From an optimization exercise on the open Yosys and OpenROAD flow, aimed at small area, a short achievable clock period and few clock cycles; shortcuts taken in it are not production practice. In this exercise RTL edits were held to simulation tests only and were not proved equivalent to the original. The series may have gaps, and a smaller design here may also do less where the tests do not look.

## flow/design.v

```verilog
`timescale 1ns / 1ps
module PC(
        input clk, reset, 
        input PCEN,
        input [31:0] a_NPC,
        output reg [31:0] a_PC_I
    );
    always @(posedge clk) begin
        if(reset) begin
            a_PC_I <= 32'h0000_3000;
        end
        else if (PCEN) begin
            a_PC_I <= a_NPC;
        end
    end
endmodule
`timescale 1ns / 1ps
module NPC(
        input c_branch,
        input c_j, c_jr, 
        input [31:0] PC, PC_I,       
        input [25:0] imm26,
        input [31:0] v_Jump,
        output reg [31:0] a_NPC
    );
    wire [31:0] PC4             = PC + 32'h00000004;
    wire [31:0] branch_target   = PC + 32'h00000004 + {{14{imm26[15]}}, imm26[15:0], 2'b00};
    wire [31:0] jump_target     = {{PC4[31:28]}, imm26, 2'b00};
    always @(*) begin
        a_NPC =   (c_jr)        ?  v_Jump :
                (c_branch)    ?  branch_target :
                (c_j)         ?  jump_target : PC_I + 4;
    end
endmodule
`timescale 1ns / 1ps
module GRF(
        input           clk, reset,
        input [4:0]     R1, R2, R3,
        input [31:0]    WD, PC,
        output [31:0]   DR1, DR2
    );
    reg [31:0] regs [31:0];
    integer i;
    always @(posedge clk) begin
        if (reset) begin
            for(i = 0; i < 32; i = i + 1) regs[i] <= 0;
        end
        else begin
            if (R3 != 0) begin
                regs[R3] <= WD;
            end
        end
    end
    assign DR1 = (R1 == R3 && R1 != 0) ? WD : regs[R1];
    assign DR2 = (R2 == R3 && R2 != 0) ? WD : regs[R2];
endmodule
`timescale 1ns / 1ps
module CMP(
        input [31:0] in1, in2,
        output eq, eqz, ltz, gtz
    );
    assign eq  = in1 == in2;
    assign eqz = 1'b0;
    assign ltz = 1'b0;
    assign gtz = 1'b0;
endmodule
`timescale 1ns / 1ps
module Controller(
		input [31:0] instr,
		input [31:0] addr_M,
		input c_eq, c_eqz, c_ltz,
		output 			c_signExt,
		output 			c_branch, 
		output 			c_j, 
		output 			c_jr,
		output 			c_selWD_D,
		output [4:0] 	a_WB_D,
		output 			c_MD,
		output [3:0] 	c_ALU_op,
		output [1:0] 	c_selWD_E,
		output 			c_ALU_in1, c_ALU_in2,
		output 			start,
		output			c_HIWE, c_LOWE,
		output [2:0]	MDUop,
		output 			c_memWE,
		output reg[3:0]	c_byte,
		output [2:0]	c_loadSign,
		output 			c_selWD_M,
		output [2:0]	c_storeSign,
		output 			h_D1, h_D2,
		output 			h_E1, h_E2,
		output 			h_M2
    );
	wire [5:0] op, funct, rt;
	assign op 		= instr[31:26];
	assign funct	= instr[5:0];
	assign rt 		= instr[20:16];
	wire add, sub, and_, or_, slt, sltu;
	wire addi, andi, ori, lui;
	wire lb, lh, lw, sb, sh, sw;
	wire mult, multu, div, divu, mfhi, mflo, mthi, mtlo;
	wire beq, bne, jal, jr;
	assign add 	= (op == 6'h0) & (funct == 6'b100000);
	assign sub 	= (op == 6'h0) & (funct == 6'b100010);
	assign and_	= (op == 6'h0) & (funct == 6'b100100);
	assign or_ 	= (op == 6'h0) & (funct == 6'b100101);
	assign slt 	= (op == 6'h0) & (funct == 6'b101010);
	assign sltu	= (op == 6'h0) & (funct == 6'b101011);
	assign addi = (op == 6'b001000);
	assign andi = (op == 6'b001100);
	assign ori  = (op == 6'b001101);
	assign lui  = (op == 6'b001111);
	assign lb 	= (op == 6'b100000);
	assign lh   = (op == 6'b100001);
	assign lw	= (op == 6'b100011);
	assign sb   = (op == 6'b101000);
	assign sh 	= (op == 6'b101001);
	assign sw 	= (op == 6'b101011);
	assign mult = (op == 6'h0) & (funct == 6'b011000);
	assign multu= (op == 6'h0) & (funct == 6'b011001); 
	assign div  = (op == 6'h0) & (funct == 6'b011010);
	assign divu = (op == 6'h0) & (funct == 6'b011011);
	assign mfhi = (op == 6'h0) & (funct == 6'b010000);
	assign mflo = (op == 6'h0) & (funct == 6'b010010);
	assign mthi = (op == 6'h0) & (funct == 6'b010001);
	assign mtlo = (op == 6'h0) & (funct == 6'b010011);
	assign beq = (op == 6'b000100);
	assign bne = (op == 6'b000101);
	assign jal = (op == 6'b000011);
	assign jr  = (op == 6'h0) & (funct == 6'b001000);
	assign c_signExt 	= 	lw | lb | lh | sw | sb | sh |
							addi | beq | bne;
	assign c_branch		= 	(beq & c_eq) | (bne & ~c_eq);
	assign c_j 			= 	jal;
	assign c_jr 			= 	jr;
	assign c_selWD_D	= 	jal;  
	assign a_WB_D = (jal)                            			? 5'd31 :          
						(lui | andi | ori | addi | lw | lb | lh) 	? instr[20:16] :  
						(add | sub | and_ | or_ | sltu | slt | mfhi | mflo) ? instr[15:11] :
						0;
	assign c_MD 		= 	mult | multu | div | divu | mfhi | mflo | mthi | mtlo;
	assign c_ALU_op = 	(add | addi)  ?		4'b0000 : 
						(sub) 		  ?		4'b0001 :
						(and_ | andi) ?		4'b0010 :
						(or_  | ori)  ?		4'b0011 :
						(lui) 		  ?		4'b0100 :
						(slt)		  ?		4'b0101 :
						(sltu)		  ? 	4'b0110 :
						4'b0000;
	assign c_ALU_in1 = 0; 
	assign c_ALU_in2 = 	andi | ori | lui | lw | lb | lh | sw | sb | sh |addi;
	assign start 	= 	mult | multu | div | divu;
	assign MDUop 	= 	multu ? 3'b000 :
						mult  ? 3'b001 :
						divu  ? 3'b010 :
						div   ? 3'b011 :
						3'b000;
	assign c_HIWE	= mthi;
	assign c_LOWE	= mtlo;
	assign c_selWD_E= 	mflo ? 2'b11 :
						mfhi ? 2'b10 :
						(add | sub | andi | ori | lui |
						and_ | or_ | addi | slt | sltu) ? 2'b01 :
						2'b00;
	assign c_memWE		= sw | sh | sb;
	assign c_loadSign 	= 	(lh) ? 3'b001 :  
							(lb) ? 3'b010 :  
							3'b000;			 
	assign c_storeSign 	= 	(sh) ? 3'b001 : 
							(sb) ? 3'b010 : 
							(sw) ? 3'b011 :
							3'b000;			 
	assign c_selWD_M 	= lw | lb | lh;
	always @(*) begin
	    if (sw) begin
			c_byte = 4'b1111;
		end
		else if (sh) begin
			casez(addr_M[1:0])
				2'b0? : c_byte = 4'b0011;
				2'b1? : c_byte = 4'b1100;
			endcase
		end
		else if (sb) begin
			case(addr_M[1:0])
				2'b00: c_byte = 4'b0001;
				2'b01: c_byte = 4'b0010;
				2'b10: c_byte = 4'b0100;
				2'b11: c_byte = 4'b1000;
			endcase
		end
		else
			c_byte = 4'b0000;
	end	
	assign h_D1 = jr | beq | bne;
	assign h_D2 = beq | bne;
	assign h_E1 = 	add | sub | ori | andi | and_| or_ |
					addi | lw | lb | lh | sw | sb | sh |
					slt | sltu | mult | multu | div | divu | mthi | mtlo;
	assign h_E2 =	add | sub | or_ | and_ | slt | sltu| 
					mult | multu | div | divu;
	assign h_M2 = sw | sh | sb;
endmodule
`timescale 1ns / 1ps
module ALU(
        input [31:0] A,
        input [31:0] B,
        input [3:0] ALUOp,
        output reg [31:0] out
    );
    always @(*) begin
        case(ALUOp)
            4'b0000 :
				out = A + B;
			4'b0001 :
				out = A - B;
			4'b0010 :
				out = A & B;
			4'b0011 :
				out = A | B;
			4'b0100:
				out = {B[15:0], 16'h0};
			4'b0101:
				out = ($signed(A) < $signed(B));
			4'b0110:
				out = (A < B);
			default:
				out = 0;
		endcase
    end
endmodule
`timescale 1ns / 1ps
module MDU(
    input           clk,
    input           reset,
    input [31:0]    in1,
    input [31:0]    in2,
    input           start,
    input [2:0]     MDUOp,
    input           HIWE, 
    input           LOWE, 
    output reg [31:0] HI,
    output reg [31:0] LO,
    output            busy    
);
    reg [31:0]  temp_HI, temp_LO;
    reg [3:0]   cnt;
    assign busy = (cnt != 0);
    always @(posedge clk) begin
        if (reset) begin
            HI      <= 0;
            LO      <= 0;
            temp_HI <= 0;
            temp_LO <= 0;
            cnt     <= 0;
        end else begin
            if (cnt > 0) begin
                cnt <= cnt - 1;
                if (cnt == 1) begin
                    HI <= temp_HI;
                    LO <= temp_LO;
                end
            end
            if (start) begin
                case (MDUOp)
                    3'b000 : begin
                        {temp_HI, temp_LO} <= in1 * in2;
                        cnt <= 1;
                    end
                    3'b001 : begin
                        {temp_HI, temp_LO} <= $signed(in1) * $signed(in2);
                        cnt <= 1;
                    end
                    3'b010 : begin
                        if(in2 != 0) begin
                            temp_LO <= in1 / in2;
                            temp_HI <= in1 % in2;
                        end else begin 
                            temp_LO <= LO;
                            temp_HI <= HI;
                        end
                        cnt <= 1;
                    end
                    3'b011 : begin
                        if(in1 == 32'h80000000 && in2 == 32'hffffffff) begin
                            temp_LO <= 32'h80000000;
                            temp_HI <= 32'h00000000;
                        end else if(in2 != 0) begin
                            temp_LO <= $signed(in1) / $signed(in2);
                            temp_HI <= $signed(in1) % $signed(in2);
                        end else begin
                            temp_LO <= LO;
                            temp_HI <= HI;
                        end
                        cnt <= 1;
                    end
                    default: cnt <= 0;
                endcase
            end 
            else if (HIWE) begin
                HI <= in1;
            end 
            else if (LOWE) begin
                LO <= in1;
            end
        end
    end
endmodule
`timescale 1ns / 1ps
module ModuleI(
        input clk, reset,
        input PCEN,
        input [31:0] a_NPC,
        output [31:0] a_PC_I
    );
    PC  u_PC (
        .clk(clk), .reset(reset),
        .PCEN(PCEN),
        .a_NPC(a_NPC),
        .a_PC_I(a_PC_I)
    );
endmodule
`timescale 1ns / 1ps
module RegID(
        input clk, reset,
        input ID_EN,
        input [31:0] instr_I,
        input [31:0] a_PC_I,
        output reg [31:0] instr_D,
        output reg [31:0] a_PC_D
    );
    always @(posedge clk) begin
        if (reset) begin
            instr_D <= 32'd0;
            a_PC_D  <= 32'd0;
        end else if (ID_EN) begin
            instr_D <= instr_I;
            a_PC_D  <= a_PC_I;
        end
    end
endmodule
`timescale 1ns / 1ps
module ModuleD(
    input clk, reset,
    input [31:0] instr_D, a_PC_D, a_PC_I,
    input [31:0] hv_fwd1_D, hv_fwd2_D,
    input [31:0] v_WB_W, a_PC_W,
    input [4:0]  a_WB_W,
    output [31:0] v_R1_D, v_R2_D,
    output [31:0] v_ext32,
    output [31:0] v_WB_D,
    output        vld_WB_D,
    output [4:0]  a_WB_D,
    output [31:0] a_NPC,
    output c_MD,
    output h_D1, h_D2
);
    wire [31:0] PC_D_NOP;
    wire [5:0] c_op, c_funct;
    wire c_eq, c_eqz, c_ltz;
    wire c_branch, c_j, c_jr;
    wire c_signExt;
    wire c_selWD;
    assign PC_D_NOP = a_PC_D + 32'h00008;
    assign c_op     = instr_D[31:26];
    assign c_funct  = instr_D[5:0];
    assign v_WB_D   = (c_selWD) ? PC_D_NOP : 32'b0;
    assign vld_WB_D = c_selWD;
    assign v_ext32 = c_signExt ? {{16{instr_D[15]}}, instr_D[15:0]} :
                                {{16'h0000}, instr_D[15:0]};
    Controller  u_ctrl_I (
        .instr(instr_D),
        .addr_M(32'd0),
        .c_branch(c_branch),
        .c_j(c_j),
        .c_jr(c_jr),
        .c_selWD_D(c_selWD),
        .a_WB_D(a_WB_D),
        .c_MD(c_MD),
        .c_eq(c_eq),
        .c_ltz(1'b0),
        .c_eqz(1'b0),
        .c_signExt(c_signExt),
        .h_D1(h_D1),
        .h_D2(h_D2)
    );
    CMP         u_cmp(
        .in1(hv_fwd1_D),
        .in2(hv_fwd2_D),
        .eq(c_eq)
    );
    NPC         u_npc (
        .c_branch(c_branch),
        .c_j(c_j),
        .c_jr(c_jr),
        .PC(a_PC_D), .PC_I(a_PC_I),
        .imm26(instr_D[25:0]),
        .v_Jump(hv_fwd1_D), .a_NPC(a_NPC)
    );
    GRF         u_grf (
        .clk(clk), .reset(reset),
        .PC(a_PC_W), 
        .R1(instr_D[25:21]),
        .R2(instr_D[20:16]),
        .R3(a_WB_W),
        .WD(v_WB_W),
        .DR1(v_R1_D),
        .DR2(v_R2_D)
    );
endmodule
`timescale 1ns / 1ps
module RegDE(
        input clk, reset,
        input DE_EN,
        input [31:0] a_PC_D, instr_D,
        input [31:0] v_R1_D, v_R2_D, v_WB_D,
        input [4:0]  a_WB_D, 
        input        vld_WB_D,
        input [31:0] v_imm32_D,
        output reg [31:0] a_PC_E, instr_E,
        output reg [31:0] v_R1_E, v_R2_E, v_WB_E,
        output reg [4:0]  a_WB_E,
        output reg        vld_WB_E,
        output reg [31:0] v_imm32_E
    );
task reset_regDE;
    begin: reset_block
        a_PC_E  <= 0;
        instr_E <= 0;
        v_R1_E  <= 0;
        v_R2_E  <= 0;
        v_WB_E  <= 0;
        a_WB_E  <= 0;
        vld_WB_E <= 0;
        v_imm32_E <= 0;
    end 
endtask
    always @(posedge clk) begin
        if(reset) reset_regDE;
        else if (DE_EN) begin
            a_PC_E      <= a_PC_D;
            instr_E     <= instr_D;
            v_R1_E      <= v_R1_D;
            v_R2_E      <= v_R2_D;
            v_WB_E      <= v_WB_D;
            a_WB_E      <= a_WB_D;
            vld_WB_E    <= vld_WB_D;
            v_imm32_E   <= v_imm32_D;
        end
    end
endmodule
`timescale 1ns / 1ps
module ModuleE(
        input           clk, reset,
        input [31:0]    instr_E,
        input [31:0]    v_R1_E, v_R2_E, v_WB_E,
        input [4:0]     a_WB_E,
        input           vld_WB_E,
        input [31:0]    v_imm32_E, 
        input [31:0]    hv_fwd1_E,
        input [31:0]    hv_fwd2_E,
        output [31:0]   v_WB_EM,
        output [31:0]   v_ALUout_EM,
        output [31:0]   v_R2_EM,
        output [4:0]    a_WB_EM,
        output          vld_WB_EM,
        output start,
        output busy,
        output h_E1, h_E2
    );
    wire [31:0] out, ALU_A, ALU_B;
    wire [3:0]  c_ALU_op;
    wire [2:0]  MDUOp;
    wire [1:0]  WD_sel_E;
    wire        c_ALU_in1, c_ALU_in2, c_HIWE, c_LOWE;
    wire [31:0] hi, lo;
    assign ALU_A    =   (c_ALU_in1 == 0)? hv_fwd1_E : {27'b0, instr_E[10:6]};
    assign ALU_B    =   (c_ALU_in2 == 0)? hv_fwd2_E : v_imm32_E;
    assign v_WB_EM  =   (WD_sel_E == 2'b00)?	v_WB_E  :
					    (WD_sel_E == 2'b01)?	out     :
                        (WD_sel_E == 2'b10)?    hi      :
                        (WD_sel_E == 2'b11)?    lo      :
					    v_WB_E;
    assign a_WB_EM      = a_WB_E;
    assign vld_WB_EM    = vld_WB_E | (WD_sel_E != 2'b00);
    assign v_R2_EM      = hv_fwd2_E;
    assign v_ALUout_EM  = out;
    Controller u_ctrl_E(
        .instr(instr_E),
        .addr_M(32'd0),
        .c_eq(1'b0), .c_eqz(1'b0), .c_ltz(1'b0),
        .c_ALU_op(c_ALU_op),
        .c_selWD_E(WD_sel_E),
        .c_ALU_in1(c_ALU_in1),
        .c_ALU_in2(c_ALU_in2),
        .start(start),
        .c_HIWE(c_HIWE),
        .c_LOWE(c_LOWE),
        .MDUop(MDUOp),
        .h_E1(h_E1), .h_E2(h_E2)
    );
    ALU     u_alu (
        .A(ALU_A), 
        .B(ALU_B),
        .ALUOp(c_ALU_op),
        .out(out)
    );
    MDU     u_mdu (
        .clk(clk),
        .reset(reset),
        .in1(hv_fwd1_E),
        .in2(hv_fwd2_E),
        .start(start),
        .busy(busy),
        .MDUOp(MDUOp),
        .HIWE(c_HIWE),
        .LOWE(c_LOWE),
        .HI(hi),
        .LO(lo)
    );
endmodule
`timescale 1ns / 1ps
module RegEM(
        input           clk, reset,
        input [31:0]    a_PC_E, instr_E,
        input [31:0]    v_R2_EM,
        input [31:0]    v_ALUout_EM,
        input [4:0]     a_WB_EM,
        input           vld_WB_EM,
        input [31:0]    v_WB_EM,
        output reg [31:0] a_PC_M, instr_M,
        output reg [31:0] v_WB_M,
        output reg [31:0] v_ALUout_M,
        output reg [31:0] v_R2_M,
        output reg [4:0]  a_WB_M,
        output reg        vld_WB_M
    );
task reset_regEM;
    begin: reset_block
        a_PC_M      <= 0;
        instr_M     <= 0;
        a_WB_M      <= 0;
        vld_WB_M    <= 0;
        v_WB_M      <= 0;
        v_ALUout_M  <= 0;
        v_R2_M      <= 0;
    end
endtask
    always @(posedge clk) begin
        if (reset) reset_regEM;
        else begin
            a_PC_M      <= a_PC_E;
            instr_M     <= instr_E;
            a_WB_M      <= a_WB_EM;
            vld_WB_M    <= vld_WB_EM;
            v_WB_M      <= v_WB_EM;
            v_ALUout_M  <= v_ALUout_EM;
            v_R2_M      <= v_R2_EM;
        end
    end
endmodule
`timescale 1ns / 1ps
module ModuleM(
        input           clk, reset,
        input [31:0]    a_PC_M,
        input [31:0]    instr_M,
        input [4:0]     a_WB_M,
        input [31:0]    v_WB_M,
        input [31:0]    v_ALUout_M,
        input [31:0]    hv_fwd2_M,
        output [4:0]    a_WB_MW,
        output [31:0]   v_WB_MW,
        input [31:0]    v_MEM_rdata,
        output [31:0]   a_MEM,
        output [31:0]   v_MEM_wdata,
        output [3:0]    c_byte,
        output [31:0]   a_PCM
);
    wire        c_memWE;
    wire [2:0]  c_loadSign;
    wire [31:0] v_MEM;
    wire        c_selWD_M;
    wire [2:0]  c_storeSign;
    assign a_MEM = v_ALUout_M;
    Controller      u_ctrl_M (
        .instr(instr_M),
        .addr_M(v_ALUout_M),
        .c_eq(1'b0), .c_eqz(1'b0), .c_ltz(1'b0),
        .c_memWE(c_memWE),
        .c_byte(c_byte),
        .c_loadSign(c_loadSign),
        .c_selWD_M(c_selWD_M),
        .c_storeSign(c_storeSign)
    );
    wire [7:0]      word_byte;
    wire [15:0]     word_half;
    assign word_byte =  (v_ALUout_M[1:0] == 2'b00) ? v_MEM_rdata[7:0]   :
                        (v_ALUout_M[1:0] == 2'b01) ? v_MEM_rdata[15:8]  :
                        (v_ALUout_M[1:0] == 2'b10) ? v_MEM_rdata[23:16] :
                        v_MEM_rdata[31:24];
    assign word_half =  (v_ALUout_M[1:0] == 2'b00 || v_ALUout_M[1:0] == 2'b01) ? v_MEM_rdata[15:0] :
                        v_MEM_rdata[31:16];
    assign v_MEM    =   (c_loadSign == 3'b000) ? v_MEM_rdata :
                        (c_loadSign == 3'b001) ? {{16{word_half[15]}}, word_half[15:0]} :
                        (c_loadSign == 3'b010) ? {{24{word_byte[7]}}, word_byte[7:0]} :
                        v_MEM_rdata;
    assign a_WB_MW  = a_WB_M;
    assign v_WB_MW  = (c_selWD_M == 0) ? v_WB_M : v_MEM;
    assign a_PCM    = a_PC_M;
    assign v_MEM_wdata =    (c_storeSign == 3'b011) ? hv_fwd2_M :
                            (c_storeSign == 3'b001) ? {2{hv_fwd2_M[15:0]}}:
                            (c_storeSign == 3'b010) ? {4{hv_fwd2_M[7:0]}} :
                            32'h0;
endmodule
`timescale 1ns / 1ps
module RegMW(
        input clk,
        input reset,
        input [31:0] a_PC_M,
        input [31:0] instr_M,
        input [4:0] a_WB_M,
        input [31:0] v_WB_M,
        output reg [31:0] a_PC_W,
        output reg [31:0] instr_W,
        output reg [4:0] a_WB_W,
        output reg [31:0] v_WB_W
    );
    always@(posedge clk) begin
		if(reset) begin
            a_PC_W      <=  0;
            instr_W     <=  0;
            a_WB_W      <=  0;
            v_WB_W      <=  0;
		end
		else begin
			a_PC_W <= a_PC_M;
			instr_W <= instr_M;
			a_WB_W <= a_WB_M;
			v_WB_W <= v_WB_M;
		end
	end
endmodule
`timescale 1ns / 1ps
module Hazard (
    input clk, 
    input reset,
    input  [4:0]  a_R1_D, a_R2_D,
    input  [31:0] v_R1_D, v_R2_D,
    input  h_D1, h_D2,
    input  MDU,
    input  [4:0]  a_R1_E, a_R2_E,
    input  [31:0] v_R1_E, v_R2_E,
    input  h_E1, h_E2,
    input start, busy,
    input  [4:0]  a_R2_M, 
    input  [31:0] v_R2_M,
    input  [4:0]  a_WB_E,              
    input  [31:0] v_WB_E,
    input         vld_WB_E,             
    input  [4:0]  a_WB_M,        
    input  [31:0] v_WB_M,    
    input         vld_WB_M,             
    input  [4:0]  a_WB_W,
    input  [31:0] v_WB_W,
    output h_stall_I,                 
    output h_stall_ID,                 
    output h_stall_DE,                 
    output h_flush_DE,                 
    output h_flush_EM,                 
    output [31:0] hv_fwd1_D, hv_fwd2_D,
    output [31:0] hv_fwd1_E, hv_fwd2_E,
    output [31:0] hv_fwd2_M
);
    reg [4:0]   a_WB;
    reg [31:0]  v_WB;
    always @(posedge clk) begin
        if (reset) {a_WB, v_WB} <= 0;
        else {a_WB, v_WB} <= {a_WB_W, v_WB_W};
    end
    wire h_stall_D, h_stall_E;
    assign h_stall_D = 
    ((
        (h_D1 && a_R1_D == a_WB_E && a_WB_E != 0 && !vld_WB_E) ||
        (h_D1 && a_R1_D == a_WB_M && a_WB_M != 0 && !vld_WB_M 
            && !(a_R1_D == a_WB_E && a_WB_E != 0 && vld_WB_E))
    ) ||
    (
        (h_D2 && a_R2_D == a_WB_E && a_WB_E != 0 && !vld_WB_E) ||
        (h_D2 && a_R2_D == a_WB_M && a_WB_M != 0 && !vld_WB_M 
            && !(a_R2_D == a_WB_E && a_WB_E != 0 && vld_WB_E))
    ) || 
    ((start || busy) && MDU) )&& ~h_stall_E;
    assign h_stall_E =  (h_E1 && a_R1_E == a_WB_M && a_WB_M != 0 && !vld_WB_M) ||
                        (h_E2 && a_R2_E == a_WB_M && a_WB_M != 0 && !vld_WB_M);
    assign h_stall_I =  h_stall_D || h_stall_E;
    assign h_stall_ID = h_stall_D || h_stall_E;
    assign h_stall_DE = h_stall_E;
    assign h_flush_DE = h_stall_D;
    assign h_flush_EM = h_stall_E;
    assign hv_fwd1_D =	(a_R1_D == a_WB_E && a_WB_E != 0)? v_WB_E :
					    (a_R1_D == a_WB_M && a_WB_M != 0)? v_WB_M :
					    v_R1_D;
	assign hv_fwd2_D =	(a_R2_D == a_WB_E && a_WB_E != 0)? v_WB_E :
					    (a_R2_D == a_WB_M && a_WB_M != 0)? v_WB_M :
					    v_R2_D;
    assign hv_fwd1_E =	(a_R1_E == a_WB_M && a_WB_M != 0)? v_WB_M :
					    (a_R1_E == a_WB_W && a_WB_W != 0)? v_WB_W :
                        (a_R1_E == a_WB && a_WB != 0)? v_WB :
					    v_R1_E;
	assign hv_fwd2_E =	(a_R2_E == a_WB_M && a_WB_M != 0)? v_WB_M :
					    (a_R2_E == a_WB_W && a_WB_W != 0)? v_WB_W :
                        (a_R2_E == a_WB && a_WB != 0)? v_WB :
					    v_R2_E;
    assign hv_fwd2_M  = (a_R2_M == a_WB_W && a_WB_W != 0) ? v_WB_W : v_R2_M;
endmodule
`timescale 1ns / 1ps
module mips(
        input clk,
        input reset,
        input [31:0] i_inst_rdata,       
        input [31:0] m_data_rdata,       
        output [31:0] i_inst_addr,       
        output [31:0] m_data_addr,       
        output [31:0] m_data_wdata,      
        output [3 :0] m_data_byteen,     
        output [31:0] m_inst_addr,       
        output w_grf_we,                 
        output [4:0] w_grf_addr,         
        output [31:0] w_grf_wdata,       
        output [31:0] w_inst_addr        
    );
    wire [31:0] a_PC_I, a_PC_D, a_PC_E, a_PC_M, a_PC_W, a_NPC;
    wire [31:0] instr_I, instr_D, instr_E, instr_M, instr_W;
    wire [31:0] v_R1_D, v_R1_E;
    wire [31:0] v_R2_D, v_R2_E, v_R2_EM, v_R2_M;
    wire [31:0] v_WB_D, v_WB_E, v_WB_M, v_WB_EM, v_WB_MW, v_WB_W;
    wire [4:0]  a_WB_D, a_WB_E, a_WB_M, a_WB_EM, a_WB_MW, a_WB_W;
    wire        vld_WB_D, vld_WB_E, vld_WB_EM, vld_WB_M;
    wire [31:0] hv_WB_E, hv_WB_M;
    wire [4:0]  ha_WB_E, ha_WB_M;
    wire [31:0] hv_fwd1_D, hv_fwd2_D, hv_fwd1_E, hv_fwd2_E, hv_fwd2_M;
    wire [31:0] fwd1_D, fwd2_D, fwd1_E, fwd2_E, fwd2_M;
    wire [31:0] v_imm32_D, v_imm32_E, ext_imm32_M;
    wire [31:0] ALUout_E, ALUout_M;
    wire h_stall_I;
    wire h_stall_ID;
    wire h_stall_DE;
    wire h_flush_DE;
    wire h_flush_EM;
    wire h_D1, h_D2;
    wire h_E1, h_E2;
    wire c_MD;
    wire start;
    wire busy;
    wire [3:0] c_byte;  
    wire [31:0] a_PCM;  
    ModuleI u_modI (
        .clk(clk),
        .reset(reset),
        .PCEN(~h_stall_I),
        .a_NPC(a_NPC),
        .a_PC_I(a_PC_I)
    );
    assign i_inst_addr  = a_PC_I;
    assign instr_I      = i_inst_rdata;
    RegID   r_modID (
        .clk(clk), .reset(reset),
        .ID_EN(~h_stall_ID),
        .instr_I(instr_I),
        .instr_D(instr_D), 
        .a_PC_I(a_PC_I),
        .a_PC_D(a_PC_D)
    );
    ModuleD u_modD (
        .clk(clk), .reset(reset),
        .instr_D(instr_D),
        .a_PC_I(a_PC_I),
        .a_PC_D(a_PC_D),
        .hv_fwd1_D(hv_fwd1_D),
        .hv_fwd2_D(hv_fwd2_D),
        .v_WB_W(v_WB_W),
        .a_WB_W(a_WB_W),
        .a_PC_W(a_PC_W),
        .v_R1_D(v_R1_D),
        .v_R2_D(v_R2_D),
        .a_WB_D(a_WB_D),
        .v_WB_D(v_WB_D),
        .vld_WB_D(vld_WB_D),
        .v_ext32(v_imm32_D),
        .a_NPC(a_NPC),
        .h_D1(h_D1),
        .h_D2(h_D2),
        .c_MD(c_MD)
    );
    assign w_grf_we     = (a_WB_W != 0);
    assign w_grf_addr   = (a_WB_W);
    assign w_grf_wdata  = (v_WB_W);
    assign w_inst_addr  = (a_PC_W);
    RegDE   r_modDE (
        .clk(clk), .reset(reset || h_flush_DE),
        .DE_EN(~h_stall_DE),
        .instr_D(instr_D), 
        .instr_E(instr_E),
        .a_PC_D(a_PC_D),
        .a_PC_E(a_PC_E),
        .v_imm32_D(v_imm32_D),
        .v_imm32_E(v_imm32_E),
        .v_R1_D(v_R1_D), .v_R2_D(v_R2_D),
        .v_WB_D(v_WB_D), .a_WB_D(a_WB_D), .vld_WB_D(vld_WB_D),
        .v_R1_E(v_R1_E), .v_R2_E(v_R2_E),
        .v_WB_E(v_WB_E), .a_WB_E(a_WB_E), .vld_WB_E(vld_WB_E)
    );
    ModuleE u_modE (
        .clk(clk), .reset(reset),
        .instr_E(instr_E),
        .v_R1_E(v_R1_E),
        .v_R2_E(v_R2_E),
        .v_WB_E(v_WB_E),
        .a_WB_E(a_WB_E),
        .vld_WB_E(vld_WB_E),
        .v_imm32_E(v_imm32_E),
        .hv_fwd1_E(hv_fwd1_E),
        .hv_fwd2_E(hv_fwd2_E),
        .v_WB_EM(v_WB_EM),
        .v_ALUout_EM(ALUout_E),
        .v_R2_EM(v_R2_EM),
        .a_WB_EM(a_WB_EM),
        .vld_WB_EM(vld_WB_EM),
        .start(start),
        .busy(busy),
        .h_E1(h_E1),
        .h_E2(h_E2)
    );
    RegEM   r_modEM (
        .clk(clk),
        .reset(reset | h_flush_EM),
        .a_PC_E(a_PC_E),
        .instr_E(instr_E),
        .a_WB_EM(a_WB_EM),
        .vld_WB_EM(vld_WB_EM),
        .v_WB_EM(v_WB_EM),
        .v_ALUout_EM(ALUout_E),
        .v_R2_EM(v_R2_EM),
        .a_PC_M(a_PC_M),
        .instr_M(instr_M),
        .a_WB_M(a_WB_M),
        .v_WB_M(v_WB_M),
        .vld_WB_M(vld_WB_M),
        .v_ALUout_M(ALUout_M),
        .v_R2_M(v_R2_M)
    );
    ModuleM u_modM (
        .clk(clk),
        .reset(reset),
        .a_PC_M(a_PC_M),
        .instr_M(instr_M),
        .a_WB_M(a_WB_M),
        .v_WB_M(v_WB_M),
        .v_ALUout_M(ALUout_M),
        .hv_fwd2_M(hv_fwd2_M),
        .a_WB_MW(a_WB_MW),
        .v_WB_MW(v_WB_MW),
        .v_MEM_rdata(m_data_rdata),
        .a_MEM(m_data_addr),
        .v_MEM_wdata(m_data_wdata),
        .c_byte(m_data_byteen),
        .a_PCM(m_inst_addr)
    );
    RegMW   r_modMW (
        .clk(clk), 
        .reset(reset), 
        .a_PC_M(a_PC_M), 
        .instr_M(instr_M),
        .a_WB_M(a_WB_MW), 
        .v_WB_M(v_WB_MW), 
        .a_PC_W(a_PC_W), 
        .instr_W(instr_W),
        .a_WB_W(a_WB_W), 
        .v_WB_W(v_WB_W)
    );
    Hazard  u_hazard (
        .clk(clk),
        .reset(reset),
        .a_R1_D(instr_D[25:21]),
        .a_R2_D(instr_D[20:16]),
        .v_R1_D(v_R1_D),
        .v_R2_D(v_R2_D),
        .v_R1_E(v_R1_E),
        .v_R2_E(v_R2_E),
        .a_R1_E(instr_E[25:21]),
        .a_R2_E(instr_E[20:16]),
        .h_D1(h_D1),
        .h_D2(h_D2),
        .h_E1(h_E1),
        .h_E2(h_E2),
        .MDU(c_MD),
        .a_WB_E(a_WB_E),
        .v_WB_E(v_WB_E),
        .vld_WB_E(vld_WB_E),
        .start(start), .busy(busy),
        .a_R2_M(instr_M[20:16]),
        .v_R2_M(v_R2_M),
        .a_WB_M(a_WB_M),
        .v_WB_M(v_WB_M),
        .vld_WB_M(vld_WB_M),
        .a_WB_W(a_WB_W),
        .v_WB_W(v_WB_W),
        .hv_fwd1_D(hv_fwd1_D),
        .hv_fwd2_D(hv_fwd2_D),
        .hv_fwd1_E(hv_fwd1_E),
        .hv_fwd2_E(hv_fwd2_E),
        .hv_fwd2_M(hv_fwd2_M),
        .h_stall_I(h_stall_I),
        .h_stall_ID(h_stall_ID),
        .h_stall_DE(h_stall_DE),
        .h_flush_DE(h_flush_DE),
        .h_flush_EM(h_flush_EM)
    );
endmodule
```

## flow/run.sh

```bash
#!/bin/bash
# synth_recipe.tcl (not shown) runs the flow's synth.tcl, then flattens the netlist and writes it again
# the make line also repeats each setting of config.mk as NAME=value (left out here)
make -C /OpenROAD-flow-scripts/flow DESIGN_CONFIG=/design/flow/config.mk WORK_HOME=/design/flow/orfs CLKGATE_MAP_FILE= SYNTH_SCRIPT=/design/flow/synth_recipe.tcl finish
```

## flow/config.mk

```make
export PLATFORM = sky130hd
export DESIGN_NAME = mips
export DESIGN_NICKNAME = mips
export VERILOG_FILES = /design/flow/design.v
export SDC_FILE = /design/flow/constraint.sdc
export NUM_CORES = 4
export LEC_CHECK = 0
export CAP_MARGIN = 20
export CORE_MARGIN = 2
export CORE_UTILIZATION = 30
export PLACE_DENSITY = 0.42
export SLEW_MARGIN = 20
```

## flow/constraint.sdc

```tcl
create_clock -name core_clock -period 90.0 [get_ports {clk}]
set_input_delay 18.0000 -clock core_clock [delete_from_list [all_inputs] [get_ports {clk}]]
set_output_delay 18.0000 -clock core_clock [all_outputs]
set_load 0.01 [all_outputs]
```

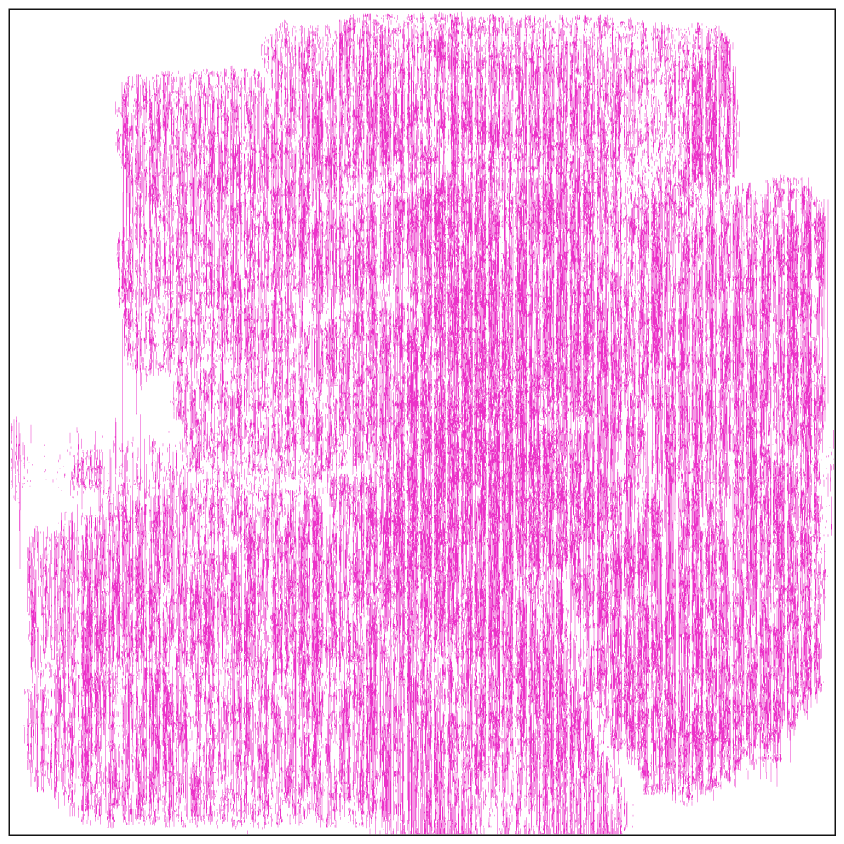
*Signal wires on met2, run 1*
(1 px per um)
wire length on this layer: 495 mm
longest straight run: 237 um

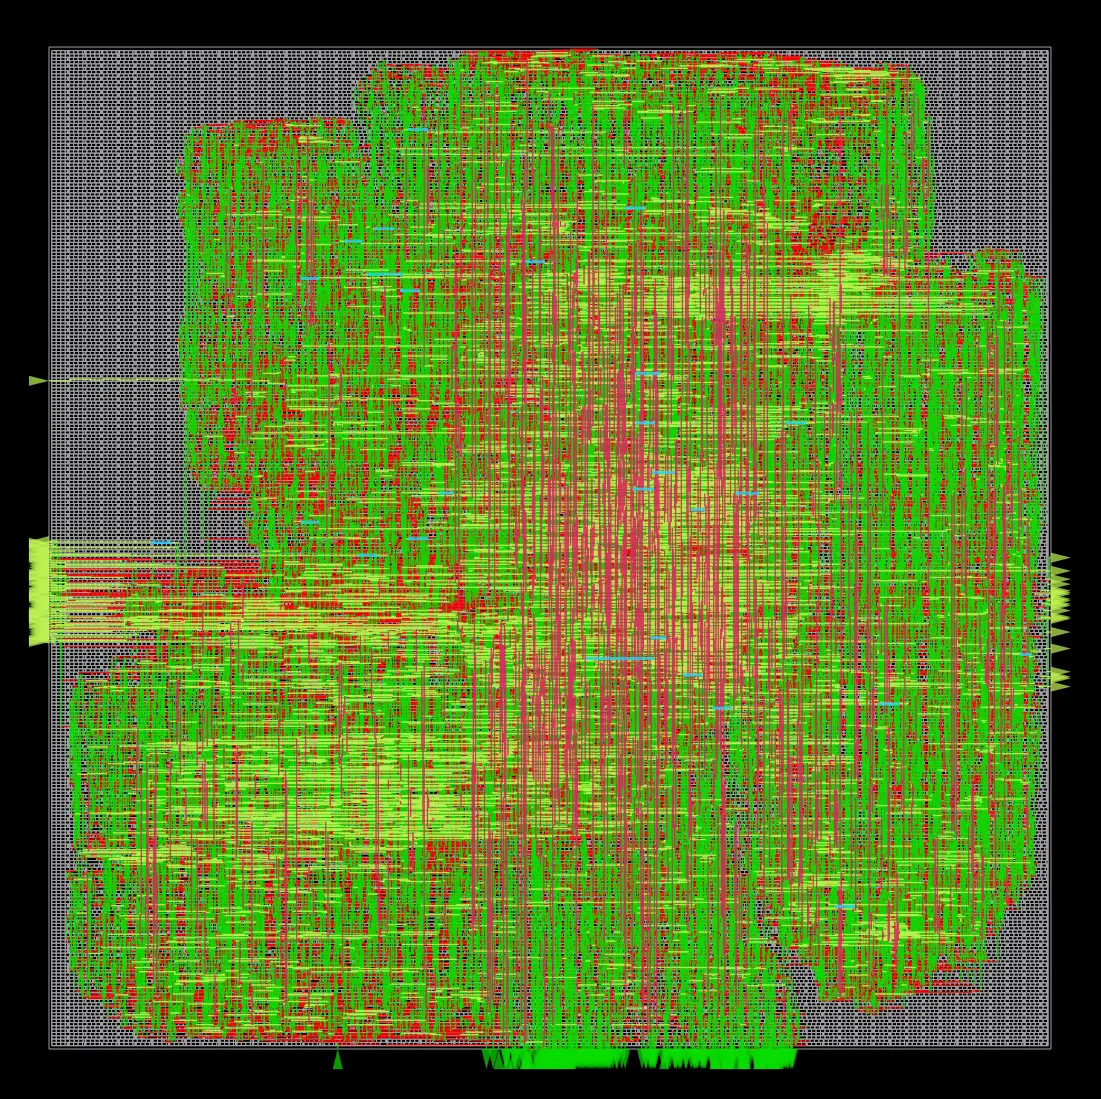
*Routing view, run 1*
via count: 194000
met2 routed WL: 495000 um

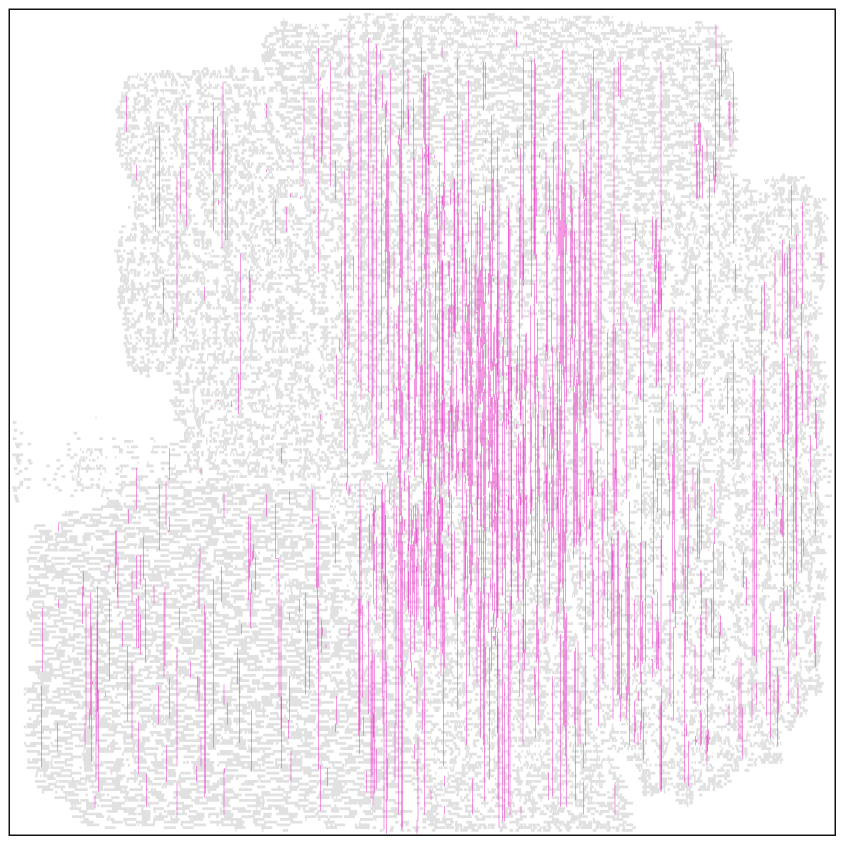
*The metal 4 layer, run 1*
(1 px per um)
main direction: vertical
nets with wire on the layer: 658
longest straight run: 360 um
share of all routed wire: 6.7%

==> impl_metrics.tcl, run 1 <==
set metrics [dict create \
    wirelength_met1_um 450000 \
    grt-busiest-layer "met2" \
    drv_slew 0 \
    wl_met3_um 96700 \
    worst_slew_pin_slew_ps 1400 \
    clkTransAtPathRegs_ps 60 \
    taps 8938 \
    drv_cap 0 \
    worst_setup_path_end_kind "flop" \
    maxClockFrequency_mhz 11.7 \
    pre_cts_ws_ps -2000 \
    grt_max_degree 223 \
    r2r_start "r_modMW.a_WB_W[1]" \
    worst-path-buf-inv 47 \
    reg2regPathDepth 435 \
    first_iter_violations 20700 \
    fin_skew_ps 110 \
    largest-register "u_modD.u_grf.regs" \
    relSlewSlack_pct 6.44 \
    final_common_cell "buf_4" \
    wire_per_inst_um 32.0 \
    ys_seq_elements 1680 \
    track_usage_pct 31.9 \
    outcome "finished clean" \
    clkCellAreaFrac_pct 2.76 \
    tns_ps 0 \
    min_period_over_period_pct 94.9 \
    top_layer_used "met5" \
    avgSynthCellArea_um2 8.85 \
    largest_register_ff_count 1024 \
    cp.arrival_ps 86220 \
    fillers 68800 \
    dp.cells 34400 \
    ctsResizeCount 82 \
    finalWeightedCongestion 1.05 \
    synthArstFlopShare_pct 0 \
    post_dp_cell_area_mm2 0.240 \
    startpoint_type "flop" \
    cp_top_family "compound AO/OA/AOI/OAI gates" \
    totalWireLength_um 1120000 \
    n_all_inverters 1952 \
    firstDrtPassIters 9 \
    holdWs_ps 447 \
    area_growth_pct 24.1 \
    start_util_pct 30.1 \
    synth.distinct_cells 120 \
    met3_usage_pct 7.40 \
    synth-adder-area-share_pct 24.5 \
    layout_common_cells "buf_4, nand2_1, nor2_1" \
    drt_drc_violations_left 0 \
    endpoint "u_modE.u_mdu.temp_HI[3]" \
    hpwl_um 857000 \
    reg2reg_setup_slack_ps 4620 \
    worstSetupPathType "reg2reg" \
    antenna_cells 70 \
    clock_path_buffers 4 \
    cts_buffers 209 \
    setup_viol 0 \
    critPathRequiredTime_ps 90850 \
    grt_pass1_vias 191000 \
    area_share_nonclk_buffers_pct 12.7 \
    num-clock-buffers 283 \
    min_delay_worst_endpoint "r_modDE.a_PC_E[26]" \
    clock-sinks 1680 \
    hp-start "r_modDE.a_PC_E[26]" \
    port_buffers 267 \
    postCtsSetupRepairBufs 5 \
    ys_warn_count 11 \
    cp_common_cell "o21a_1" \
    root_buffer "clkbuf_16" \
    synth_compound_area_share_pct 15.1 \
    seq_share_pct 17.5 \
    ys_seq_area_share_pct 21.7 \
    top_area_cell_class "multi-input combinational cells" \
    buffers_excl_clock 4056 \
    whs_path_depth 2 \
    synth_top_family_by_area "adder cells" \
    seqCellArea_mm2 0.0440 \
    reg2reg_to "u_modE.u_mdu.temp_HI[3]" \
    cpPeakStageDelay_ps 600 \
    core_mm2 0.671 \
    rows 301 \
    syn-cell-area_mm2 0.202 \
    overflow 0 \
    synth_xor_area_share_pct 4.58 \
    crit_fanout 31 \
    ios 268 \
    nets 28900 \
    drive_gt1_share_pct 22.4 \
    ctsHoldBuffers 0 \
    critPathLaunch "r_modMW.a_WB_W[1]" \
    utilization_pct 37.3 \
]
Testbench counts for the RTL of run 1, summed over its fixed seeds: cycles 28,510.
[run 1: cell usage after synthesis, types with 129 or more instances]
| cell | instances | area, um^2 |
|---|---|---|
| a211oi_1 | 194 | 1460 |
| a21o_1 | 409 | 3070 |
| a21oi_1 | 1402 | 7020 |
| a31oi_1 | 159 | 995 |
| and2_1 | 1148 | 7180 |
| and3_1 | 129 | 807 |
| buf_1 | 213 | 800 |
| clkbuf_1 | 1082 | 4060 |
| dfxtp_1 | 656 | 13100 |
| edfxtp_1 | 1024 | 30700 |
| fa_1 | 1477 | 29600 |
| ha_1 | 1587 | 19900 |
| inv_1 | 1908 | 7160 |
| mux2_2 | 156 | 1760 |
| mux2i_1 | 265 | 2650 |
| mux4_2 | 640 | 14400 |
| nand2_1 | 2494 | 9360 |
| nand2b_1 | 152 | 951 |
| nand3_1 | 406 | 2030 |
| nand4_1 | 182 | 1140 |
| nor2_1 | 2027 | 7610 |
| nor2b_1 | 227 | 1420 |
| nor3_1 | 600 | 3000 |
| o21a_1 | 395 | 2970 |
| o21ai_0 | 944 | 4720 |
| or2_2 | 137 | 857 |
| or3_1 | 143 | 895 |
| xnor2_1 | 669 | 5860 |
| xor2_1 | 385 | 3370 |
### Metal layers overlaid, run 1

(1 px per um) Only two layers are drawn.
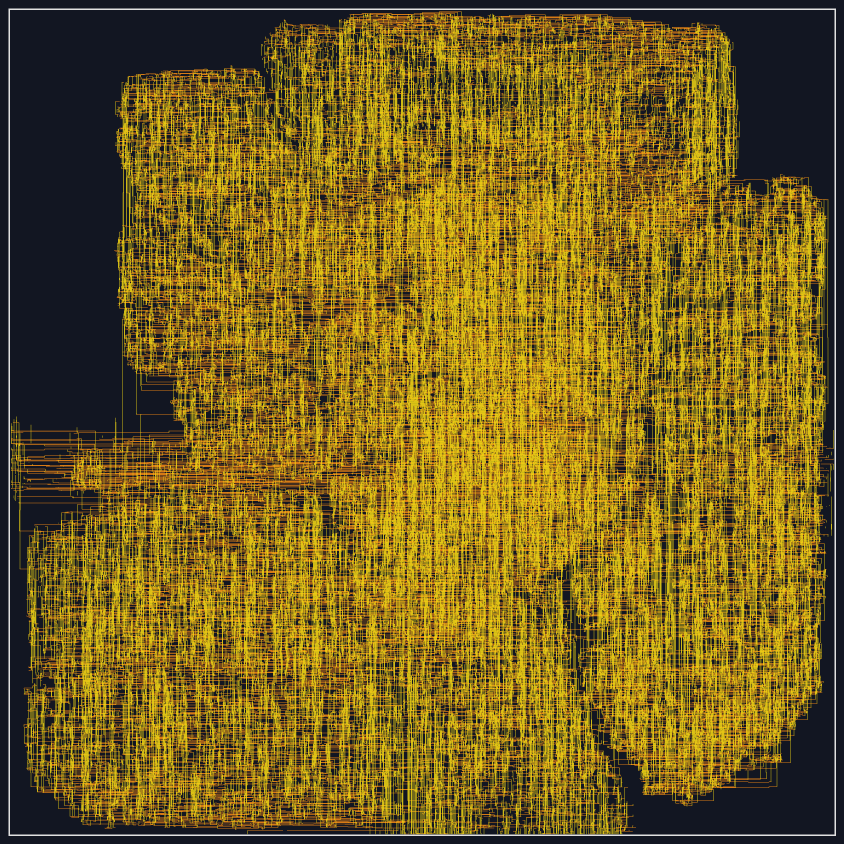

--- run 2 (changed files replaced; the others as in run 1) ---
==> flow/design.v <==
`timescale 1ns / 1ps
module GRF(
    input         clk,
    input         reset,
    input         we,
    input  [4:0]  wa,
    input  [31:0] wd,
    input  [4:0]  ra1,
    input  [4:0]  ra2,
    output reg [31:0] rd1,
    output reg [31:0] rd2
);
    reg [31:0] regs [1:31];
    wire [31:0] wdr = wd & {32{~reset}};
    integer i;
    always @(posedge clk) begin
        for (i = 1; i < 32; i = i + 1)
            if (reset | (we & (wa == i))) regs[i] <= wdr;
    end
    always @(*) begin
        rd1 = 32'd0;
        rd2 = 32'd0;
        for (i = 1; i < 32; i = i + 1) begin
            rd1 = rd1 | (regs[i] & {32{ra1 == i}});
            rd2 = rd2 | (regs[i] & {32{ra2 == i}});
        end
    end
endmodule
`timescale 1ns / 1ps
module MDU(
    input             clk,
    input             reset,
    input             go_mul,      
    input             go_div,      
    input             go_mthi,
    input             go_mtlo,
    input             sgn,         
    input      [31:0] a,           
    input      [31:0] b,           
    input      [31:0] an,          
    output reg [31:0] hi,
    output reg [31:0] lo,
    output reg        negh,
    output reg        negl,
    output            busy
);
    reg [31:0] md_d;       
    reg        md_dc;      
    reg        md_sgn;     
    reg        md_mul;
    reg [3:0]  md_cnt;
    assign busy = (md_cnt != 4'd0);
    wire        sn   = sgn & a[31];
    wire        sd   = sgn & b[31];
    wire [31:0] dneg = sd ? b : ~b;           
    wire        dc   = ~sd;
    wire [33:0] cmp  = {2'b00, an} + {2'b01, dneg} + {33'd0, dc};
    wire        ge   = cmp[33];               
    wire        dz   = (b == 32'd0);
    wire        last  = (md_cnt == 4'd1);
    wire [7:0]  chunk = lo[7:0];
    wire signed [32:0] mA = {md_sgn & md_d[31], md_d};
    wire signed [8:0]  mB = {last & md_sgn & chunk[7], chunk};
    wire signed [41:0] pp = mA * mB;
    wire signed [41:0] hx = {{10{md_sgn & hi[31]}}, hi};
    wire [41:0] mt = hx + pp;
    reg [31:0] r, q;
    reg [32:0] r33;
    reg [33:0] s;
    integer k;
    always @(*) begin
        r = hi;
        q = lo;
        for (k = 0; k < 4; k = k + 1) begin
            r33 = {r, q[31]};
            s   = {1'b0, r33} + {1'b1, md_d} + {33'd0, md_dc};
            q   = {q[30:0], s[33]};
            r   = s[33] ? s[31:0] : r33[31:0];
        end
    end
    always @(posedge clk) begin
        if (reset) begin
            hi     <= 32'd0;
            lo     <= 32'd0;
            negh   <= 1'b0;
            negl   <= 1'b0;
            md_cnt <= 4'd0;
        end else if (busy) begin
            md_cnt <= md_cnt - 4'd1;
            if (md_mul) begin
                hi <= mt[39:8];
                lo <= {mt[7:0], lo[31:8]};
            end else begin
                hi <= r;
                lo <= q;
            end
        end else if (go_mul) begin
            hi     <= 32'd0;
            lo     <= b;
            md_d   <= a;
            md_sgn <= sgn;
            md_mul <= 1'b1;
            md_cnt <= 4'd4;
            negh   <= 1'b0;
            negl   <= 1'b0;
        end else if (go_div & ~dz) begin
            negh <= ge & sn;
            negl <= ge & (sn ^ sd);
            if (ge) begin
                hi     <= 32'd0;
                lo     <= an;
                md_d   <= dneg;
                md_dc  <= dc;
                md_mul <= 1'b0;
                md_cnt <= 4'd8;
            end else begin
                hi <= a;
                lo <= 32'd0;
            end
        end else begin
            if (go_mthi) begin hi <= a; negh <= 1'b0; end
            if (go_mtlo) begin lo <= a; negl <= 1'b0; end
        end
    end
endmodule
`timescale 1ns / 1ps
module mips(
    input         clk,
    input         reset,
    input  [31:0] i_inst_rdata,
    input  [31:0] m_data_rdata,
    output [31:0] i_inst_addr,
    output [31:0] m_data_addr,
    output [31:0] m_data_wdata,
    output [3:0]  m_data_byteen,
    output [31:0] m_inst_addr,
    output        w_grf_we,
    output [4:0]  w_grf_addr,
    output [31:0] w_grf_wdata,
    output [31:0] w_inst_addr
);
    reg [31:0] pc_f;
    reg [31:0] ir_x, pc_x;
    reg        v_x;
    reg [31:0] res_m, wd_m, pc_m;
    reg [3:0]  be_m;
    reg [4:0]  dst_m;
    reg        ld_m;
    reg [1:0]  lt_m;
    reg [31:0] data_w, pc_w;
    reg [4:0]  dst_w;
    reg        we_w;
    assign i_inst_addr   = pc_f;
    assign m_data_addr   = res_m;
    assign m_data_wdata  = wd_m;
    assign m_data_byteen = be_m;
    assign m_inst_addr   = pc_m;
    assign w_grf_we      = we_w;
    assign w_grf_addr    = dst_w;
    assign w_grf_wdata   = data_w;
    assign w_inst_addr   = pc_w;
    wire [5:0]  op  = ir_x[31:26];
    wire [5:0]  fn  = ir_x[5:0];
    wire [4:0]  rs  = ir_x[25:21];
    wire [4:0]  rt  = ir_x[20:16];
    wire [4:0]  rd  = ir_x[15:11];
    wire [15:0] imm = ir_x[15:0];
    wire rtype   = (op == 6'b000000);
    wire i_beq   = (op == 6'b000100);
    wire i_bne   = (op == 6'b000101);
    wire i_jal   = (op == 6'b000011);
    wire i_jr    = rtype & (fn == 6'b001000);
    wire i_alui  = (op[5:3] == 3'b001);           
    wire i_lui   = i_alui & (op[2:0] == 3'b111);
    wire i_load  = (op[5:3] == 3'b100);           
    wire i_store = (op[5:3] == 3'b101);           
    wire i_md    = rtype & (fn[5:4] == 2'b01);     
    wire i_mf    = i_md & ~fn[3] & ~fn[0];         
    wire i_mt    = i_md & ~fn[3] &  fn[0];         
    wire i_mul   = i_md &  fn[3] & ~fn[1];         
    wire i_div   = i_md &  fn[3] &  fn[1];         
    wire wr_rd   = rtype & (fn[5] | i_mf);
    wire [4:0] dst = i_jal ? 5'd31 : (i_alui | i_load) ? rt : wr_rd ? rd : 5'd0;
    wire use_rs = ~(i_jal | i_lui);
    wire use_rt = rtype | i_beq | i_bne | i_store;
    wire [31:0] rf1, rf2;
    GRF u_grf (
        .clk(clk), .reset(reset),
        .we(we_w), .wa(dst_w), .wd(data_w),
        .ra1(rs), .ra2(rt), .rd1(rf1), .rd2(rf2)
    );
    wire wm   = (dst_m != 5'd0);
    wire fm1  = wm & (rs == dst_m);
    wire fm2  = wm & (rt == dst_m);
    wire fw1  = we_w & (rs == dst_w);
    wire fw2  = we_w & (rt == dst_w);
    wire [31:0] rsv = fm1 ? res_m : fw1 ? data_w : rf1;
    wire [31:0] rtv = fm2 ? res_m : fw2 ? data_w : rf2;
    wire md_busy;
    wire ld_hz = ld_m & ((use_rs & fm1) | (use_rt & fm2));
    wire stall = v_x & (ld_hz | (i_md & md_busy));
    wire go    = v_x & ~stall;
    wire [31:0] pc4   = pc_f + 32'd4;                
    wire [31:0] btgt  = pc_f + {{14{imm[15]}}, imm, 2'b00};
    wire        eq    = (rsv == rtv);
    wire        taken = v_x & (i_jal | i_jr | (i_beq & eq) | (i_bne & ~eq));
    wire [31:0] tgt   = i_jr ? rsv : i_jal ? {pc_f[31:28], ir_x[25:0], 2'b00} : btgt;
    wire [31:0] npc   = taken ? tgt : pc4;
    wire [31:0] immx = (i_alui & op[2]) ? {16'd0, imm} : {{16{imm[15]}}, imm};
    wire [31:0] bv   = rtype ? rtv : immx;
    wire        sub  = rtype & fn[1];
    wire [32:0] sum33 = {1'b0, rsv} + {1'b0, sub ? ~bv : bv} + {32'd0, sub};
    wire [31:0] sum  = sum33[31:0];
    wire        ltu  = ~sum33[32];
    wire        lts  = (rsv[31] ^ bv[31]) ? rsv[31] : sum[31];
    wire        sel_logic = rtype ? fn[2] : (i_alui & op[2] & ~op[1]);
    wire        lor       = rtype ? fn[0] : op[0];
    wire        sel_slt   = rtype & fn[3];
    wire        sgn   = ~fn[0];
    wire [31:0] hi, lo;
    wire        negh, negl;
    wire [31:0] ng_in = i_mf ? (fn[1] ? lo : hi) : rsv;
    wire        ng_f  = i_mf ? (fn[1] ? negl : negh) : (sgn & rsv[31]);
    wire [31:0] ng_out = (ng_in ^ {32{ng_f}}) + {31'd0, ng_f};
    wire [31:0] res = i_mf      ? ng_out :
                      i_jal     ? pc4 :
                      i_lui     ? {imm, 16'd0} :
                      sel_slt   ? {31'd0, fn[0] ? ltu : lts} :
                      sel_logic ? (lor ? (rsv | bv) : (rsv & bv)) :
                      sum;
    MDU u_mdu (
        .clk(clk), .reset(reset),
        .go_mul(go & i_mul), .go_div(go & i_div),
        .go_mthi(go & i_mt & ~fn[1]), .go_mtlo(go & i_mt & fn[1]),
        .sgn(sgn), .a(rsv), .b(rtv), .an(ng_out),
        .hi(hi), .lo(lo), .negh(negh), .negl(negl),
        .busy(md_busy)
    );
    wire [1:0]  a10 = sum[1:0];
    wire [3:0]  be  = op[1] ? 4'b1111 :
                      op[0] ? (a10[1] ? 4'b1100 : 4'b0011) :
                      (4'b0001 << a10);
    wire [31:0] wd  = {op[1] ? rtv[31:24] : op[0] ? rtv[15:8] : rtv[7:0],
                       op[1] ? rtv[23:16] : rtv[7:0],
                       op[0] ? rtv[15:8]  : rtv[7:0],
                       rtv[7:0]};
    wire [1:0]  am    = res_m[1:0];
    wire [7:0]  lbyte = am[1] ? (am[0] ? m_data_rdata[31:24] : m_data_rdata[23:16])
                              : (am[0] ? m_data_rdata[15:8]  : m_data_rdata[7:0]);
    wire [15:0] lhalf = am[1] ? m_data_rdata[31:16] : m_data_rdata[15:0];
    wire [31:0] ldv   = lt_m[1] ? m_data_rdata :
                        lt_m[0] ? {{16{lhalf[15]}}, lhalf} :
                                  {{24{lbyte[7]}}, lbyte};
    always @(posedge clk) begin
        if (reset)       pc_f <= 32'h0000_3000;
        else if (~stall) pc_f <= npc;
        if (reset)       v_x <= 1'b0;
        else if (~stall) v_x <= 1'b1;
        if (~stall) begin
            ir_x <= i_inst_rdata;
            pc_x <= pc_f;
        end
        res_m <= res;
        wd_m  <= wd;
        pc_m  <= pc_x;
        lt_m  <= op[1:0];
        if (reset | ~go) begin
            dst_m <= 5'd0;
            be_m  <= 4'd0;
            ld_m  <= 1'b0;
        end else begin
            dst_m <= dst;
            be_m  <= i_store ? be : 4'd0;
            ld_m  <= i_load;
        end
        data_w <= ld_m ? ldv : res_m;
        dst_w  <= dst_m;
        pc_w   <= pc_m;
        we_w   <= ~reset & wm;
    end
endmodule
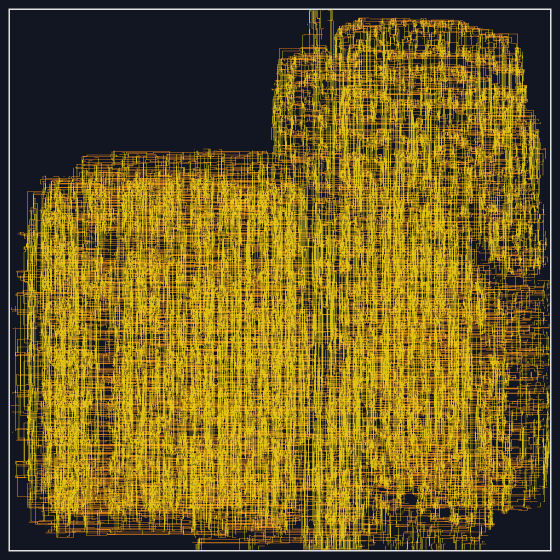
*Metal layers overlaid, run 2*
(1 px per um) Only two layers are drawn.
| colour | layer | wire length |
|---|---|---|
| orange | metal 1 | 189 mm |
| yellow | metal 2 | 214 mm |

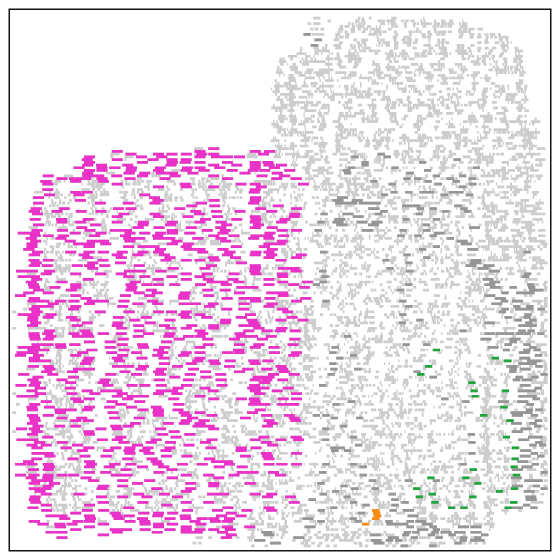
*Where the registers sit, run 2*
(1 px per um)
| colour | signal | sequential cells |
|---|---|---|
| orange | dst_w | 5 |
| magenta | u_grf.regs | 992 |
| green | pc_f | 32 |

==> impl_metrics.tcl, run 2 <==
set metrics [dict create \
    outcome "finished clean" \
    largest-register "u_grf.regs" \
    clock_path_buffers 4 \
    track_usage_pct 32.9 \
    drv_cap 0 \
    post_dp_cell_area_mm2 0.0949 \
    final_common_cell "edfxtp_1" \
    wire_per_inst_um 40.2 \
    root_buffer "clkbuf_16" \
    critPathRequiredTime_ps 72000 \
    worstSetupPathType "reg2out" \
    ys_seq_elements 1372 \
    synth.distinct_cells 123 \
    first_iter_violations 13800 \
    num_vias 79900 \
    synth_xor_area_share_pct 3.75 \
    overflow 0 \
    buffers_excl_clock 629 \
    drt_drc_violations_left 0 \
    startpoint_type "flop" \
    core_mm2 0.285 \
    synth-adder-area-share_pct 11.1 \
    avgSynthCellArea_um2 10.5 \
    holdWs_ps 337 \
    taps 3762 \
    dp.cells 12100 \
    rows 196 \
    pre_cts_ws_ps 69160 \
    setup_viol 0 \
    port_buffers 267 \
    largest_register_ff_count 992 \
    syn-cell-area_mm2 0.0862 \
    totalWireLength_um 498000 \
    fin_skew_ps 140 \
    drive_gt1_share_pct 11.7 \
    cts_buffers 168 \
    relSlewSlack_pct 6.20 \
    tns_ps 0 \
    cp_top_family "flip-flops" \
    area_share_nonclk_buffers_pct 5.42 \
    cp.arrival_ps 2560 \
    hpwl_um 329000 \
    synth_top_family_by_area "compound AO/OA/AOI/OAI gates" \
    worst-path-buf-inv 1 \
    grt_max_degree 71 \
    synth.most_common_cell "edfxtp_1" \
    whs_path_depth 0 \
    drv_slew 0 \
    synth_common_cells "edfxtp_1, nand2_1, a22oi_1" \
    start_util_pct 30.2 \
    synthArstFlopShare_pct 0 \
    seq_share_pct 38.1 \
    reg2regPathDepth 50 \
    clock-sinks 1372 \
    crit_fanout 4 \
    area_growth_pct 16.9 \
    cpPeakStageDelay_ps 990 \
    fillers 28600 \
    min_period_over_period_pct 22.8 \
    firstDrtPassIters 8 \
    ctsResizeCount 0 \
    ios 268 \
    ys_warn_count 4 \
    worst_slew_pin_slew_ps 1390 \
    n_all_inverters 343 \
    seqCellArea_mm2 0.0384 \
    synth_area_leaders "edfxtp_1, dfxtp_1, fa_1" \
    ys_seq_area_share_pct 44.6 \
    utilization_pct 35.3 \
    top_area_cell_class "multi-input combinational cells" \
    clkCellAreaFrac_pct 5.49 \
    finalWeightedCongestion 0.966 \
    worst_setup_path_end_kind "primary output" \
    yosys.area.top_type "edfxtp_1" \
    grt_pass1_vias 75900 \
    maxClockFrequency_mhz 48.6 \
    layout_common_cells "edfxtp_1, nand2_1, a22oi_1" \
    clkTransAtPathRegs_ps 60 \
    synth_top_area_share_pct 38.0 \
]
Testbench counts for the RTL of run 2, summed over its fixed seeds: cycles 28,981.
-- run 2: cell types whose count changed in the layout (fill, tap and decap cells not counted), moves of 584 or more --
cell | before | now
buf_4 | 3712 | 357
o21ai_0 | 854 | 270
ha_1 | 1580 | 310
nand2_1 | 2476 | 594
mux4_2 | 640 | 3
a21oi_1 | 1334 | 417
fa_1 | 1475 | 276
and2_1 | 1144 | 126
inv_1 | 1894 | 335
nor2_1 | 1968 | 353
-- run 2: logic make-up (layout without fill, tap and decap cells) --
logic type,Yosys count,in the layout
mux,175,175
compound gates,2304,2304
simple gates,2517,2517
flops,1372,1372
buf+inv,892,1277
fa+ha+maj,602,602
other cells,0,38
xor+xnor,366,366
-- run 2: worst paths after layout --
kind	from	endpoint	slack [ps]
worst max register to register	u_mdu.md_d[6]	u_mdu.hi[6]	73660
worst min-delay path	pc_x[10]	pc_m[10]	340
worst max-delay path	data_w[15]	w_grf_wdata[15]	69440
worst min register to register	pc_x[10]	pc_m[10]	340
-- run 2: per-layer routing --
metal	GRT usage (%)	part of all wire, %	routed length, um
met5	0	0.050	250
met4	19.6	7.0	34700
met3	10.2	12	59900
met1	41.2	38	189000
met2	49.7	43	214000
### Routing view, run 2

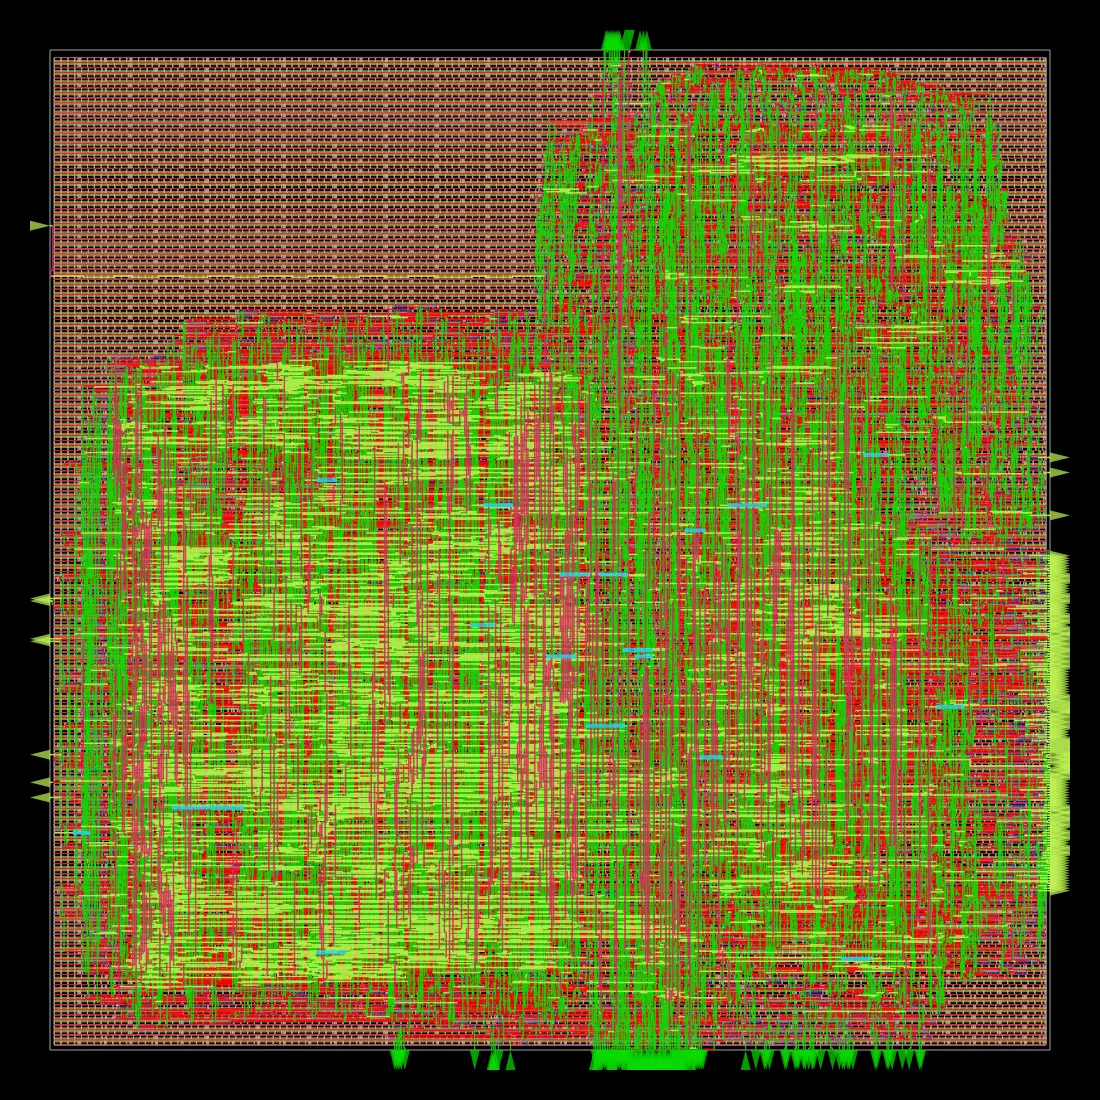

## Run 3: files that changed since run 2, shown whole
==> flow/design.v <==
`timescale 1ns / 1ps
module GRF(
    input         clk,
    input         reset,
    input         we,
    input  [4:0]  wa,
    input  [31:0] wd,
    input  [4:0]  ra1,
    input  [4:0]  ra2,
    output reg [31:0] rd1,
    output reg [31:0] rd2
);
    reg [31:0] regs [1:31];
    wire [31:0] wdr = wd & {32{~reset}};
    integer i;
    always @(posedge clk) begin
        for (i = 1; i < 32; i = i + 1)
            if (reset | (we & (wa == i))) regs[i] <= wdr;
    end
    always @(*) begin
        rd1 = 32'd0;
        rd2 = 32'd0;
        for (i = 1; i < 32; i = i + 1) begin
            rd1 = rd1 | (regs[i] & {32{ra1 == i}});
            rd2 = rd2 | (regs[i] & {32{ra2 == i}});
        end
    end
endmodule
`timescale 1ns / 1ps
module RCA #(parameter W = 32) (
    input  [W-1:0] a,
    input  [W-1:0] b,
    input          ci,
    output [W-1:0] s,
    output         co
);
    wire [W:0] c;
    assign c[0] = ci;
    genvar i;
    generate
        for (i = 0; i < W; i = i + 1) begin : g_fa
            assign s[i]   = a[i] ^ b[i] ^ c[i];
            assign c[i+1] = (a[i] & b[i]) | (c[i] & (a[i] ^ b[i]));
        end
    endgenerate
    assign co = c[W];
endmodule
`timescale 1ns / 1ps
module MDU(
    input             clk,
    input             reset,
    input             go_mul,      
    input             go_div,      
    input             go_mthi,
    input             go_mtlo,
    input             sgn,         
    input      [31:0] a,           
    input      [31:0] b,           
    input      [31:0] an,          
    output reg [31:0] hi,
    output reg [31:0] lo,
    output reg        negh,
    output reg        negl,
    output reg        hc,
    output            busy
);
    reg [31:0] md_d;       
    reg        md_mul;
    reg [5:0]  md_cnt;
    assign busy = (md_cnt != 6'd0);
    function [5:0] lzc32;
        input [31:0] x;
        integer j;
        begin
            lzc32 = 6'd32;
            for (j = 0; j < 32; j = j + 1)
                if (x[j]) lzc32 = 6'd31 - j[5:0];
        end
    endfunction
    wire        sa  = sgn & a[31];
    wire        sb  = sgn & b[31];
    wire [31:0] bn  = (b ^ {32{sb}}) + {31'd0, sb};      
    wire [5:0]  lza = lzc32(an);
    wire [5:0]  lzb = lzc32(bn);
    wire        dz  = lzb[5];                            
    wire        az  = lza[5];                            
    wire [5:0]  dsh = lzb - lza;                         
    wire        dq0 = lza > lzb;                         
    wire [4:0]  sha = go_mul ? {lzb[4:2], 2'b00} : dsh[4:0];
    wire [31:0] bsh = bn << sha;
    wire [3:0]  ch  = hi[31:28];
    wire [35:0] pp  = ({4'd0, md_d & {32{ch[0]}}}) +
                      ({3'd0, md_d & {32{ch[1]}}, 1'b0}) +
                      ({2'd0, md_d & {32{ch[2]}}, 2'b0}) +
                      ({1'd0, md_d & {32{ch[3]}}, 3'b0});
    wire [36:0] ml;
    RCA #(36) u_mla (.a({lo, 4'd0}), .b(pp), .ci(1'b0), .s(ml[35:0]), .co(ml[36]));
    wire [27:0] mh  = hi[27:0] + {27'd0, ml[36]};
    wire [31:0] mlo = ml[31:0];
    wire [31:0] mhi = {mh, ml[35:32]};
    wire [31:0] dt;
    wire        dge;                         
    RCA #(32) u_dsub (.a(hi), .b(~md_d), .ci(1'b1), .s(dt), .co(dge));
    always @(posedge clk) begin
        if (reset) begin
            hi     <= 32'd0;
            lo     <= 32'd0;
            negh   <= 1'b0;
            negl   <= 1'b0;
            hc     <= 1'b1;
            md_cnt <= 6'd0;
        end else if (busy) begin
            md_cnt <= md_cnt - 6'd1;
            if (md_mul) begin
                hi <= mhi;
                lo <= mlo;
                hc <= (mlo == 32'd0);
            end else begin
                if (dge) hi <= dt[31:0];
                lo   <= {lo[30:0], dge};
                md_d <= {1'b0, md_d[31:1]};
            end
        end else if (go_mul) begin
            negh <= sa ^ sb;
            negl <= sa ^ sb;
            hc   <= 1'b1;
            if (az | dz) begin
                hi <= 32'd0;
                lo <= 32'd0;
            end else begin
                hi     <= bsh;
                lo     <= 32'd0;
                md_d   <= an;
                md_mul <= 1'b1;
                md_cnt <= {1'b0, 5'd8 - {2'b00, lzb[4:2]}};
            end
        end else if (go_div & ~dz) begin
            hc <= 1'b1;
            if (dq0) begin
                hi   <= a;
                lo   <= 32'd0;
                negh <= 1'b0;
                negl <= 1'b0;
            end else begin
                hi     <= an;
                lo     <= 32'd0;
                md_d   <= bsh;
                md_mul <= 1'b0;
                md_cnt <= dsh + 6'd1;
                negh   <= sa;
                negl   <= sa ^ sb;
            end
        end else begin
            if (go_mthi) begin hi <= a; negh <= 1'b0; end
            if (go_mtlo) begin lo <= a; negl <= 1'b0; end
        end
    end
endmodule
`timescale 1ns / 1ps
module mips(
    input         clk,
    input         reset,
    input  [31:0] i_inst_rdata,
    input  [31:0] m_data_rdata,
    output [31:0] i_inst_addr,
    output [31:0] m_data_addr,
    output [31:0] m_data_wdata,
    output [3:0]  m_data_byteen,
    output [31:0] m_inst_addr,
    output        w_grf_we,
    output [4:0]  w_grf_addr,
    output [31:0] w_grf_wdata,
    output [31:0] w_inst_addr
);
    reg [31:0] pc_f;
    reg [31:0] ir_x, pc_x;
    reg        v_x;
    reg [31:0] res_m, wd_m, pc_m;
    reg [3:0]  be_m;
    reg [4:0]  dst_m;
    reg        ld_m;
    reg [1:0]  lt_m;
    reg [31:0] data_w, pc_w;
    reg [4:0]  dst_w;
    reg        we_w;
    assign i_inst_addr   = pc_f;
    assign m_data_addr   = res_m;
    assign m_data_wdata  = wd_m;
    assign m_data_byteen = be_m;
    assign m_inst_addr   = pc_m;
    assign w_grf_we      = we_w;
    assign w_grf_addr    = dst_w;
    assign w_grf_wdata   = data_w;
    assign w_inst_addr   = pc_w;
    wire [5:0]  op  = ir_x[31:26];
    wire [5:0]  fn  = ir_x[5:0];
    wire [4:0]  rs  = ir_x[25:21];
    wire [4:0]  rt  = ir_x[20:16];
    wire [4:0]  rd  = ir_x[15:11];
    wire [15:0] imm = ir_x[15:0];
    wire rtype   = (op == 6'b000000);
    wire i_beq   = (op == 6'b000100);
    wire i_bne   = (op == 6'b000101);
    wire i_jal   = (op == 6'b000011);
    wire i_jr    = rtype & (fn == 6'b001000);
    wire i_alui  = (op[5:3] == 3'b001);           
    wire i_lui   = i_alui & (op[2:0] == 3'b111);
    wire i_load  = (op[5:3] == 3'b100);           
    wire i_store = (op[5:3] == 3'b101);           
    wire i_md    = rtype & (fn[5:4] == 2'b01);     
    wire i_mf    = i_md & ~fn[3] & ~fn[0];         
    wire i_mt    = i_md & ~fn[3] &  fn[0];         
    wire i_mul   = i_md &  fn[3] & ~fn[1];         
    wire i_div   = i_md &  fn[3] &  fn[1];         
    wire wr_rd   = rtype & (fn[5] | i_mf);
    wire [4:0] dst = i_jal ? 5'd31 : (i_alui | i_load) ? rt : wr_rd ? rd : 5'd0;
    wire use_rs = ~(i_jal | i_lui);
    wire use_rt = rtype | i_beq | i_bne | i_store;
    wire [31:0] rf1, rf2;
    GRF u_grf (
        .clk(clk), .reset(reset),
        .we(we_w), .wa(dst_w), .wd(data_w),
        .ra1(rs), .ra2(rt), .rd1(rf1), .rd2(rf2)
    );
    wire wm   = (dst_m != 5'd0);
    wire fm1  = wm & (rs == dst_m);
    wire fm2  = wm & (rt == dst_m);
    wire fw1  = we_w & (rs == dst_w);
    wire fw2  = we_w & (rt == dst_w);
    wire [31:0] rsv = fm1 ? res_m : fw1 ? data_w : rf1;
    wire [31:0] rtv = fm2 ? res_m : fw2 ? data_w : rf2;
    wire md_busy;
    wire ld_hz = ld_m & ((use_rs & fm1) | (use_rt & fm2));
    wire stall = v_x & (ld_hz | (i_md & md_busy));
    wire go    = v_x & ~stall;
    wire [31:0] pc4   = pc_f + 32'd4;                
    wire [31:0] btgt;
    RCA #(30) u_badd (.a(pc_f[31:2]), .b({{14{imm[15]}}, imm}), .ci(1'b0), .s(btgt[31:2]), .co());
    assign btgt[1:0] = pc_f[1:0];
    wire        eq    = (rsv == rtv);
    wire        taken = v_x & (i_jal | i_jr | (i_beq & eq) | (i_bne & ~eq));
    wire [31:0] tgt   = i_jr ? rsv : i_jal ? {pc_f[31:28], ir_x[25:0], 2'b00} : btgt;
    wire [31:0] npc   = taken ? tgt : pc4;
    wire [31:0] immx = (i_alui & op[2]) ? {16'd0, imm} : {{16{imm[15]}}, imm};
    wire [31:0] bv   = rtype ? rtv : immx;
    wire        sub  = rtype & fn[1];
    wire [31:0] sum;
    wire        cout;
    RCA #(32) u_add (.a(rsv), .b(sub ? ~bv : bv), .ci(sub), .s(sum), .co(cout));
    wire        ltu  = ~cout;
    wire        lts  = (rsv[31] ^ bv[31]) ? rsv[31] : sum[31];
    wire        sel_logic = rtype ? fn[2] : (i_alui & op[2] & ~op[1]);
    wire        lor       = rtype ? fn[0] : op[0];
    wire        sel_slt   = rtype & fn[3];
    wire        sgn   = ~fn[0];
    wire [31:0] hi, lo;
    wire        negh, negl, hc;
    wire [31:0] ng_in = i_mf ? (fn[1] ? lo : hi) : rsv;
    wire        ng_f  = i_mf ? (fn[1] ? negl : negh) : (sgn & rsv[31]);
    wire        ng_c  = i_mf ? (fn[1] ? negl : (negh & hc)) : (sgn & rsv[31]);
    wire [31:0] ng_out = (ng_in ^ {32{ng_f}}) + {31'd0, ng_c};
    wire [31:0] res = i_mf      ? ng_out :
                      i_jal     ? pc4 :
                      i_lui     ? {imm, 16'd0} :
                      sel_slt   ? {31'd0, fn[0] ? ltu : lts} :
                      sel_logic ? (lor ? (rsv | bv) : (rsv & bv)) :
                      sum;
    MDU u_mdu (
        .clk(clk), .reset(reset),
        .go_mul(go & i_mul), .go_div(go & i_div),
        .go_mthi(go & i_mt & ~fn[1]), .go_mtlo(go & i_mt & fn[1]),
        .sgn(sgn), .a(rsv), .b(rtv), .an(ng_out),
        .hi(hi), .lo(lo), .negh(negh), .negl(negl), .hc(hc),
        .busy(md_busy)
    );
    wire [1:0]  a10 = sum[1:0];
    wire [3:0]  be  = op[1] ? 4'b1111 :
                      op[0] ? (a10[1] ? 4'b1100 : 4'b0011) :
                      (4'b0001 << a10);
    wire [31:0] wd  = {op[1] ? rtv[31:24] : op[0] ? rtv[15:8] : rtv[7:0],
                       op[1] ? rtv[23:16] : rtv[7:0],
                       op[0] ? rtv[15:8]  : rtv[7:0],
                       rtv[7:0]};
    wire [1:0]  am    = res_m[1:0];
    wire [7:0]  lbyte = am[1] ? (am[0] ? m_data_rdata[31:24] : m_data_rdata[23:16])
                              : (am[0] ? m_data_rdata[15:8]  : m_data_rdata[7:0]);
    wire [15:0] lhalf = am[1] ? m_data_rdata[31:16] : m_data_rdata[15:0];
    wire [31:0] ldv   = lt_m[1] ? m_data_rdata :
                        lt_m[0] ? {{16{lhalf[15]}}, lhalf} :
                                  {{24{lbyte[7]}}, lbyte};
    always @(posedge clk) begin
        if (reset)       pc_f <= 32'h0000_3000;
        else if (~stall) pc_f <= npc;
        if (reset)       v_x <= 1'b0;
        else if (~stall) v_x <= 1'b1;
        if (~stall) begin
            ir_x <= i_inst_rdata;
            pc_x <= pc_f;
        end
        res_m <= res;
        wd_m  <= wd;
        pc_m  <= pc_x;
        lt_m  <= op[1:0];
        if (reset | ~go) begin
            dst_m <= 5'd0;
            be_m  <= 4'd0;
            ld_m  <= 1'b0;
        end else begin
            dst_m <= dst;
            be_m  <= i_store ? be : 4'd0;
            ld_m  <= i_load;
        end
        data_w <= ld_m ? ldv : res_m;
        dst_w  <= dst_m;
        pc_w   <= pc_m;
        we_w   <= ~reset & wm;
    end
endmodule
==> flow/config.mk <==
export PLATFORM = sky130hd
export DESIGN_NAME = mips
export DESIGN_NICKNAME = mips
export VERILOG_FILES = /design/flow/design.v
export SDC_FILE = /design/flow/constraint.sdc
export NUM_CORES = 4
export LEC_CHECK = 0
export CAP_MARGIN = 20
export CORE_MARGIN = 2
export CORE_UTILIZATION = 40
export PLACE_DENSITY = 0.5
export SLEW_MARGIN = 60
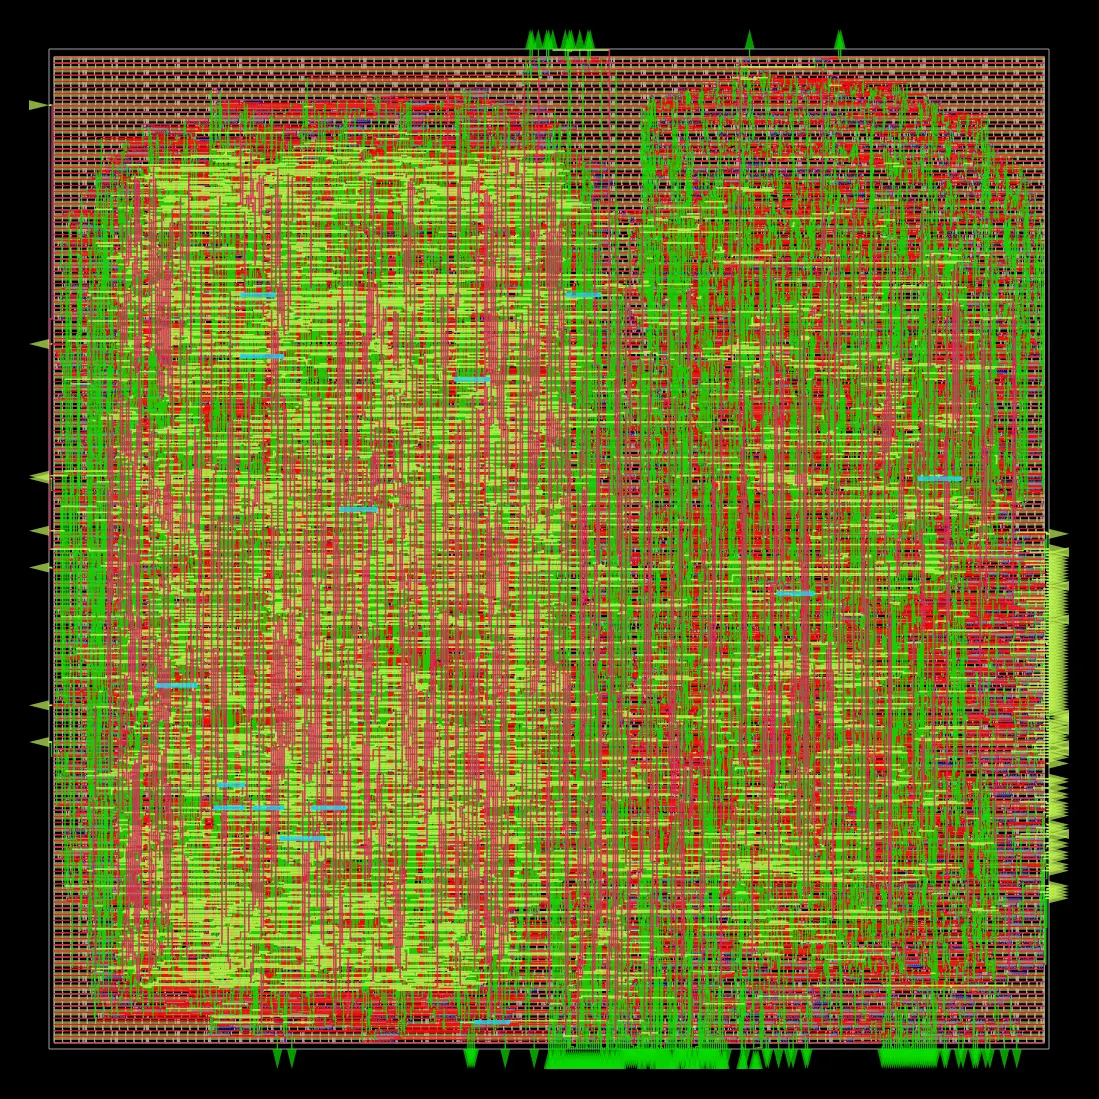
*Routing view, run 3*
Routed WL per cell: 42.4 um
wl on met1: 152000 um

==> impl_metrics.tcl, run 3 <==
set metrics [dict create \
    outcome "finished clean" \
    largest-register "u_grf.regs" \
    num_vias 74700 \
    hold_viol_final 0 \
    finalWeightedCongestion 1.02 \
    tns_ps 0 \
    firstDrtPassIters 14 \
    synth_common_cells "edfxtp_1, a22oi_1, nor2_1" \
    ys_seq_area_share_pct 49.5 \
    hp-start "pc_x[16]" \
    first_iter_violations 13800 \
    cp_num_cells 1 \
    top_layer_used "met5" \
    cp.arrival_ps 2210 \
    start_util_pct 40.2 \
    rsz0062_at_grt "false" \
    worstSetupPathType "reg2out" \
    syn-cell-area_mm2 0.0775 \
    stdcell_count 10400 \
    die_area_mm2 0.197 \
    drive_gt1_share_pct 14.2 \
    period_minus_slack_ps 20210 \
    cpPeakStageDelay_ps 710 \
    rows 161 \
    relSlewSlack_pct 52.6 \
    setup_viol 0 \
    layout_common_cells "edfxtp_1, a22oi_1, nand2_1" \
    largest_register_ff_count 992 \
    critPathRequiredTime_ps 72000 \
    reg2reg_setup_slack_ps 71150 \
    holdWs_ps 337 \
    dp.cells 10000 \
    final_common_cell "edfxtp_1" \
    cp_cell_sequence "clkdlybuf4s50_1" \
    totalWireLength_um 440000 \
    synthCells 7335 \
    clkTransAtPathRegs_ps 60 \
    drt_drc_violations_left 0 \
    final_area_mm2 0.0921 \
    hpwl_um 293000 \
    overflow 0 \
    avgSynthCellArea_um2 10.6 \
    ctsHoldBuffers 0 \
    worst-path-buf-inv 1 \
    antenna_found_initial 50 \
    r2r_start "ir_x[16]" \
    fillers 17800 \
    grt_pass1_vias 68800 \
    cts_buffers 157 \
    grt_max_degree 66 \
    cts_tree "built" \
    ys_warn_count 4 \
    die_h_um 444 \
    reg2regPathDepth 53 \
    core_mm2 0.193 \
    fin_skew_ps 72.0 \
    drv_cap 0 \
    htree_levels 4 \
    maxClockFrequency_mhz 49.5 \
    drv_slew 0 \
    ys.flop_type "edfxtp_1" \
    critPathLaunch "data_w[9]" \
    synth.distinct_cells 138 \
    synth_top_area_share_pct 42.2 \
    yosys.area.top_type "edfxtp_1" \
    nets 7982 \
    slowest_stage "dfxtp_1" \
    wl_met2_um 184000 \
    whs_path_depth 0 \
    crit_fanout 4 \
    ctsResizeCount 0 \
    insertion_delay_ps 880 \
    postCtsSetupRepairBufs 0 \
    synthArstFlopShare_pct 0 \
    endpoint "w_grf_wdata[9]" \
    synth_edf_count 1089 \
    met1_usage_pct 51.2 \
    cp_top_family "flip-flops" \
    grt-busiest-layer "met2" \
    root_buffer "clkbuf_16" \
    clock_path_buffers 3 \
    area_growth_pct 18.8 \
    post_dp_cell_area_mm2 0.0863 \
    worst_setup_path_end_kind "primary output" \
    ios 268 \
    ys_seq_elements 1373 \
    port_buffers 267 \
    startpoint_type "flop" \
    min_path_type "reg2reg" \
    grt_pass1_wl_um 588000 \
    reg2reg_to "res_m[0]" \
    clock-sinks 1373 \
    worst_slew_pin_slew_ps 711 \
    min_period_over_period_pct 22.5 \
    antenna_left 0 \
    min_delay_worst_endpoint "pc_m[16]" \
    viasPerCell 7.19 \
    die_x_um 444 \
    synth.most_common_cell "edfxtp_1" \
    wl_met3_um 60300 \
    synth_area_leaders "edfxtp_1, dfxtp_1, a22oi_1" \
]
Testbench counts for the RTL of run 3, summed over its fixed seeds: cycles 29,405.
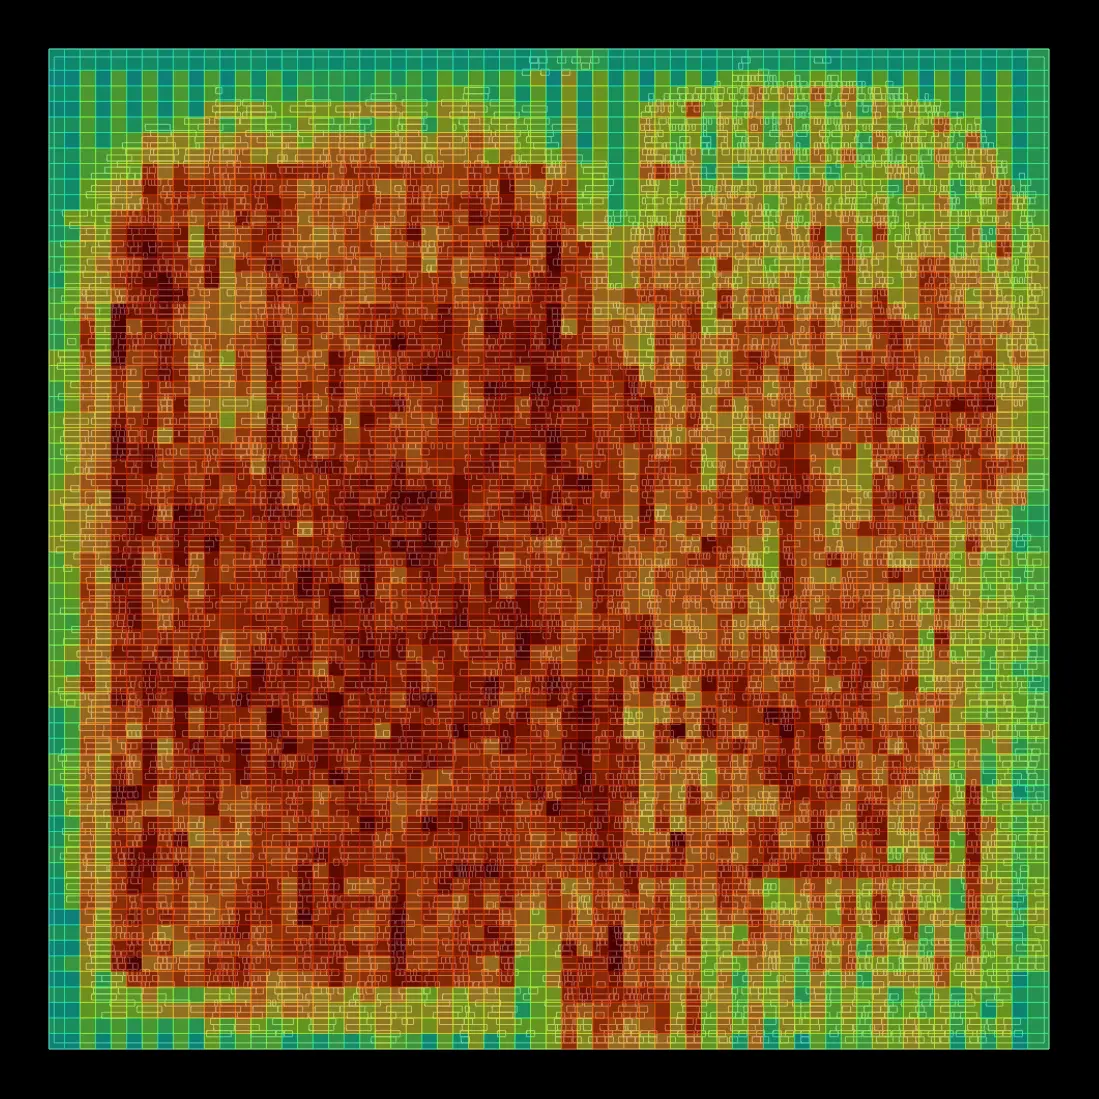
*Routing congestion map, run 3*
grt met2 use: 63.2%
GRT Resource Usage Total: 43.3%
GRT met3 Usage: 16.2%

run 3: changes by cell type after synthesis, moves of 107 or more:
cell	change
and3_1	-166
inv_1	-108
a21oi_1	-107
fa_1	-121
nor2_1	+115
ha_1	-221
run 3: cell type report:
cell class	count	area (um^2)	area share [%]
diodes	51	128	0.139
clock buffers	195	4160	4.52
clock inverters	98	1070	1.16
inverters	233	880	0.955
multi-input cells	5189	37500	40.7
flip-flops and latches	1373	38400	41.7
well taps	2526	3160	3.43
repair buffers	718	6790	7.37
run 3: logic make-up after synthesis:
group,share of synthesized area (%)
DFF,49.5
muxes,2.43
AOI/OAI and AO/OA,19.0
adders and majority gates,5.58
buffers and inverters,4.21
xor gates and xnor gates,3.24
and+or+nand+nor,16.0
run 3: stage by stage:
| stage | util [%] | setup WS (ps) |
|---|---|---|
| after detailed placement | 44.8 | 69830 |
| after global placement | 43.9 | 69270 |
| after floorplan | - | 69460 |
| final | 47.8 | 69790 |
| after CTS | 47.5 | 69680 |
| after global routing | 47.7 | 69770 |

-- static timing again, ports no longer ideal --
The results above use ideal ports. As a check the final layouts listed here were re-extracted and re-timed, cells and wires unchanged. Step 1 assumes that a clkbuf_16 drives the clock port and a buf_2 every other input. Step 2 moves the port delays by t, midway between the first and last clock arrival at a register: inputs arrive t later, outputs are due t later. That takes back most of the time a late clock gives input paths. Three values: ideal, step 1, step 2; two values: the first two.
| run | shift t [ns] | setup WS [ns] | latest minus earliest clock arrival (ns) |
|---|---|---|---|
| run 1 | 1.065 | 4.622 / 4.622 / 4.622 | 0.141 / 0.141 |
| run 2 | 0.937 | 69.442 / 69.359 / 68.747 | 0.141 / 0.140 |
| run 3 | 0.939 | 69.791 / 69.700 / 69.764 | 0.072 / 0.072 |
After both steps setup and hold are still met in every run listed. The setup slack of run 2, which loses most, moves by -0.083 ns with the drivers and by -0.695 ns with both steps.
